Background: an optimization exercise with open tools, aiming at small area. Do not read the settings as production practice. Function was checked by simulation only, so behaviour that the tests miss may differ from the original. The series may have gaps, and a smaller design here may also do less where the tests do not look. Power and IR drop assume default switching activity.

`design/flow/constraint.sdc`:
```
create_clock -name core_clock -period 9.0 [get_ports {clk}]
set_input_delay 1.8000 -clock core_clock [delete_from_list [all_inputs] [get_ports {clk}]]
set_output_delay 1.8000 -clock core_clock [all_outputs]
set_load 0.01 [all_outputs]
```
`design/flow/run.sh`:
```
#!/bin/bash
# synth_recipe.tcl (not shown) runs the flow's synth.tcl, then flattens the netlist and writes it again
# the make line also repeats each setting of config.mk as NAME=value (left out here)
make -C /OpenROAD-flow-scripts/flow DESIGN_CONFIG=/design/flow/config.mk WORK_HOME=/design/flow/orfs CLKGATE_MAP_FILE= SYNTH_SCRIPT=/design/flow/synth_recipe.tcl finish
```
`design/flow/config.mk`:
```
export PLATFORM = sky130hd
export DESIGN_NAME = gpr
export DESIGN_NICKNAME = gpr
export VERILOG_FILES = /design/flow/design.v
export SDC_FILE = /design/flow/constraint.sdc
export NUM_CORES = 4
export LEC_CHECK = 0
export CAP_MARGIN = 20
export CORE_MARGIN = 2
export CORE_UTILIZATION = 25
export SLEW_MARGIN = 20
```
`design/flow/design.v`:
```
	`default_nettype none
module gpr (
	input wire clk,
	input wire reset,
	input wire[4:0] rd_addr_0,
	output wire[31:0] rd_data_0,
	input wire[4:0] rd_addr_1,
	output wire[31:0] rd_data_1,
	input wire we_,
	input wire[4:0] wr_addr,
	input wire[31:0] wr_data
);
reg [31:0] regs [32-1 : 0];
integer i;
assign rd_data_0 = ( (we_ == 1'b0) && (wr_addr == rd_addr_0) ) ? wr_data : regs[rd_addr_0];
assign rd_data_1 = ( (we_ == 1'b0) && (wr_addr == rd_addr_1) ) ? wr_data : regs[rd_addr_1];
always @( posedge clk or posedge reset )
begin
	if(reset == 1'b1)
	begin
		for(i=0; i<32; i=i+1)
		begin
			regs[i] <= 32'h0;
		end
	end
	else
	begin
		if(we_ == 1'b0)
		begin
			regs[wr_addr] <= wr_data;
		end
	end
end
endmodule
```
==> reports/results.tsv, run 1 <==
stage	metric	value	unit
status	run status	no timing/DRC/antenna violations	
routing	number of routed nets with antenna violations	0	
global_routing	first-pass GRT wire length	404000	um
place	Post-DP HPWL	184000	um
job	Max Cap Viol	0	
clocking	clock slew at the register clock pins of the worst setup and hold paths	0.06	ns
place	RD Place Congestion	1.01	
clocking	maximum root-to-sink buffer count	3	
routing	DRC violation count after routing	0	
final_layout	area taken by multi-input logic gates	24900	um^2
clocking	TritonCTS Buffers	114	
hold_path	min-delay worst type	flop to flop	
final_layout	largest register by flop count	regs	
power	switching share of total power	31.0	%
worst_setup_path	Max Fanout on Critical Path	19	
power	part of the power in combinational logic	14.7	%
worst_setup_path	Crit Reg-Reg Startpoint	regs[30][24]	
power	P_sw	4.20	mW
timing	Setup-failing EPs final	0	
clocking	source-to-sink clock delay at the later pin of the worst-skew pair	0.78	ns
timing	shortest period the worst path allows	8.35	ns
timing	maximum clock frequency	120	MHz
worst_setup_path	launching instance or port of the critical path	rd_addr_1[4]	
routing	1st-iter DRT viols	9630	
timing	least setup slack across all paths after layout	0.654	ns
clocking	H-tree depth	3	
worst_setup_path	type of the worst setup path	input port to output port	
synth	total standard cell area after synthesis	52300	um^2
global_routing	number of antenna violations at the first check in global routing	33	
global_routing	via count of the first global-routing pass	47200	
power	portion of total power attributed to sequential cells	48.0	%
clocking	root buf cell	sky130_fd_sc_hd__clkbuf_16	
timing	Least-Margin Pin Slew	1.41	ns
final_layout	final standard cell count with taps included and fillers excluded	7713	
final_layout	total non-filler cell area in the finished layout	61400	um^2
==> run 1: kinds of logic (layout without fill, tap and decap cells) <==
| kind of cell | count (synthesis) | count (layout) | share of synthesized area, % |
|---|---|---|---|
| AOI/OAI and AO/OA | 1301 | 1301 | 17.6 |
| xor gates and xnor gates | 10 | 10 | 0.167 |
| buffers and inverters | 493 | 579 | 4.27 |
| DFF | 1024 | 1024 | 49.0 |
| muxes | 778 | 778 | 16.7 |
| other | 0 | 29 | 0 |
| and+or+nand+nor | 1204 | 1204 | 12.2 |
==> run 1: critical path: stages <==
cell and delay, ns:
sky130_fd_sc_hd__clkdlybuf4s50_1 0.68, sky130_fd_sc_hd__buf_4 0.32, sky130_fd_sc_hd__or2_1 0.51, sky130_fd_sc_hd__nor2_4 1.15, sky130_fd_sc_hd__buf_4 0.50, sky130_fd_sc_hd__a22oi_1 0.12
sky130_fd_sc_hd__nand4_1 0.10, sky130_fd_sc_hd__nor4_1 0.08, sky130_fd_sc_hd__o22ai_1 0.58, sky130_fd_sc_hd__clkdlybuf4s50_1 0.68
==> run 1: per-layer routing <==
metal / part of all wire [%] / up-vias / GRT usage [%]
met5: 0.10 / - / 0.436
met4: 8.9 / 38 / 19.8
met3: 14 / 1670 / 10.8
met2: 40 / 4860 / 38.7
met1: 37 / 24800 / 33.4
li1: - / 18300 / -
==> run 1: power groups by stage <==
| stage | Sequential [mW] | Combinational (mW) | Clock (mW) |
|---|---|---|---|
| 2_1_floorplan | 6.07 | 1.26 | 0 |
| 3_3_place_gp | 6.48 | 1.90 | 0 |
| 3_5_place_dp | 6.50 | 1.96 | 0 |
| 4_1_cts | 6.42 | 1.96 | 5.06 |
| 5_1_grt | 6.54 | 2.12 | 5.23 |
| 6_report | 6.52 | 2.00 | 5.05 |
==> run 1: final timing paths <==
| path | endpoint | slack (ns) | cells after the start |
|---|---|---|---|
| max | rd_data_1[10] | 0.65 | 10 |
| min | regs[0][31] | 0.50 | 2 |
| max reg2reg | regs[30][24] | 8.07 | 1 |
| min reg2reg | regs[0][31] | 0.50 | 2 |
| max in group asynchronous | regs[19][14] | 5.44 | 5 |
| min in group asynchronous | regs[20][29] | 1.58 | 3 |
==> run 1: area by class of cell <==
class	count	area share, %
multi-input cells	3293	40.5
repair buffers	355	5.46
clock buffers	162	5.46
flip-flops and latches	1024	41.7
diodes	29	0.118
inverters	15	0.0977
clock inverters	47	1.01
well taps	2788	5.68
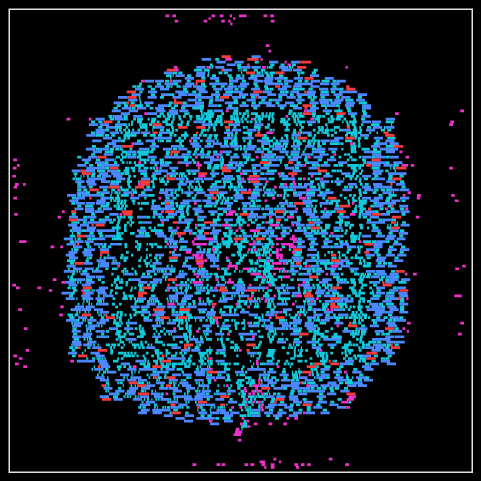
**Above:** run 1 (placement by cell class).
Drawn at 1 px/um.
[clock drivers and dummy loads] red | cells: 209 | share of their area: 6.9%
[remaining buffers and delay cells] magenta | cells: 355 | share of their area: 5.8%
[remaining logic cells] cyan | cells: 3308 | share of their area: 43%
[sequential cells] blue | cells: 1024 | share of their area: 44%
share of cell area taken by flip-flops and latches: 41.7%
final cell utilization of the core: 29.6%

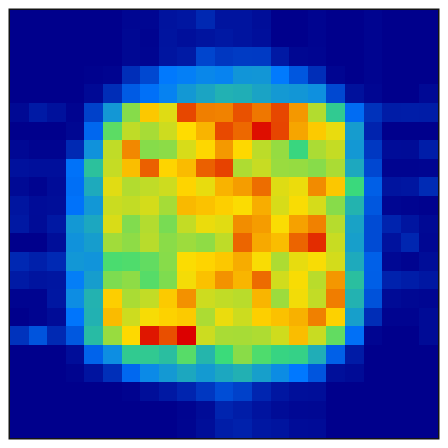
**Above:** run 1 (wiring heat map).
23 x 23 tiles, from dark blue (low) to red (high), scaled to the fullest tile. Values are wire area over tile area, all layers added.
tiles over half the peak: 32%
emptiest ninth of the die: north-west
densest ninth of the die: centre
number of vias in the routed layout: 49700
All-Layer GR Usage: 27.4%
drt wl/cell: 39.0 um
total wire length: 301000 um

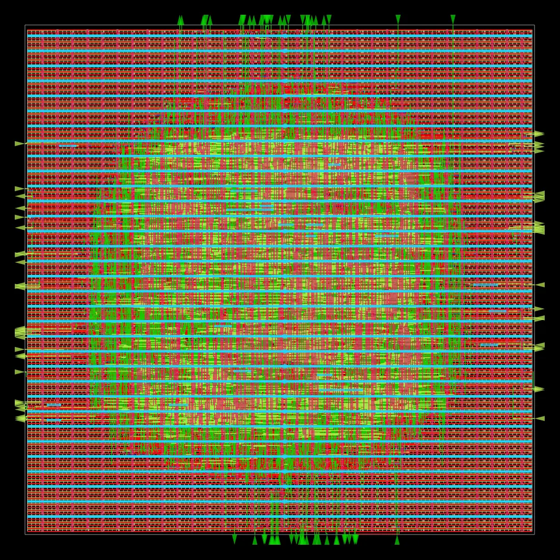
**Above:** run 1 (top view of the die).
die outline area: 213000 um^2
chip height: 461 um
number of I/O pins: 114
row count: 167

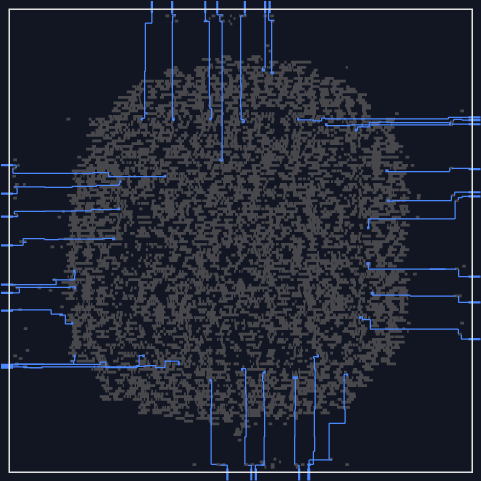
**Above:** run 1 (port wiring).
Drawn at 1 px/um.
[`rd_data_1`] blue | bits: 32 | direction: output | edge: 10 west, 9 east, 7 north, 6 south | end cells: 32 | buffers: 32 | wire: 3740 um
count of input and output buffers: 113

==> run 2, diff against run 1 <==
==> design/flow/design.v (replaced) <==
	`default_nettype none
module gpr (
	input wire clk,
	input wire reset,
	input wire[4:0] rd_addr_0,
	output wire[31:0] rd_data_0,
	input wire[4:0] rd_addr_1,
	output wire[31:0] rd_data_1,
	input wire we_,
	input wire[4:0] wr_addr,
	input wire[31:0] wr_data
);
localparam N = 32;
localparam W = 32;
wire wen = (we_ == 1'b0);
reg [N*W-1:0] regs;
reg [N-1:0] valid;
wire byp_0 = wen && (wr_addr == rd_addr_0);
wire byp_1 = wen && (wr_addr == rd_addr_1);
wire [N:0] sel_0 = {byp_0, ({{(N-1){1'b0}}, 1'b1} << rd_addr_0) & valid & {N{~byp_0}}};
wire [N:0] sel_1 = {byp_1, ({{(N-1){1'b0}}, 1'b1} << rd_addr_1) & valid & {N{~byp_1}}};
wire [N-1:0] row_we;
wire [N-1:0] row_hold;
genvar r, b;
generate
	for (r = 0; r < N; r = r + 1) begin : g_row
		assign row_we[r] = wen && (wr_addr == r);
		assign row_hold[r] = ~row_we[r];
		for (b = 0; b < W; b = b + 1) begin : g_bit
			wire d;
			gpr_ao22 u_hold (.a1(row_we[r]), .a2(wr_data[b]), .b1(row_hold[r]), .b2(regs[r*W+b]), .y(d));
			always @(posedge clk) regs[r*W+b] <= d;
		end
		always @(posedge clk or posedge reset) begin
			if (reset == 1'b1) valid[r] <= 1'b0;
			else if (row_we[r]) valid[r] <= 1'b1;
		end
	end
	for (b = 0; b < W; b = b + 1) begin : g_col
		wire [N:0] col;
		for (r = 0; r < N; r = r + 1) begin : g_c
			assign col[r] = regs[r*W+b];
		end
		assign col[N] = wr_data[b];
		gpr_rdbit u_rd0 (.sel(sel_0), .d(col), .y(rd_data_0[b]));
		gpr_rdbit u_rd1 (.sel(sel_1), .d(col), .y(rd_data_1[b]));
	end
endgenerate
endmodule
module gpr_rdbit (
	input wire [32:0] sel,
	input wire [32:0] d,
	output wire y
);
	wire [10:0] n;
	genvar g;
	generate
		for (g = 0; g < 11; g = g + 1) begin : g_aoi
			gpr_aoi222 u (.a1(sel[3*g]), .a2(d[3*g]), .b1(sel[3*g+1]), .b2(d[3*g+1]),
			              .c1(sel[3*g+2]), .c2(d[3*g+2]), .y(n[g]));
		end
	endgenerate
	wire o0, o1, o2;
	gpr_nand4 u_n0 (.a(n[0]), .b(n[1]), .c(n[2]), .d(n[3]), .y(o0));
	gpr_nand4 u_n1 (.a(n[4]), .b(n[5]), .c(n[6]), .d(n[7]), .y(o1));
	gpr_nand3 u_n2 (.a(n[8]), .b(n[9]), .c(n[10]), .y(o2));
	gpr_or3 u_o (.a(o0), .b(o1), .c(o2), .y(y));
endmodule
module gpr_aoi222 (input wire a1, a2, b1, b2, c1, c2, output wire y);
	assign y = ~((a1 & a2) | (b1 & b2) | (c1 & c2));
endmodule
module gpr_ao22 (input wire a1, a2, b1, b2, output wire y);
	assign y = (a1 & a2) | (b1 & b2);
endmodule
module gpr_nand4 (input wire a, b, c, d, output wire y);
	assign y = ~(a & b & c & d);
endmodule
module gpr_nand3 (input wire a, b, c, output wire y);
	assign y = ~(a & b & c);
endmodule
module gpr_or3 (input wire a, b, c, output wire y);
	assign y = a | b | c;
endmodule
--- a/design/flow/config.mk
+++ b/design/flow/config.mk
@@ -7,5 +7,7 @@
 export LEC_CHECK = 0
 export CAP_MARGIN = 20
 export CORE_MARGIN = 2
-export CORE_UTILIZATION = 25
+export CORE_UTILIZATION = 50
 export SLEW_MARGIN = 20
+export SYNTH_HIERARCHICAL = 1
+export SYNTH_MINIMUM_KEEP_SIZE = 0
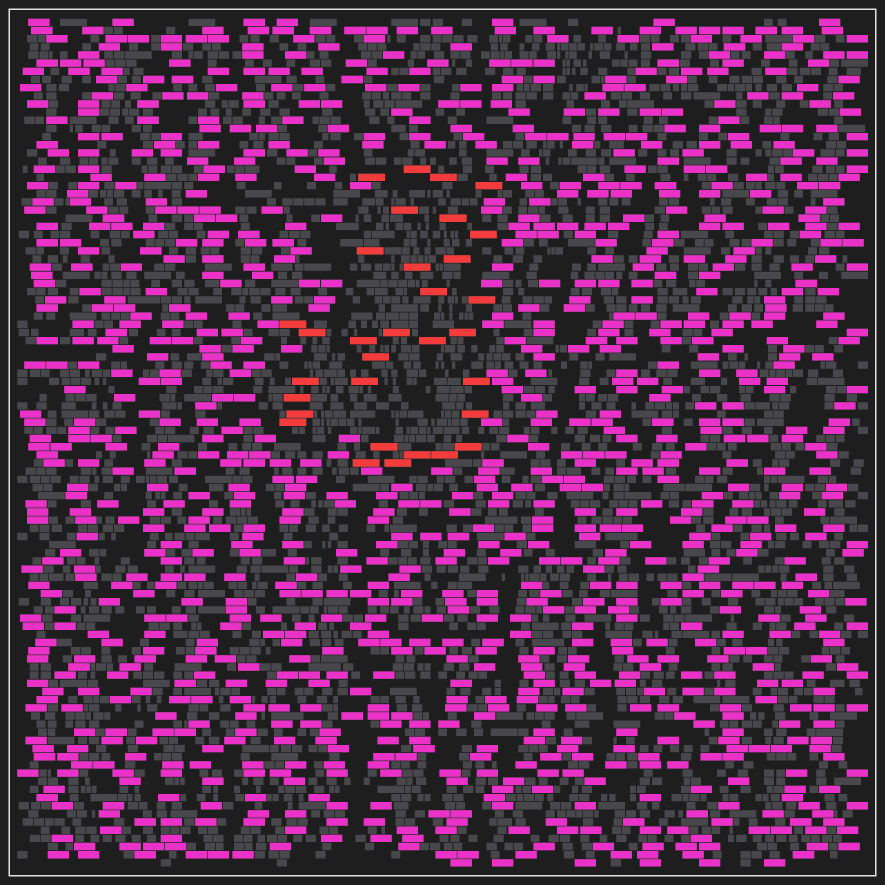
**Above:** run 2 (where the registers sit).
Drawn at 3 px/um.
[`regs`] magenta | sequential cells: 1024 | where: spread over the die
[`valid`] red | sequential cells: 32
area used by sequential logic in the layout: 21300 um^2
share of cell area taken by flip-flops and latches: 44.0%
Seq group: 6.39 mW

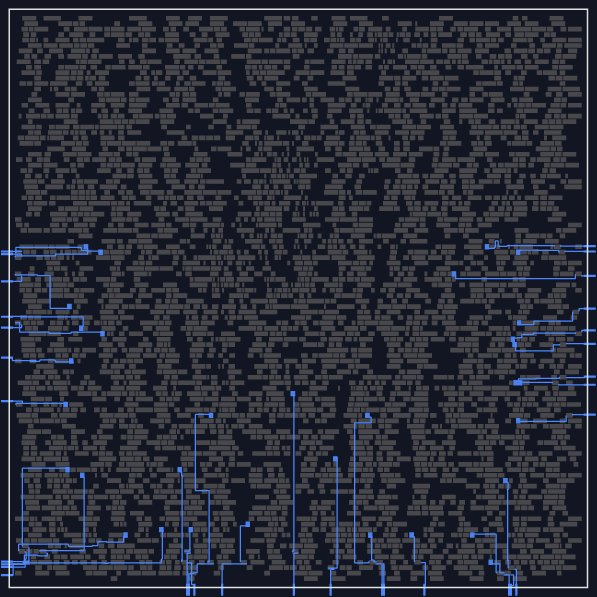
**Above:** run 2 (port wiring).
Drawn at 2 px/um.
[`rd_data_1`] blue | bits: 32 | direction: output | edge: 12 south, 11 west, 9 east | end cells: 32 | buffers: 32 | wire: 1720 um

==> reports/results.tsv, run 2 <==
stage	metric	value	unit
worst_setup_path	Worst R2R Path Depth	1	
clocking	clock slew at the register clock pins of the worst setup and hold paths	0.06	ns
status	run status	no timing/DRC/antenna violations	
worst_setup_path	maximum single-stage delay on the critical path	0.81	ns
global_routing	first-pass GRT wire length	284000	um
synth	sequential area share after synthesis	52.7	%
routing	number of routed nets with antenna violations	0	
final_layout	largest register by flop count	regs	
routing	drt wl/cell	41.7	um
hold_path	min-delay worst type	flop to flop	
place	RD Place Congestion	1.01	
global_routing	number of antenna violations at the first check in global routing	13	
clocking	Gates resized, CTS repair	0	
timing	Least-Margin Pin Slew	1.14	ns
routing	number of vias in the routed layout	41900	
floorplan	number of I/O pins	114	
clocking	source-to-sink clock delay at the later pin of the worst-skew pair	0.69	ns
place	count of input and output buffers	113	
timing	shortest period the worst path allows	8.23	ns
routing	DRC violation count after routing	0	
timing	Setup-failing EPs final	0	
job	Max Cap Viol	0	
routing	1st-iter DRT viols	10800	
clocking	root buf cell	sky130_fd_sc_hd__clkbuf_16	
place	Post-DP HPWL	119000	um
worst_setup_path	Crit path buffers/inverters	3	
routing	average via count per standard cell	8.59	
clocking	maximum root-to-sink buffer count	3	
timing	maximum clock frequency	121	MHz
hold_path	hold path depth	1	
global_routing	All-Layer GR Usage	46.8	%
worst_setup_path	delay-heaviest family, CP	simple AND/OR/NAND/NOR gates	
clocking	H-tree depth	3	
clocking	TritonCTS Buffers	110	
floorplan	chip height	288	um
worst_setup_path	cell count along the critical path	10	
routing	total wire length	204000	um
global_routing	via count of the first global-routing pass	39900	
place	Placed Cells incl. Taps	4666	
worst_setup_path	signal arrival time at the worst endpoint	6.43	ns
synth	total standard cell area after synthesis	40400	um^2
worst_setup_path	slowest cell on the critical path	sky130_fd_sc_hd__clkdlybuf4s50_1	
final_layout	Final Net Count	3771	
worst_setup_path	cell-by-cell trace of the critical path	clkdlybuf4s50_1 -> xnor2_1 -> nand4_2 -> nor3_4 -> nor3_2 -> buf_4 -> a222oi_1 -> nand4_1 -> or3_1 -> clkdlybuf4s50_1	
final_layout	final standard cell count with taps included and fillers excluded	4880	
worst_setup_path	type of the worst setup path	input port to output port	
synth	most area-hungry cell type in the Yosys netlist	sky130_fd_sc_hd__dfxtp_1	
timing	least setup slack across all paths after layout	0.766	ns
worst_setup_path	most used cell, CP	sky130_fd_sc_hd__clkdlybuf4s50_1	
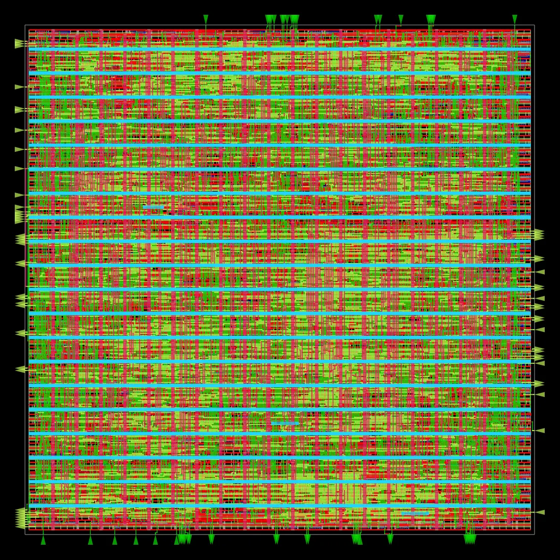
**Above:** run 2 (top view of the die).
final cell utilization of the core: 60.3%
total non-filler cell area in the finished layout: 48400 um^2
row count: 104
die outline area: 83200 um^2

==> run 2: changes by cell type in the layout (fill, tap and decap cells not counted), moves of 316 or more <==
cell,delta
sky130_fd_sc_hd__a222oi_1,+695
sky130_fd_sc_hd__nand2_1,-316
sky130_fd_sc_hd__dfrtp_1,-992
sky130_fd_sc_hd__dfxtp_1,+1024
sky130_fd_sc_hd__mux2_2,-766
sky130_fd_sc_hd__a22o_1,+994
sky130_fd_sc_hd__a22oi_1,-700
==> run 2: final cells by class <==
type	instances	area, um^2
fillers	6526	31900
flip-flops and latches	1056	21300
multi-input cells	2227	19300
clock buffers	169	3420
repair buffers	293	2540
well taps	1060	1330
clock inverters	35	362
inverters	33	124
diodes	7	17.5
==> run 2: logic make-up after synthesis <==
| group | after synthesis | synth area share, % |
|---|---|---|
| AOI/OAI and AO/OA | 1728 | 39.6 |
| xor gates and xnor gates | 10 | 0.217 |
| buffers and inverters | 55 | 0.659 |
| DFF | 1056 | 52.7 |
| and+or+nand+nor | 489 | 6.83 |
==> run 2: where the power goes <==
group	switching (mW)	total (mW)	internal, mW
sequential	0.770	6.39	5.62
clock	1.98	4.76	2.78
combinational	0.731	1.54	0.814
total	3.48	12.7	9.22
==> run 2: layer usage <==
metal / global-route usage [%] / wire length, um
met4: 32.2 / 17000
met1: 58.4 / 69900
met3: 19.5 / 35300
met5: 0 / 37
met2: 65.4 / 81600
==> run 2: path summary, 6_finish.rpt <==
path,from,slack (ns),end
min,regs[809],0.50,regs[809]
max,rd_addr_0[0],0.77,rd_data_0[16]
min reg2reg,regs[809],0.50,regs[809]
max reg2reg,valid[25],8.28,valid[25]
max in group asynchronous,reset,7.08,valid[28]
min in group asynchronous,reset,1.55,valid[11]
==> run 2: per-module statistics from Yosys (local to each module, per instance), excerpt <==
module	copies in the design	flip-flops and latches	cells
gpr_or3	64	0	1
gpr	1	1056	1354
gpr_nand3	64	0	1
gpr_ao22	1024	0	1
gpr_aoi222	704	0	1
gpr_nand4	128	0	1
==> run 3, diff against run 2 <==
==> design/flow/flow/run.sh (new file) <==
#!/bin/bash
# The standard layout, with two changes:
#  - ports are buffered with the smallest buffer (buf_1);
#  - clock tree synthesis uses small clock buffers and inserts no dummy loads.
set -euo pipefail
bash standard.sh \
  BUFFER_PORTS_ARGS="-buffer_cell sky130_fd_sc_hd__buf_1" \
  CTS_ARGS="-sink_clustering_enable -repair_clock_nets -dont_use_dummy_load -buf_list {sky130_fd_sc_hd__clkbuf_4 sky130_fd_sc_hd__clkbuf_8}" \
  finish > standard_flow.log 2>&1
==> design/flow/standard.sh (new file) <==
#!/bin/bash
# synth_recipe.tcl (not shown) runs the flow's synth.tcl, then flattens the netlist and writes it again
# the make line also repeats each setting of config.mk as NAME=value (left out here)
make -C /OpenROAD-flow-scripts/flow DESIGN_CONFIG=/design/flow/config.mk WORK_HOME=/design/flow/orfs CLKGATE_MAP_FILE= SYNTH_SCRIPT=/design/flow/synth_recipe.tcl "${@:-finish}"
removed: design/flow/run.sh
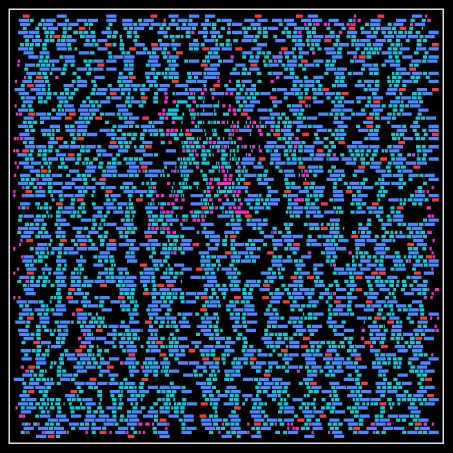
**Above:** run 3 (placement by cell class).
Drawn at 1.5 px/um.
[remaining logic cells] cyan | cells: 2260 | share of their area: 43%
[remaining buffers and delay cells] magenta | cells: 275 | share of their area: 3.9%
[clock-net drivers] red | cells: 171 | share of their area: 5.3%
[sequential cells] blue | cells: 1056 | share of their area: 48%
final cell utilization of the core: 57.5%
total non-filler cell area in the finished layout: 46100 um^2

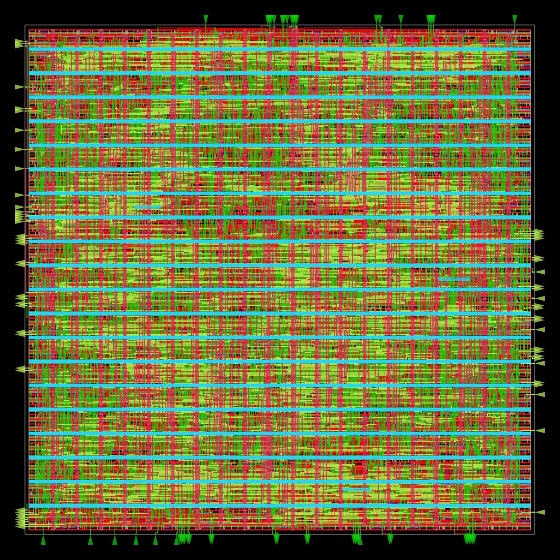
**Above:** run 3 (top view of the die).
chip height: 288 um
total wire length: 202000 um

==> reports/results.tsv, run 3 <==
stage	metric	value	unit
status	run status	no timing/DRC/antenna violations	
place	Post-DP HPWL	112000	um
floorplan	row count	104	
synth	area share of and/or/nand/nor cells after synthesis	6.83	%
routing	average via count per standard cell	8.64	
synth	dominant combinational cell family by area after synthesis	compound AO/OA/AOI/OAI gates	
synth	adder and majority cell fraction of the synthesized area	0	%
final_layout	area used by sequential logic in the layout	21300	um^2
power	part of the power in combinational logic	12.8	%
power	Seq group	6.39	mW
synth	compound-cell area share of the yosys netlist	39.6	%
final_layout	area taken by multi-input logic gates	19300	um^2
routing	number of vias in the routed layout	41700	
global_routing	All-Layer GR Usage	46.6	%
final_layout	largest register by flop count	regs	
power	internal power contribution	8.02	mW
hold_path	min-delay worst type	flop to flop	
routing	1st-iter DRT viols	10200	
power	Clock Power	3.45	mW
synth	XOR/XNOR Fraction of Synth Area	0.217	%
place	RD Place Congestion	0.975	
clocking	H-tree depth	4	
global_routing	first-pass GRT wire length	282000	um
clocking	maximum root-to-sink buffer count	3	
floorplan	die outline area	83200	um^2
synth	total standard cell area after synthesis	40400	um^2
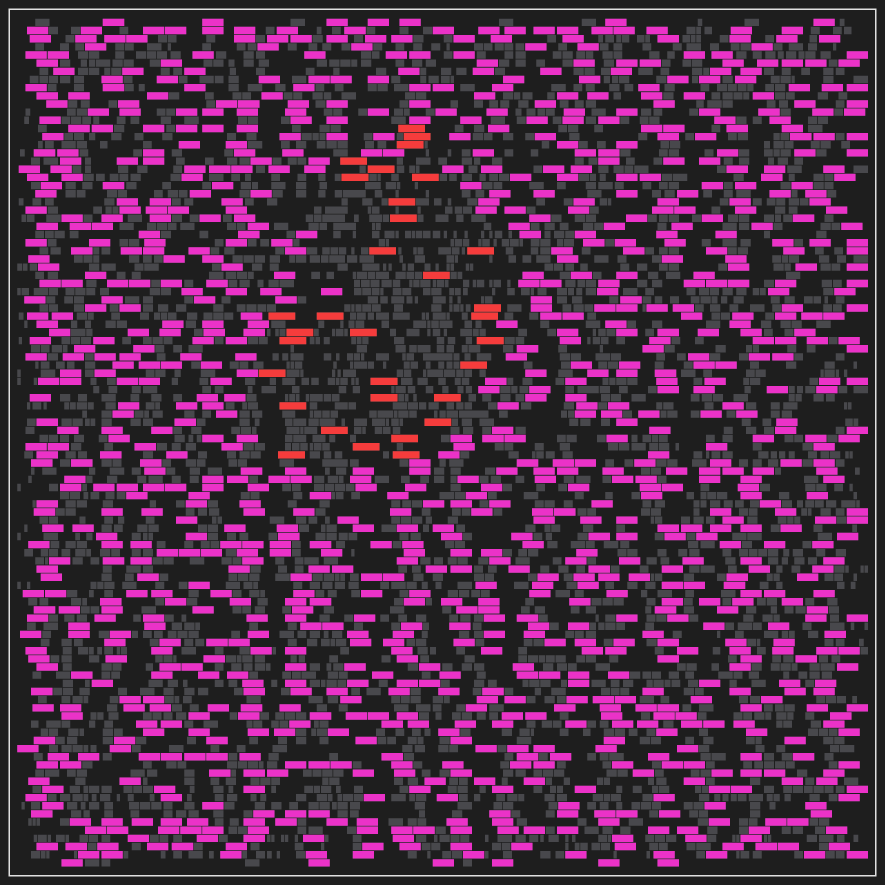
**Above:** run 3 (where the registers sit).
Drawn at 3 px/um.
[`regs`] magenta | sequential cells: 1024 | where: spread over the die
[`valid`] red | sequential cells: 32
share of cell area taken by flip-flops and latches: 46.2%

## run 3: final timing paths
| path | from | end | cells after the start |
|---|---|---|---|
| worst max-delay path | rd_addr_1[0] | rd_data_1[15] | 13 |
| worst min-delay path | valid[31] | valid[31] | 1 |
| worst max register to register | valid[0] | valid[0] | 1 |
| worst min register to register | valid[31] | valid[31] | 1 |
| max in group asynchronous | reset | valid[25] | 3 |
| min in group asynchronous | reset | valid[11] | 3 |
## run 3: layer usage
layer	wire (um)	track usage, %	vias up
li1	-	-	16300
met1	71100	57.9	20300
met3	33800	19.0	955
met5	42	0.341	-
met4	15500	31.5	6
met2	81500	65.9	4232
## run 3: area by class of cell
class                           count  area share (%)
Sequential cell                  1056            46.2
Antenna cell                        7          0.0380
Clock buffer                      171            5.10
Timing Repair Buffer              275            3.76
Inverter                           33           0.268
Multi-Input combinational cell   2227            41.8
Tap cell                         1060            2.87
## run 3: cell families after synthesis
kind of cell,after synthesis
AOI/OAI and AO/OA,1728
xor gates and xnor gates,10
buffers and inverters,55
DFF,1056
and+or+nand+nor,489
## run 3: critical path, cell delays in order
cell,delay [ns]
sky130_fd_sc_hd__buf_1,0.06
sky130_fd_sc_hd__buf_4,0.28
sky130_fd_sc_hd__xnor2_1,0.17
sky130_fd_sc_hd__nand4_1,0.17
sky130_fd_sc_hd__nor3_4,0.30
sky130_fd_sc_hd__buf_4,0.41
sky130_fd_sc_hd__buf_4,0.61
sky130_fd_sc_hd__nor4b_4,0.10
sky130_fd_sc_hd__buf_4,0.33
sky130_fd_sc_hd__a222oi_1,0.44
sky130_fd_sc_hd__nand3_1,0.48
sky130_fd_sc_hd__or3_1,0.49
sky130_fd_sc_hd__buf_1,0.14
## run 3: modules after synthesis, one instance, submodules excluded, excerpt
module,times used,area [um^2],cells inside,flops+latches
gpr_or3,64,6.26,1,0
gpr_nand4,128,6.26,1,0
gpr,1,22900,1354,1056
gpr_aoi222,704,10.0,1,0
gpr_nand3,64,5.00,1,0
gpr_ao22,1024,8.76,1,0
## run 3: through the flow
step / hold WS [ns] / worst slack, ns / cells
CTS: 0.492 / 1.56 / 4820
global route: 0.507 / 1.30 / 4826
floorplan: 0.448 / 1.67 / 3338
global placement: 0.467 / 1.62 / 4648
detailed placement: 0.474 / 1.58 / 4649
finish: 0.492 / 1.35 / 4829
==> run 4, diff against run 3 <==
==> design/flow/flow/run.sh (replaced) <==
#!/bin/bash
# The standard layout, with two changes:
#  - ports are buffered with the smallest buffer (buf_1);
#  - clock tree synthesis uses larger sink clusters and inserts no dummy loads.
set -euo pipefail
bash standard.sh \
  BUFFER_PORTS_ARGS="-buffer_cell sky130_fd_sc_hd__buf_1" \
  CTS_ARGS="-sink_clustering_enable -repair_clock_nets -dont_use_dummy_load -buf_list sky130_fd_sc_hd__clkbuf_16 -sink_clustering_size 24 -sink_clustering_max_diameter 80" \
  finish > standard_flow.log 2>&1
==> design/flow/config.mk (replaced) <==
export PLATFORM = sky130hd
export DESIGN_NAME = gpr
export DESIGN_NICKNAME = gpr
export VERILOG_FILES = /design/flow/design.v
export SDC_FILE = /design/flow/constraint.sdc
export NUM_CORES = 4
export LEC_CHECK = 0
export CAP_MARGIN = 0
export CORE_MARGIN = 2
export CORE_UTILIZATION = 50
export SLEW_MARGIN = 0
export SYNTH_HIERARCHICAL = 1
export SYNTH_MINIMUM_KEEP_SIZE = 0
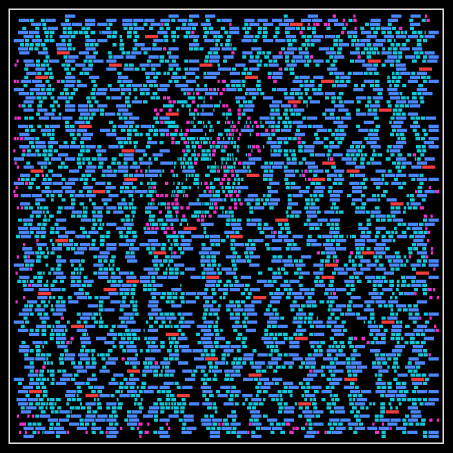
**Above:** run 4 (placement by cell class).
Drawn at 1.5 px/um.
[remaining buffers and delay cells] magenta | cells: 272 | share of their area: 3.8%
[remaining logic cells] cyan | cells: 2260 | share of their area: 44%
[sequential cells] blue | cells: 1056 | share of their area: 49%
[clock-net drivers] red | cells: 52 | share of their area: 3.0%
final cell utilization of the core: 56.1%
total non-filler cell area in the finished layout: 45000 um^2
core area: 80300 um^2

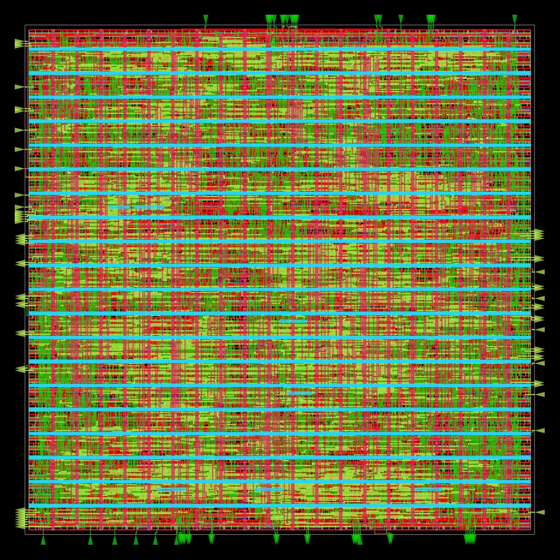
**Above:** run 4 (top view of the die).
Horiz. Die Dim: 288 um
total wire length: 200000 um

==> reports/results.tsv, run 4 <==
stage	metric	value	unit
synth	dominant combinational cell family by area after synthesis	compound AO/OA/AOI/OAI gates	
routing	drt wl/cell	42.5	um
timing	Setup-failing EPs final	0	
worst_setup_path	Worst R2R Setup Slack	8.27	ns
worst_setup_path	Crit path buffers/inverters	6	
worst_setup_path	Max Fanout on Critical Path	40	
synth	adder and majority cell fraction of the synthesized area	0	%
routing	Routed met2 length	80700	um
worst_setup_path	delay-heaviest family, CP	buffers and inverters	
place	RD Place Congestion	0.975	
routing	1st-iter DRT viols	10200	
global_routing	All-Layer GR Usage	45.8	%
clocking	clock slew at the register clock pins of the worst setup and hold paths	0.06	ns
worst_setup_path	launching instance or port of the critical path	rd_addr_1[0]	
floorplan	die outline area	83200	um^2
routing	average via count per standard cell	8.72	
clocking	maximum root-to-sink buffer count	3	
synth	compound-cell area share of the yosys netlist	39.6	%
clocking	TritonCTS Buffers	52	
worst_setup_path	cell-by-cell trace of the critical path	buf_1 -> buf_4 -> xnor2_1 -> nand4_1 -> nor3_4 -> buf_4 -> buf_4 -> nor4b_4 -> buf_4 -> a222oi_1 -> nand3_1 -> or3_1 -> buf_1	
final_layout	final-layout fill cell count	6748	
floorplan	number of I/O pins	114	
floorplan	row count	104	
worst_setup_path	most used cell, CP	sky130_fd_sc_hd__buf_4	
clocking	source-to-sink clock delay at the later pin of the worst-skew pair	0.65	ns
synth	most area-hungry cell type in the Yosys netlist	sky130_fd_sc_hd__dfxtp_1	
worst_setup_path	slowest cell on the critical path	sky130_fd_sc_hd__buf_4	
routing	DRC violation count after routing	0	
timing	shortest period the worst path allows	7.66	ns
global_routing	via count of the first global-routing pass	39400	
worst_setup_path	endpoint of the worst setup timing path	rd_data_1[15]	
clocking	H-tree depth	2	
final_layout	largest register by flop count	regs	
clocking	root buf cell	sky130_fd_sc_hd__clkbuf_16	
routing	number of routed nets with antenna violations	0	
worst_setup_path	signal arrival time at the worst endpoint	5.86	ns
worst_setup_path	type of the worst setup path	input port to output port	
worst_setup_path	endpoint of the most critical register-to-register path	valid[0]	
routing	routed length on met1	71000	um
worst_setup_path	Worst R2R Path Depth	1	
final_layout	Final Net Count	3692	
status	run status	no timing/DRC/antenna violations	
routing	max layer used	met5	
job	Max Cap Viol	0	
synth	XOR/XNOR Fraction of Synth Area	0.217	%
routing	detailed route wirelength on metal3	32600	um
synth	total standard cell area after synthesis	40400	um^2
clocking	Gates resized, CTS repair	0	
synth	sequential area share after synthesis	52.7	%
place	Post-DP HPWL	112000	um
place	count of input and output buffers	113	
timing	maximum clock frequency	131	MHz
global_routing	first-pass GRT wire length	279000	um
worst_setup_path	Crit Reg-Reg Startpoint	valid[0]	
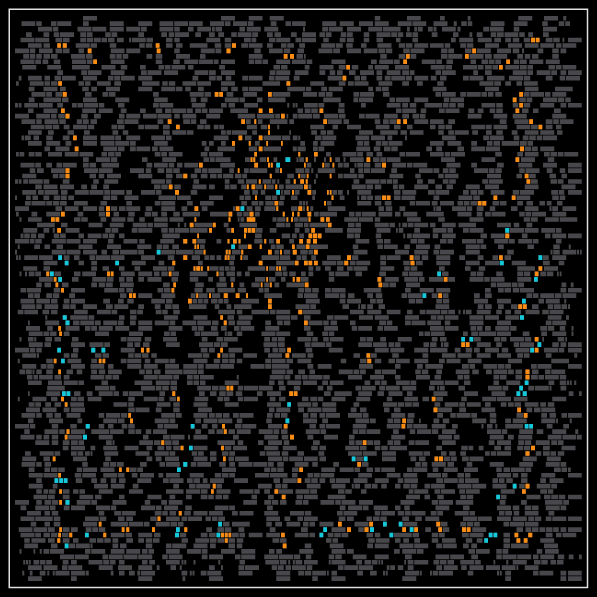
**Above:** run 4 (logic cells by family).
Drawn at 2 px/um.
[and/or cells] cyan | cells: 69
[nand cells] orange | cells: 334 | where: spread over the die
final standard cell count with taps included and fillers excluded: 4708
share of the final layout cell area in multi-input gates: 42.8%

run 4: area by class of cell:
class / count / area, um^2 / share of cell area [%]
Antenna cell: 8 / 20.0 / 0.0445
Clock buffer: 52 / 1300 / 2.89
Inverter: 33 / 124 / 0.275
Multi-Input combinational cell: 2227 / 19300 / 42.8
Sequential cell: 1056 / 21300 / 47.3
Tap cell: 1060 / 1330 / 2.95
Timing Repair Buffer: 272 / 1660 / 3.69
run 4: how the worst min path moves through the flow:
| stage | slack [ns] | to | startpoint |
|---|---|---|---|
| after floorplan | 0.45 | valid[27] | valid[27] |
| after global placement | 0.47 | valid[31] | valid[31] |
| after detailed placement | 0.47 | valid[31] | valid[31] |
| after CTS | 0.49 | valid[31] | valid[31] |
| after global routing | 0.52 | regs[876] | regs[876] |
| final | 0.50 | valid[31] | valid[31] |
run 4: report_power, final:
| part | internal, mW | total (mW) | switching (mW) |
|---|---|---|---|
| clock network | 1.03 | 2.57 | 1.54 |
| registers | 5.61 | 6.38 | 0.767 |
| logic | 0.731 | 1.44 | 0.707 |
run 4: per-stage QoR:
stage          hold slack (ns)  cells  power, mW  setup WS, ns
6_report                 0.500   4708       10.4          1.34
5_1_grt                  0.516   4704       10.7          1.33
4_1_cts                  0.493   4700       10.3          1.58
3_5_place_dp             0.474   4648       7.81          1.59
3_3_place_gp             0.467   4648       7.69          1.62
2_1_floorplan            0.448   3338       7.14          1.67
run 4: Yosys stat by module, one instance, submodules excluded, excerpt:
module / flip-flops and latches / area [um^2] / cells / times used
gpr_nand4: 0 / 6.26 / 1 / 128
gpr: 1056 / 22900 / 1354 / 1
gpr_nand3: 0 / 5.00 / 1 / 64
gpr_aoi222: 0 / 10.0 / 1 / 704
gpr_or3: 0 / 6.26 / 1 / 64
gpr_ao22: 0 / 8.76 / 1 / 1024
run 4: cell families (layout without fill, tap and decap cells):
group | Yosys count | in the layout
AO/OA/AOI/OAI | 1728 | 1728
buffers and inverters | 55 | 357
AND/OR/NAND/NOR | 489 | 489
flip-flops | 1056 | 1056
XOR/XNOR | 10 | 10
other | 0 | 8
run 4: per-layer routing:
metal | up-vias | track usage, %
met3 | 882 | 16.9
li1 | 16100 | -
met4 | 14 | 31.4
met1 | 20100 | 58.0
met5 | - | 0
met2 | 4025 | 64.5
==> run 5, diff against run 4 <==
==> design/flow/flow/run.sh (replaced) <==
#!/bin/bash
# The standard layout, with two changes:
#  - ports are buffered with the smallest buffer (buf_1);
#  - clock tree synthesis uses larger sink clusters and inserts no dummy loads;
#  - after global routing, cells on paths with slack are downsized (RECOVER_POWER).
set -euo pipefail
bash standard.sh \
  BUFFER_PORTS_ARGS="-buffer_cell sky130_fd_sc_hd__buf_1" \
  CTS_ARGS="-sink_clustering_enable -repair_clock_nets -dont_use_dummy_load -buf_list sky130_fd_sc_hd__clkbuf_16 -sink_clustering_size 24 -sink_clustering_max_diameter 80" \
  RECOVER_POWER=100 \
  finish > standard_flow.log 2>&1
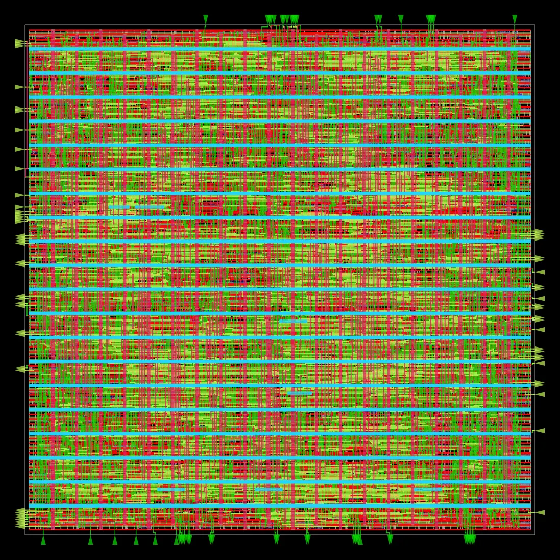
**Above:** run 5 (top view of the die).
total wire length: 200000 um
total non-filler cell area in the finished layout: 44800 um^2

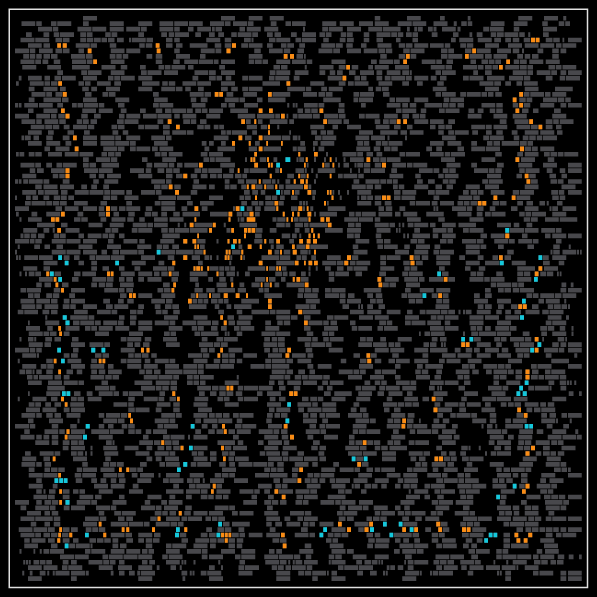
**Above:** run 5 (logic cells by family).
Drawn at 2 px/um.
[and/or cells] cyan | cells: 69
[nand cells] orange | cells: 334 | where: spread over the die
share of the final layout cell area in multi-input gates: 43.0%
final standard cell count with taps included and fillers excluded: 4705

==> reports/results.tsv, run 5 <==
stage	metric	value	unit
routing	DRC violation count after routing	0	
timing	maximum clock frequency	122	MHz
routing	average via count per standard cell	8.73	
job	Max Cap Viol	52	
clocking	maximum root-to-sink buffer count	3	
synth	sequential area share after synthesis	52.7	%
power	Clock Power	2.57	mW
timing	shortest period the worst path allows	8.18	ns
global_routing	first-pass GRT wire length	279000	um
worst_setup_path	type of the worst setup path	input port to output port	
worst_setup_path	Worst R2R Setup Slack	8.18	ns
routing	drt wl/cell	42.5	um
place	Placement Setup Slack	1.59	ns
hold_path	min-delay worst type	flop to flop	
final_layout	share of final-layout standard cells stronger than drive strength 1	7.20	%
clocking	root buf cell	sky130_fd_sc_hd__clkbuf_16	
place	Post-DP HPWL	112000	um
place	RD Place Congestion	0.975	
global_routing	via count of the first global-routing pass	39400	
clocking	Gates resized, CTS repair	0	
floorplan	core area	80300	um^2
worst_setup_path	Max Fanout on Critical Path	32	
synth	total standard cell area after synthesis	40400	um^2
timing	Max Transition Viols Final	1624	
power	portion of total power attributed to sequential cells	61.4	%
global_routing	met1 track utilization from global routing	58.0	%
timing	Setup-failing EPs final	0	
routing	1st-iter DRT viols	9885	
final_layout	largest register by flop count	regs	
power	part of the power in combinational logic	13.8	%
status	run status	complete, but fails checks	
synth	ranking of synthesized cells by instance count	1024 x sky130_fd_sc_hd__a22o_1, 1024 x sky130_fd_sc_hd__dfxtp_1, 704 x sky130_fd_sc_hd__a222oi_1	
power	reported combinational group power	1.43	mW
power	P_sw	3.01	mW
timing	least setup slack across all paths after layout	0.822	ns
global_routing	busiest metal layer after global routing	met2	
power	relative contribution of the clock network to total power	24.8	%
final_layout	final cell utilization of the core	55.7	%
power	internal power contribution	7.37	mW
clocking	source-to-sink clock delay at the later pin of the worst-skew pair	0.65	ns
timing	Least-Margin Pin Slew	2.99	ns
final_layout	Final Net Count	3692	
clocking	H-tree depth	2	
final_layout	largest registers in the final layout	regs (1024), valid (32)	
place	count of input and output buffers	113	
power	Pwr Total	10.4	mW
status	Layout Check Fails	max-capacitance violations, max-slew violations	
power	Seq group	6.37	mW
power	switching share of total power	29.0	%
floorplan	row count	104	
floorplan	Horiz. Die Dim	288	um
global_routing	number of antenna violations at the first check in global routing	19	
clocking	clock slew at the register clock pins of the worst setup and hold paths	0.07	ns
routing	number of vias in the routed layout	41100	
timing	Slew Limit Headroom	-99.6	%
routing	number of routed nets with antenna violations	0	
clocking	TritonCTS Buffers	52	
global_routing	global routing met2 resource utilization	64.5	%
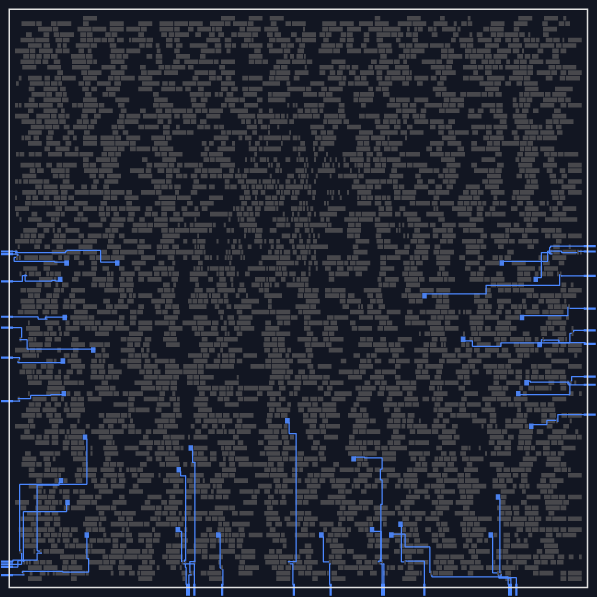
**Above:** run 5 (port wiring).
Drawn at 2 px/um.
[`rd_data_1`] blue | bits: 32 | direction: output | edge: 12 south, 11 west, 9 east | end cells: 32 | buffers: 32 | wire: 1600 um

-- run 5: cell counts after synthesis --
No cell type changed its count.
-- run 5: cell type report --
type	count	area (um^2)
tap	1060	1330
sequential	1056	21300
multi-input combinational	2227	19200
antenna	5	12.5
clock buffer	52	1300
timing repair buffer	272	1460
fill	6802	35500
inverter	33	124
-- run 5: Yosys stat by module (local to each module, per instance), excerpt --
module      flip-flops and latches  cells
gpr                           1056   1354
gpr_nand4                        0      1
gpr_or3                          0      1
gpr_ao22                         0      1
gpr_aoi222                       0      1
gpr_nand3                        0      1
-- run 5: through the flow --
| step | instance area [um^2] | cells | hold slack (ns) |
|---|---|---|---|
| global route | 44800 | 4705 | 0.516 |
| floorplan | 40400 | 3338 | 0.448 |
| detailed placement | 43700 | 4648 | 0.474 |
| global placement | 43700 | 4648 | 0.467 |
| finish | 44800 | 4705 | 0.500 |
| CTS | 45000 | 4700 | 0.493 |
-- run 5: cells by family (layout without fill, tap and decap cells) --
group / after synthesis / after routing / share of synthesized area [%]
AOI/OAI and AO/OA: 1728 / 1728 / 39.6
xor gates and xnor gates: 10 / 10 / 0.217
buffers and inverters: 55 / 357 / 0.659
DFF: 1056 / 1056 / 52.7
other: 0 / 5 / 0
and+or+nand+nor: 489 / 489 / 6.83
-- run 5: path summary, 6_finish.rpt --
check	startpoint	depth (start not counted)	endpoint
hold reg to reg	valid[31]	1	valid[31]
setup / recovery	rd_addr_0[1]	11	rd_data_0[3]
min in group asynchronous	reset	3	valid[9]
max in group asynchronous	reset	3	valid[27]
hold / removal	valid[31]	1	valid[31]
setup reg to reg	valid[0]	1	valid[0]
-- run 5: worst max-delay path: stages --
cell and delay, ns:
sky130_fd_sc_hd__buf_1 0.50, sky130_fd_sc_hd__xnor2_1 0.23, sky130_fd_sc_hd__nand4_2 0.16, sky130_fd_sc_hd__nor3_4 0.58
sky130_fd_sc_hd__buf_4 0.44, sky130_fd_sc_hd__nor4_1 0.13, sky130_fd_sc_hd__clkbuf_2 0.76, sky130_fd_sc_hd__a222oi_1 0.60
sky130_fd_sc_hd__nand4_1 0.47, sky130_fd_sc_hd__or3_1 0.53, sky130_fd_sc_hd__buf_1 0.14
-- run 5: routing by layer --
metal	part of all wire (%)	vias up	wire (um)
met5	0.046	-	92
met4	8.3	14	16500
met3	16	914	32900
met2	40	3991	80200
met1	35	20100	70000
li1	-	16000	-
==> run 6: a larger rewrite; changed files in full <==
==> design/flow/design.v <==
	`default_nettype none
module gpr (
	input wire clk,
	input wire reset,
	input wire[4:0] rd_addr_0,
	output wire[31:0] rd_data_0,
	input wire[4:0] rd_addr_1,
	output wire[31:0] rd_data_1,
	input wire we_,
	input wire[4:0] wr_addr,
	input wire[31:0] wr_data
);
localparam N = 32;
localparam W = 32;
wire wen = (we_ == 1'b0);
reg [N*W-1:0] regs;
reg [N-1:0] valid;
wire [3:0] wlo, rlo_0, rlo_1;
wire [7:0] whi, rhi_0, rhi_1;
genvar j;
generate
	for (j = 0; j < 4; j = j + 1) begin : g_lo
		assign wlo[j]   = wen && (wr_addr[1:0] == j);
		assign rlo_0[j] = (rd_addr_0[1:0] == j);
		assign rlo_1[j] = (rd_addr_1[1:0] == j);
	end
	for (j = 0; j < 8; j = j + 1) begin : g_hi
		assign whi[j]   = (wr_addr[4:2] == j);
		assign rhi_0[j] = (rd_addr_0[4:2] == j);
		assign rhi_1[j] = (rd_addr_1[4:2] == j);
	end
endgenerate
localparam G = 1;         
localparam GW = W / G;     
wire [N-1:0] valid_nxt;
wire [G*N-1:0] row_we, row_hold, sel_0, sel_1;
genvar r, b, h;
generate
	for (r = 0; r < N; r = r + 1) begin : g_row
		assign valid_nxt[r] = valid[r] | (wlo[r%4] & whi[r/4]);
		for (h = 0; h < G; h = h + 1) begin : g_grp
			gpr_nand2 u_hold (.a(wlo[r%4]), .b(whi[r/4]), .y(row_hold[h*N+r]));
			gpr_inv u_we (.a(row_hold[h*N+r]), .y(row_we[h*N+r]));
			gpr_and3 u_s0 (.a(rlo_0[r%4]), .b(rhi_0[r/4]), .c(valid_nxt[r]), .y(sel_0[h*N+r]));
			gpr_and3 u_s1 (.a(rlo_1[r%4]), .b(rhi_1[r/4]), .c(valid_nxt[r]), .y(sel_1[h*N+r]));
		end
		always @(posedge clk or posedge reset) begin
			if (reset == 1'b1) valid[r] <= 1'b0;
			else valid[r] <= valid_nxt[r];
		end
	end
	for (b = 0; b < W; b = b + 1) begin : g_col
		localparam HB = (b / GW) * N;
		wire [N-1:0] col;   
		for (r = 0; r < N; r = r + 1) begin : g_bit
			gpr_ao22 u_hold (.a1(row_we[HB+r]), .a2(wr_data[b]), .b1(row_hold[HB+r]), .b2(regs[r*W+b]), .y(col[r]));
			always @(posedge clk) regs[r*W+b] <= col[r];
		end
		gpr_rdbit u_rd0 (.sel(sel_0[HB+N-1:HB]), .d(col), .y(rd_data_0[b]));
		gpr_rdbit u_rd1 (.sel(sel_1[HB+N-1:HB]), .d(col), .y(rd_data_1[b]));
	end
endgenerate
endmodule
module gpr_rdbit (
	input wire [31:0] sel,
	input wire [31:0] d,
	output wire y
);
	wire [10:0] n;
	wire o0, o1, o2;
	genvar g;
	generate
		for (g = 0; g < 10; g = g + 1) begin : g_aoi
			gpr_aoi222 u (.a1(sel[3*g]), .a2(d[3*g]), .b1(sel[3*g+1]), .b2(d[3*g+1]),
			              .c1(sel[3*g+2]), .c2(d[3*g+2]), .y(n[g]));
		end
	endgenerate
	gpr_nand4 u_n0 (.a(n[0]), .b(n[1]), .c(n[2]), .d(n[3]), .y(o0));
	gpr_aoi221 u_last (.a1(sel[30]), .a2(d[30]), .b1(sel[31]), .b2(d[31]), .c1(o0), .y(n[10]));
	gpr_nand4 u_n1 (.a(n[4]), .b(n[5]), .c(n[6]), .d(n[7]), .y(o1));
	gpr_nand3 u_n2 (.a(n[8]), .b(n[9]), .c(n[10]), .y(o2));
	gpr_or2 u_o (.a(o1), .b(o2), .y(y));
endmodule
module gpr_aoi222 (input wire a1, a2, b1, b2, c1, c2, output wire y);
	assign y = ~((a1 & a2) | (b1 & b2) | (c1 & c2));
endmodule
module gpr_aoi221 (input wire a1, a2, b1, b2, c1, output wire y);
	assign y = ~((a1 & a2) | (b1 & b2) | c1);
endmodule
module gpr_nand2 (input wire a, b, output wire y);
	assign y = ~(a & b);
endmodule
module gpr_inv (input wire a, output wire y);
	assign y = ~a;
endmodule
module gpr_and3 (input wire a, b, c, output wire y);
	assign y = a & b & c;
endmodule
module gpr_ao22 (input wire a1, a2, b1, b2, output wire y);
	assign y = (a1 & a2) | (b1 & b2);
endmodule
module gpr_nand4 (input wire a, b, c, d, output wire y);
	assign y = ~(a & b & c & d);
endmodule
module gpr_nand3 (input wire a, b, c, output wire y);
	assign y = ~(a & b & c);
endmodule
module gpr_or2 (input wire a, b, output wire y);
	assign y = a | b;
endmodule
==> design/flow/flow/run.sh <==
#!/bin/bash
# The standard layout, with these changes:
#  - after synthesis, every combinational cell is set to the smallest drive
#    strength of its family (downsize.tcl); placement repair sizes up or
#    buffers what needs more drive. Flip-flops keep their synthesized types;
#  - ports are buffered with the smallest buffer (buf_1);
#  - clock tree synthesis uses larger sink clusters and inserts no dummy loads.
set -euo pipefail
ARGS=(
  BUFFER_PORTS_ARGS="-buffer_cell sky130_fd_sc_hd__buf_1"
  CTS_ARGS="-sink_clustering_enable -repair_clock_nets -dont_use_dummy_load -buf_list sky130_fd_sc_hd__clkbuf_16 -sink_clustering_size 24 -sink_clustering_max_diameter 80"
)
bash standard.sh "${ARGS[@]}" synth > synth.log 2>&1
R=orfs/results/sky130hd/gpr/base
PLATFORM_DIR="$FLOW_HOME/platforms/sky130hd" ODB_IN=$R/1_synth.odb ODB_OUT=$R/1_synth.odb \
  openroad -no_init -exit flow/downsize.tcl > downsize.log 2>&1
bash standard.sh "${ARGS[@]}" finish > layout.log 2>&1
==> design/flow/flow/downsize.tcl <==
# Set every combinational cell of the synthesized netlist to the smallest
# drive strength of its cell family (same function and pins); flip-flops and
# other sequential cells keep the type synthesis gave them. The placement
# repair then sizes up or buffers whatever needs more drive.
set P $::env(PLATFORM_DIR)
read_lef $P/lef/sky130_fd_sc_hd.tlef
read_lef $P/lef/sky130_fd_sc_hd_merged.lef
read_db $::env(ODB_IN)
set db [ord::get_db]
array set best {}
foreach lib [$db getLibs] {
  foreach m [$lib getMasters] {
    set n [$m getName]
    if {![regexp {^(sky130_fd_sc_hd__[a-z0-9]+)_([0-9]+)$} $n -> fam drv]} continue
    if {[string match *lpflow* $n] || [string match *probe* $n]} continue
    set a [expr {[$m getWidth] * [$m getHeight]}]
    if {![info exists best($fam)] || $a < [lindex $best($fam) 1] || ($a == [lindex $best($fam) 1] && $drv == 1)} {
      set best($fam) [list $m $a]
    }
  }
}
set n 0
foreach inst [[ord::get_db_block] getInsts] {
  set m [$inst getMaster]
  set name [$m getName]
  if {![regexp {^(sky130_fd_sc_hd__[a-z0-9]+)_([0-9]+)$} $name -> fam drv]} continue
  if {[regexp {^sky130_fd_sc_hd__(df|dl|sdf|edf|sedf|conb|tap|fill|decap|clkdly|dlygate|dlymetal)} $name]} continue
  if {![info exists best($fam)]} continue
  set bm [lindex $best($fam) 0]
  if {[$bm getName] ne $name} {
    $inst swapMaster $bm
    incr n
  }
}
puts "downsize: swapped $n cells"
write_db $::env(ODB_OUT)
==> design/flow/config.mk <==
export PLATFORM = sky130hd
export DESIGN_NAME = gpr
export DESIGN_NICKNAME = gpr
export VERILOG_FILES = /design/flow/design.v
export SDC_FILE = /design/flow/constraint.sdc
export NUM_CORES = 4
export LEC_CHECK = 0
export CAP_MARGIN = 20
export CORE_MARGIN = 2
export CORE_UTILIZATION = 50
export SLEW_MARGIN = 20
export SYNTH_HIERARCHICAL = 1
export SYNTH_MINIMUM_KEEP_SIZE = 0
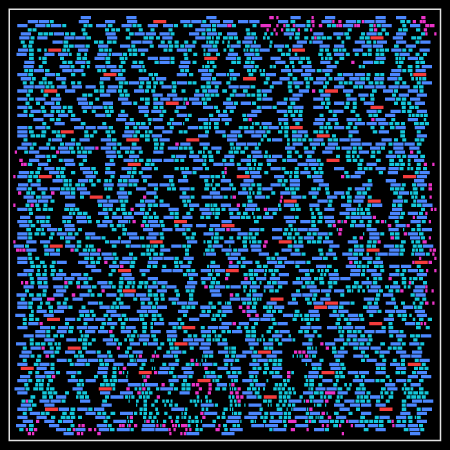
**Above:** run 6 (placement by cell class).
Drawn at 1.5 px/um.
[sequential cells] blue | cells: 1056 | share of their area: 50%
[remaining buffers and delay cells] magenta | cells: 256 | share of their area: 3.5%
[clock-net drivers] red | cells: 53 | share of their area: 3.1%
[remaining logic cells] cyan | cells: 2191 | share of their area: 44%
row count: 103
final cell utilization of the core: 55.9%
total non-filler cell area in the finished layout: 44100 um^2
core area: 79000 um^2
share of cell area taken by flip-flops and latches: 48.3%

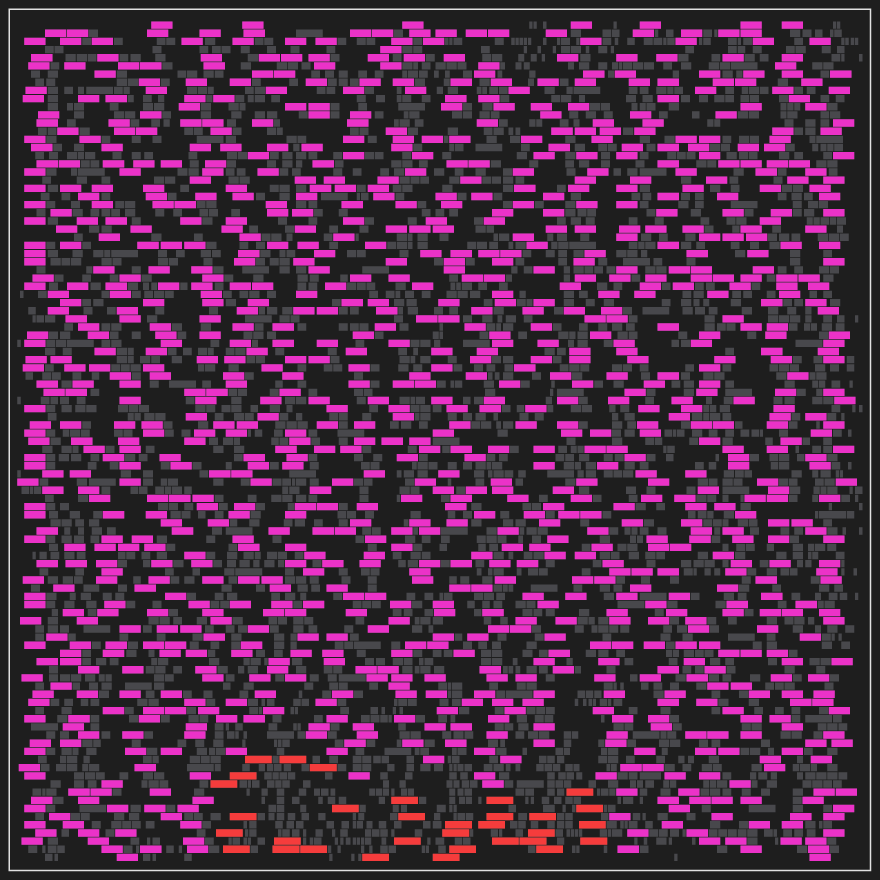
**Above:** run 6 (where the registers sit).
Drawn at 3 px/um.
[`valid`] red | sequential cells: 32 | where: south
[`regs`] magenta | sequential cells: 1024 | where: spread over the die
Seq group: 5.84 mW

==> reports/results.tsv, run 6 <==
stage	metric	value	unit
worst_setup_path	type of the worst setup path	input port to output port	
global_routing	number of antenna violations at the first check in global routing	10	
hold_path	min-delay worst type	flop to flop	
worst_setup_path	signal arrival time at the worst endpoint	6.31	ns
power	relative contribution of the clock network to total power	24.9	%
power	part of the power in combinational logic	19.0	%
final_layout	largest register by flop count	regs	
power	internal power contribution	7.43	mW
clocking	H-tree depth	2	
job	Max Cap Viol	0	
routing	number of vias in the routed layout	39600	
global_routing	All-Layer GR Usage	42.6	%
power	switching share of total power	28.7	%
place	RD Place Congestion	0.909	
routing	DRC violation count after routing	0	
timing	maximum clock frequency	123	MHz
routing	average via count per standard cell	8.59	
clocking	TritonCTS Buffers	53	
clocking	maximum root-to-sink buffer count	3	
floorplan	Horiz. Die Dim	287	um
final_layout	Final Net Count	3608	
floorplan	die outline area	82100	um^2
worst_setup_path	Crit Reg-Reg Startpoint	valid[14]	
clocking	source-to-sink clock delay at the later pin of the worst-skew pair	0.66	ns
synth	total standard cell area after synthesis	39900	um^2
clocking	Gates resized, CTS repair	0	
final_layout	final-layout fill cell count	6642	
routing	1st-iter DRT viols	9626	
status	run status	no timing/DRC/antenna violations	
clocking	clock slew at the register clock pins of the worst setup and hold paths	0.07	ns
floorplan	number of I/O pins	114	
timing	Setup-failing EPs final	0	
routing	number of routed nets with antenna violations	0	
timing	Max Transition Viols Final	0	
timing	shortest period the worst path allows	8.11	ns
worst_setup_path	Max Fanout on Critical Path	19	
worst_setup_path	launching instance or port of the critical path	we_	
place	Placement Setup Slack	1.23	ns
power	P_sw	2.98	mW
global_routing	first-pass GRT wire length	263000	um
timing	Slew Limit Headroom	13.2	%
timing	Least-Margin Pin Slew	1.30	ns
final_layout	largest registers in the final layout	regs (1024), valid (32)	
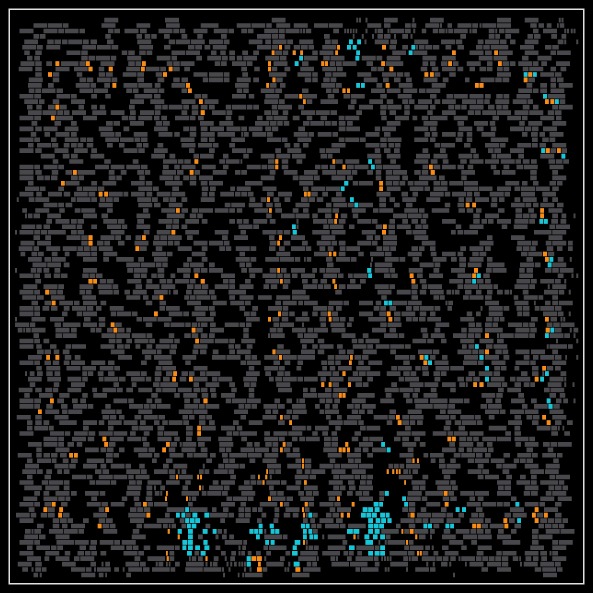
**Above:** run 6 (logic cells by family).
Drawn at 2 px/um.
[and/or cells] cyan | cells: 139
[nand cells] orange | cells: 231 | where: spread over the die
share of the final layout cell area in multi-input gates: 42.0%
final standard cell count with taps included and fillers excluded: 4607

[run 6: power by group through the flow]
stage	clock network, mW	logic, mW	registers (mW)
finish	2.60	1.98	5.84
global route	2.75	2.08	5.92
CTS	2.59	1.89	5.83
detailed placement	0	1.88	5.94
global placement	0	1.77	5.92
floorplan	0	1.30	5.87
[run 6: layout make-up]
cell class | count | area (um^2) | share of cell area [%]
antenna | 1 | 2.50 | 0.00567
clock buffer | 53 | 1330 | 3.01
inverter | 41 | 154 | 0.349
multi-input combinational | 2150 | 18500 | 42.0
sequential | 1056 | 21300 | 48.3
tap | 1050 | 1310 | 2.98
timing repair buffer | 256 | 1520 | 3.44
[run 6: final timing paths]
kind | to | slack (ns) | cells past startpoint
max | rd_data_0[19] | 0.89 | 13
min | valid[10] | 0.48 | 1
max reg2reg | valid[14] | 8.28 | 1
min reg2reg | valid[10] | 0.48 | 1
max in group asynchronous | valid[5] | 7.47 | 3
min in group asynchronous | valid[3] | 1.20 | 3
[run 6: worst max-delay path: stages]
cell,delay [ns]
sky130_fd_sc_hd__buf_1,0.12
sky130_fd_sc_hd__nand3b_1,0.25
sky130_fd_sc_hd__inv_1,0.38
sky130_fd_sc_hd__nand2_1,0.78
sky130_fd_sc_hd__inv_1,0.15
sky130_fd_sc_hd__buf_4,0.31
sky130_fd_sc_hd__a22o_1,0.31
sky130_fd_sc_hd__a222oi_1,0.61
sky130_fd_sc_hd__nand4_1,0.28
sky130_fd_sc_hd__a221oi_1,0.48
sky130_fd_sc_hd__nand3_1,0.34
sky130_fd_sc_hd__or2_1,0.32
sky130_fd_sc_hd__buf_1,0.13
[run 6: metrics by stage]
stage	util (%)	power, mW	instance area (um^2)	cells	hold WS, ns
4_1_cts	55.8	10.3	44100	4605	0.467
5_1_grt	55.9	10.7	44100	4606	0.501
6_report	55.9	10.4	44100	4607	0.477
3_5_place_dp	54.2	7.81	42800	4552	0.451
2_1_floorplan	-	7.17	39900	3247	0.430
3_3_place_gp	54.2	7.69	42800	4552	0.441
[run 6: per-layer routing]
metal,wire length [um],vias up,global-route usage [%],part of all wire [%]
met5,69,-,0,0.037
met1,67300,19500,55.1,36
met2,79600,3605,64.8,43
met4,10700,6,23.2,5.8
li1,-,15700,-,-
met3,26900,790,11.4,15
==> run 7, diff against run 6 <==
--- a/design/flow/design.v
+++ b/design/flow/design.v
@@ -67,7 +67,6 @@
 	output wire y
 );
 	wire [10:0] n;
-	wire o0, o1, o2;
 	genvar g;
 	generate
 		for (g = 0; g < 10; g = g + 1) begin : g_aoi
@@ -75,17 +74,18 @@
 			              .c1(sel[3*g+2]), .c2(d[3*g+2]), .y(n[g]));
 		end
 	endgenerate
+	gpr_aoi22 u_last (.a1(sel[30]), .a2(d[30]), .b1(sel[31]), .b2(d[31]), .y(n[10]));
+	wire o0, o1, o2;
 	gpr_nand4 u_n0 (.a(n[0]), .b(n[1]), .c(n[2]), .d(n[3]), .y(o0));
-	gpr_aoi221 u_last (.a1(sel[30]), .a2(d[30]), .b1(sel[31]), .b2(d[31]), .c1(o0), .y(n[10]));
 	gpr_nand4 u_n1 (.a(n[4]), .b(n[5]), .c(n[6]), .d(n[7]), .y(o1));
 	gpr_nand3 u_n2 (.a(n[8]), .b(n[9]), .c(n[10]), .y(o2));
-	gpr_or2 u_o (.a(o1), .b(o2), .y(y));
+	gpr_or3 u_o (.a(o0), .b(o1), .c(o2), .y(y));
 endmodule
 module gpr_aoi222 (input wire a1, a2, b1, b2, c1, c2, output wire y);
 	assign y = ~((a1 & a2) | (b1 & b2) | (c1 & c2));
 endmodule
-module gpr_aoi221 (input wire a1, a2, b1, b2, c1, output wire y);
-	assign y = ~((a1 & a2) | (b1 & b2) | c1);
+module gpr_aoi22 (input wire a1, a2, b1, b2, output wire y);
+	assign y = ~((a1 & a2) | (b1 & b2));
 endmodule
 module gpr_nand2 (input wire a, b, output wire y);
 	assign y = ~(a & b);
@@ -105,6 +105,6 @@
 module gpr_nand3 (input wire a, b, c, output wire y);
 	assign y = ~(a & b & c);
 endmodule
-module gpr_or2 (input wire a, b, output wire y);
-	assign y = a | b;
+module gpr_or3 (input wire a, b, c, output wire y);
+	assign y = a | b | c;
 endmodule
--- a/design/flow/flow/run.sh
+++ b/design/flow/flow/run.sh
@@ -8,7 +8,7 @@
 set -euo pipefail
 ARGS=(
   BUFFER_PORTS_ARGS="-buffer_cell sky130_fd_sc_hd__buf_1"
-  CTS_ARGS="-sink_clustering_enable -repair_clock_nets -dont_use_dummy_load -buf_list sky130_fd_sc_hd__clkbuf_16 -sink_clustering_size 24 -sink_clustering_max_diameter 80"
+  CTS_ARGS="-sink_clustering_enable -repair_clock_nets -dont_use_dummy_load -buf_list sky130_fd_sc_hd__clkbuf_16 -sink_clustering_size 26 -sink_clustering_max_diameter 100"
 )
 bash standard.sh "${ARGS[@]}" synth > synth.log 2>&1
 R=orfs/results/sky130hd/gpr/base
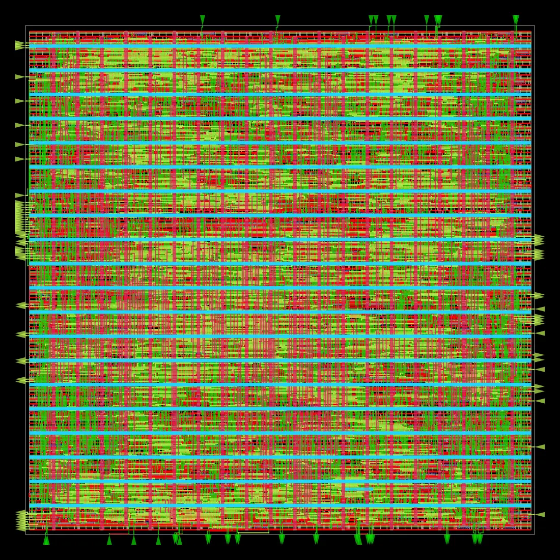
**Above:** run 7 (top view of the die).
total non-filler cell area in the finished layout: 44000 um^2
chip height: 286 um
Horiz. Die Dim: 286 um
final standard cell count with taps included and fillers excluded: 4617
final cell utilization of the core: 55.7%

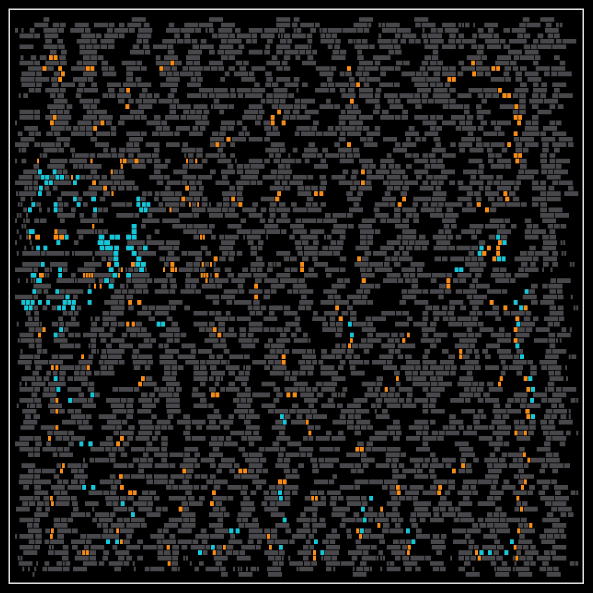
**Above:** run 7 (logic cells by family).
Drawn at 2 px/um.
[nand cells] orange | cells: 231 | where: spread over the die
[and/or cells] cyan | cells: 139
share of the final layout cell area in multi-input gates: 41.9%

==> reports/results.tsv, run 7 <==
stage	metric	value	unit
clocking	maximum root-to-sink buffer count	3	
floorplan	number of I/O pins	114	
synth	dominant combinational cell family by area after synthesis	compound AO/OA/AOI/OAI gates	
synth	XOR/XNOR Fraction of Synth Area	0	%
place	RD Place Congestion	0.946	
global_routing	first-pass GRT wire length	275000	um
job	Max Cap Viol	0	
place	Post-DP HPWL	114000	um
routing	number of vias in the routed layout	40100	
global_routing	All-Layer GR Usage	45.4	%
synth	most area-hungry cell type in the Yosys netlist	sky130_fd_sc_hd__dfxtp_1	
place	Placed Cells incl. Taps	4567	
final_layout	largest register by flop count	regs	
timing	shortest period the worst path allows	7.78	ns
synth	area share of and/or/nand/nor cells after synthesis	5.75	%
routing	DRC violation count after routing	0	
clocking	H-tree depth	2	
hold_path	Worst Min Path Start	valid[7]	
place	count of input and output buffers	113	
synth	compound-cell area share of the yosys netlist	40.9	%
hold_path	min-delay worst type	flop to flop	
worst_setup_path	type of the worst setup path	input port to output port	
routing	drt wl/cell	42.5	um
timing	Slew Limit Headroom	13.2	%
worst_setup_path	signal arrival time at the worst endpoint	5.98	ns
synth	total standard cell area after synthesis	39800	um^2
timing	Setup-failing EPs final	0	
worst_setup_path	Max Fanout on Critical Path	33	
synth	sequential area share after synthesis	53.0	%
worst_setup_path	launching instance or port of the critical path	we_	
synth	share of synthesized area spent on multiplexers	0	%
synth	adder and majority cell fraction of the synthesized area	0	%
routing	1st-iter DRT viols	9997	
synth	ranking of synthesized cells by instance count	1024 x sky130_fd_sc_hd__a22o_1, 1024 x sky130_fd_sc_hd__dfxtp_1, 640 x sky130_fd_sc_hd__a222oi_1	
final_layout	share of final-layout standard cells stronger than drive strength 1	6.79	%
floorplan	die outline area	82000	um^2
clocking	Gates resized, CTS repair	0	
worst_setup_path	Crit Reg-Reg Startpoint	valid[23]	
global_routing	via count of the first global-routing pass	38800	
status	run status	no timing/DRC/antenna violations	
routing	total wire length	196000	um
clocking	clock slew at the register clock pins of the worst setup and hold paths	0.10	ns
clocking	source-to-sink clock delay at the later pin of the worst-skew pair	0.64	ns
final_layout	Final Net Count	3615	
clocking	root buf cell	sky130_fd_sc_hd__clkbuf_16	
routing	number of routed nets with antenna violations	0	
final_layout	largest registers in the final layout	regs (1024), valid (32)	
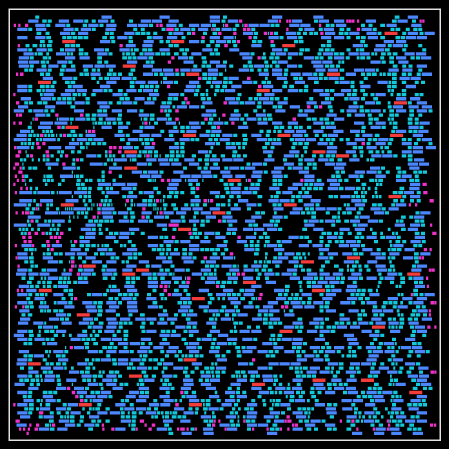
**Above:** run 7 (placement by cell class).
Drawn at 1.5 px/um.
[sequential cells] blue | cells: 1056 | share of their area: 50%
[remaining logic cells] cyan | cells: 2191 | share of their area: 44%
[remaining buffers and delay cells] magenta | cells: 270 | share of their area: 3.8%
[clock-net drivers] red | cells: 46 | share of their area: 2.7%
share of cell area taken by flip-flops and latches: 48.4%

## run 7: area by class of cell
type | instances | area (um^2)
Clock buffer | 46 | 1150
Antenna cell | 4 | 10.0
Tap cell | 1050 | 1310
Timing Repair Buffer | 270 | 1640
Inverter | 41 | 154
Multi-Input combinational cell | 2150 | 18400
Fill cell | 6637 | 35000
Sequential cell | 1056 | 21300
## run 7: where the power goes
group          total, mW  leakage (nW)  internal (mW)  switching, mW
registers           5.84          8.89           5.59          0.250
logic               1.96          8.65          0.776           1.19
clock network       2.43         0.567          0.921           1.51
## run 7: per-module statistics from Yosys, one instance, submodules excluded, excerpt
module      flops+latches  cells inside
gpr                  1056          1135
gpr_and3                0             1
gpr_ao22                0             1
gpr_aoi22               0             1
gpr_aoi222              0             1
gpr_inv                 0             1
gpr_nand2               0             1
gpr_nand3               0             1
gpr_nand4               0             1
gpr_or3                 0             1
## run 7: path summary, 6_finish.rpt
kind	endpoint	slack [ns]	depth (start not counted)
max	rd_data_0[29]	1.23	12
min	valid[7]	0.47	1
max reg2reg	valid[23]	8.24	1
min reg2reg	valid[7]	0.47	1
max in group asynchronous	valid[14]	7.36	3
min in group asynchronous	valid[10]	1.28	3
## run 7: worst max-delay path, cell delays in order
cell and delay [ns]:
sky130_fd_sc_hd__buf_1 0.14, sky130_fd_sc_hd__nand3b_1 0.23, sky130_fd_sc_hd__inv_1 0.28, sky130_fd_sc_hd__nand2_1 0.19
sky130_fd_sc_hd__buf_4 0.43, sky130_fd_sc_hd__inv_1 0.53, sky130_fd_sc_hd__buf_4 0.38, sky130_fd_sc_hd__a22o_1 0.28
sky130_fd_sc_hd__a222oi_1 0.35, sky130_fd_sc_hd__nand4_1 0.60, sky130_fd_sc_hd__or3_1 0.59, sky130_fd_sc_hd__buf_1 0.15
## run 7: routing by layer
metal  GRT usage (%)  routed length [um]
met5               0                  13
met4            30.8               15900
met3            16.5               32600
met2            63.3               78200
met1            58.5               69600
## run 7: metrics by stage
step	instance area (um^2)	hold WS (ns)	util, %	power [mW]	setup slack [ns]
6_report	44000	0.475	55.7	10.2	1.23
5_1_grt	44000	0.496	55.7	10.5	1.23
4_1_cts	44000	0.474	55.7	10.1	1.46
3_5_place_dp	42800	0.450	54.2	7.79	1.48
3_3_place_gp	42800	0.439	54.2	7.69	1.32
2_1_floorplan	39800	0.430	-	7.15	2.74
==> run 8, diff against run 7 <==
--- a/design/flow/flow/run.sh
+++ b/design/flow/flow/run.sh
@@ -8,7 +8,7 @@
 set -euo pipefail
 ARGS=(
   BUFFER_PORTS_ARGS="-buffer_cell sky130_fd_sc_hd__buf_1"
-  CTS_ARGS="-sink_clustering_enable -repair_clock_nets -dont_use_dummy_load -buf_list sky130_fd_sc_hd__clkbuf_16 -sink_clustering_size 26 -sink_clustering_max_diameter 100"
+  CTS_ARGS="-sink_clustering_enable -repair_clock_nets -dont_use_dummy_load -buf_list sky130_fd_sc_hd__clkbuf_8 -sink_clustering_size 16 -sink_clustering_max_diameter 80"
 )
 bash standard.sh "${ARGS[@]}" synth > synth.log 2>&1
 R=orfs/results/sky130hd/gpr/base
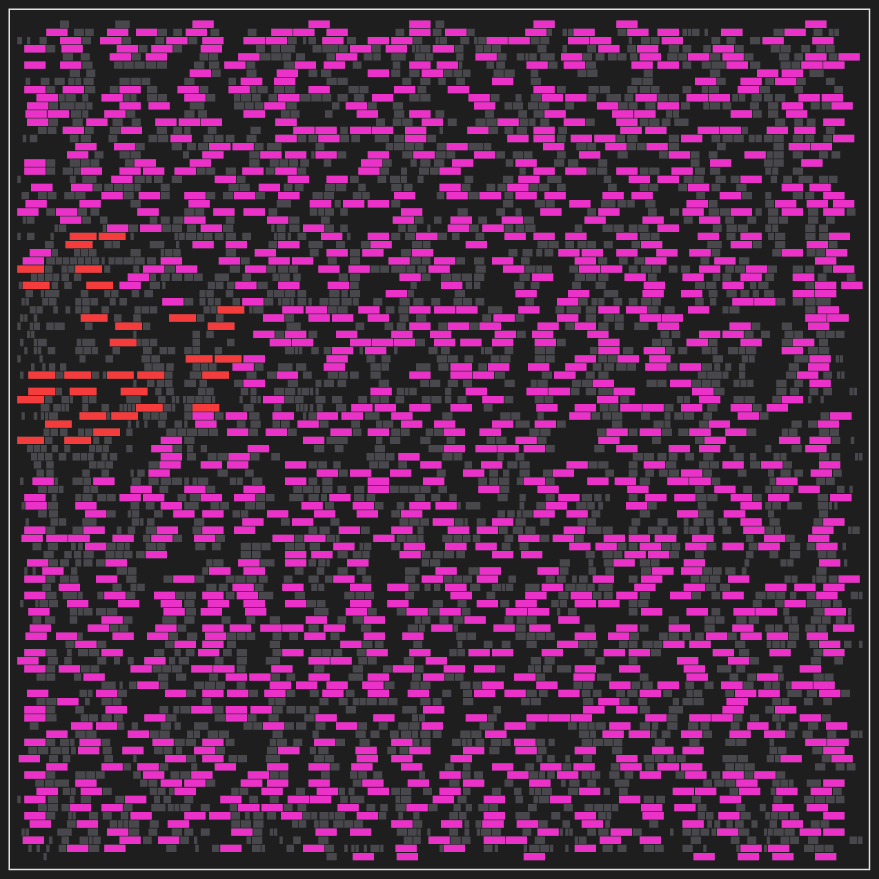
**Above:** run 8 (where the registers sit).
Drawn at 3 px/um.
[`regs`] magenta | sequential cells: 1024 | where: spread over the die
[`valid`] red | sequential cells: 32 | where: west
final cell utilization of the core: 55.6%
share of cell area taken by flip-flops and latches: 48.5%

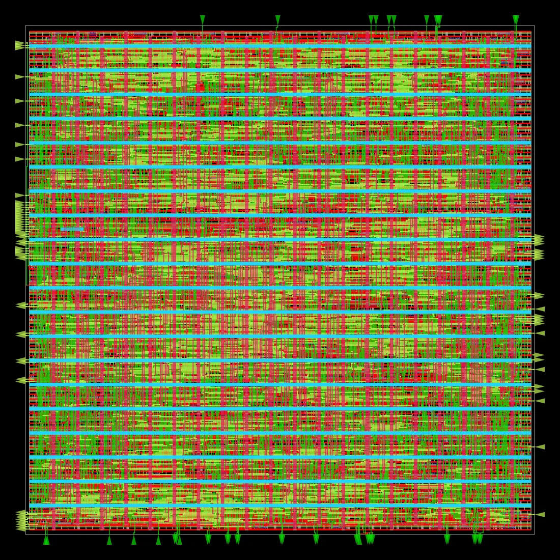
**Above:** run 8 (top view of the die).
die outline area: 82000 um^2
total wire length: 198000 um
final standard cell count with taps included and fillers excluded: 4655

==> reports/results.tsv, run 8 <==
stage	metric	value	unit
clocking	Gates resized, CTS repair	0	
status	run status	no timing/DRC/antenna violations	
worst_setup_path	delay-heaviest family, CP	simple AND/OR/NAND/NOR gates	
final_layout	largest register by flop count	regs	
routing	DRC violation count after routing	0	
clocking	root buf cell	sky130_fd_sc_hd__clkbuf_8	
worst_setup_path	Max Fanout on Critical Path	20	
power	internal power contribution	7.13	mW
timing	Slew Limit Headroom	13.1	%
timing	maximum clock frequency	129	MHz
place	count of input and output buffers	113	
power	portion of total power attributed to sequential cells	57.7	%
worst_setup_path	Crit path buffers/inverters	6	
global_routing	via count of the first global-routing pass	39100	
routing	number of vias in the routed layout	40500	
routing	1st-iter DRT viols	10200	
clocking	H-tree depth	3	
job	Max Cap Viol	0	
timing	shortest period the worst path allows	7.77	ns
floorplan	core area	79000	um^2
synth	sequential area share after synthesis	53.0	%
place	Post-DP HPWL	114000	um
clocking	TritonCTS Buffers	76	
clocking	clock slew at the register clock pins of the worst setup and hold paths	0.08	ns
power	switching share of total power	29.6	%
routing	average via count per standard cell	8.70	
timing	Max Transition Viols Final	0	
power	P_sw	2.99	mW
global_routing	All-Layer GR Usage	45.7	%
power	part of the power in combinational logic	19.4	%
worst_setup_path	signal arrival time at the worst endpoint	5.97	ns
routing	drt wl/cell	42.5	um
final_layout	share of final-layout standard cells stronger than drive strength 1	7.57	%
synth	total standard cell area after synthesis	39800	um^2
clocking	source-to-sink clock delay at the later pin of the worst-skew pair	0.72	ns
global_routing	first-pass GRT wire length	277000	um
routing	number of routed nets with antenna violations	0	
worst_setup_path	cell-by-cell trace of the critical path	buf_1 -> nand3b_1 -> inv_1 -> nand2_1 -> buf_4 -> inv_1 -> buf_4 -> a22o_1 -> a222oi_1 -> nand4_1 -> or3_1 -> buf_1	
worst_setup_path	maximum single-stage delay on the critical path	0.83	ns
hold_path	min-delay worst type	flop to flop	
floorplan	Horiz. Die Dim	286	um
synth	most area-hungry cell type in the Yosys netlist	sky130_fd_sc_hd__dfxtp_1	
floorplan	row count	103	
global_routing	number of antenna violations at the first check in global routing	9	
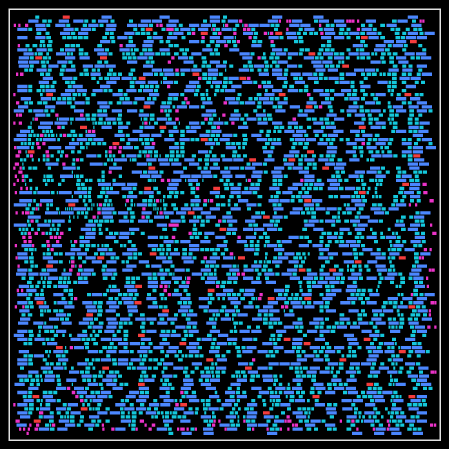
**Above:** run 8 (placement by cell class).
Drawn at 1.5 px/um.
[clock-net drivers] red | cells: 76 | share of their area: 2.5%
[remaining buffers and delay cells] magenta | cells: 270 | share of their area: 3.8%
[remaining logic cells] cyan | cells: 2191 | share of their area: 44%
[sequential cells] blue | cells: 1056 | share of their area: 50%
total non-filler cell area in the finished layout: 43900 um^2

run 8: changes by cell type in the layout (fill, tap and decap cells not counted), sizes merged:
| cell | delta |
|---|---|
| clkbuf | +30 |
| diode | +8 |
run 8: cells by family after synthesis:
group,share of synthesized area (%)
compound gates,40.9
flops,53.0
simple gates,5.75
buf+inv,0.383
run 8: layer usage:
metal  part of all wire, %  wire length (um)  up-vias  GRT usage (%)
li1                      -                 -    15700              -
met2                    40             79000     4163           63.5
met3                    17             32600      885           17.2
met5                0.0056                11        -          0.233
met4                   7.8             15300        2           31.7
met1                    36             70600    19700           58.4
run 8: worst paths after layout:
kind | startpoint | end | slack (ns) | cells after the start
max | we_ | rd_data_1[17] | 1.23 | 12
min | valid[0] | valid[0] | 0.47 | 1
max reg2reg | valid[23] | valid[23] | 8.25 | 1
min reg2reg | valid[0] | valid[0] | 0.47 | 1
max in group asynchronous | reset | valid[26] | 7.44 | 3
min in group asynchronous | reset | valid[8] | 1.16 | 3
run 8: per-stage QoR:
stage	area [um^2]	power [mW]	hold WS (ns)	setup WS (ns)	utilization, %
final	43900	10.1	0.473	1.23	55.6
after floorplan	39800	7.15	0.430	2.74	-
after global routing	43900	10.4	0.498	1.24	55.6
after CTS	43900	10.0	0.472	1.46	55.5
after detailed placement	42800	7.79	0.450	1.48	54.2
after global placement	42800	7.69	0.439	1.32	54.2
run 8: area by class of cell:
cell class / count / area (um^2) / area share [%]
Sequential cell: 1056 / 21300 / 48.5
Multi-Input combinational cell: 2150 / 18400 / 42.0
Timing Repair Buffer: 270 / 1640 / 3.72
Tap cell: 1050 / 1310 / 2.99
Clock buffer: 76 / 1050 / 2.38
Inverter: 41 / 154 / 0.350
Antenna cell: 12 / 30.0 / 0.0684
run 8: power by group through the flow:
stage	sequential, mW	combinational [mW]	clock [mW]
after global routing	5.91	2.05	2.46
after global placement	5.92	1.77	0
after floorplan	5.87	1.28	0
final	5.84	1.97	2.31
after detailed placement	5.93	1.86	0
after CTS	5.83	1.88	2.30

-- port drivers added, routing unchanged --
The results above use ideal ports. As a check the final layouts listed here were re-extracted and re-timed, cells and wires unchanged. Step 1 assumes that a clkbuf_16 drives the clock port and a buf_2 every other input. Step 2 times the ports against the registers' clock, not the clock port: input delays grow and output delays shrink by t, the midpoint of the rising clock arrivals with the driver on. Slacks: ideal / step 1 / step 2; pairs: ideal / step 1.
run	t (ns)	setup slack, ns	pins driven straight from the clock port
run 1	0.853	0.654 / 0.630 / 0.630	1
run 2	0.756	0.766 / 0.738 / 0.738	1
run 3	0.904	1.352 / 1.267 / 1.267	1
run 4	0.718	1.340 / 1.263 / 1.263	1
run 5	0.722	0.822 / 0.760 / 0.760	1
run 6	0.710	0.886 / 0.860 / 0.860	1
run 7	0.706	1.225 / 1.201 / 1.201	1
run 8	0.772	1.235 / 1.211 / 1.211	1
The setup slack of run 3, which loses most, moves by -0.085 ns with the drivers and by -0.085 ns with both steps.
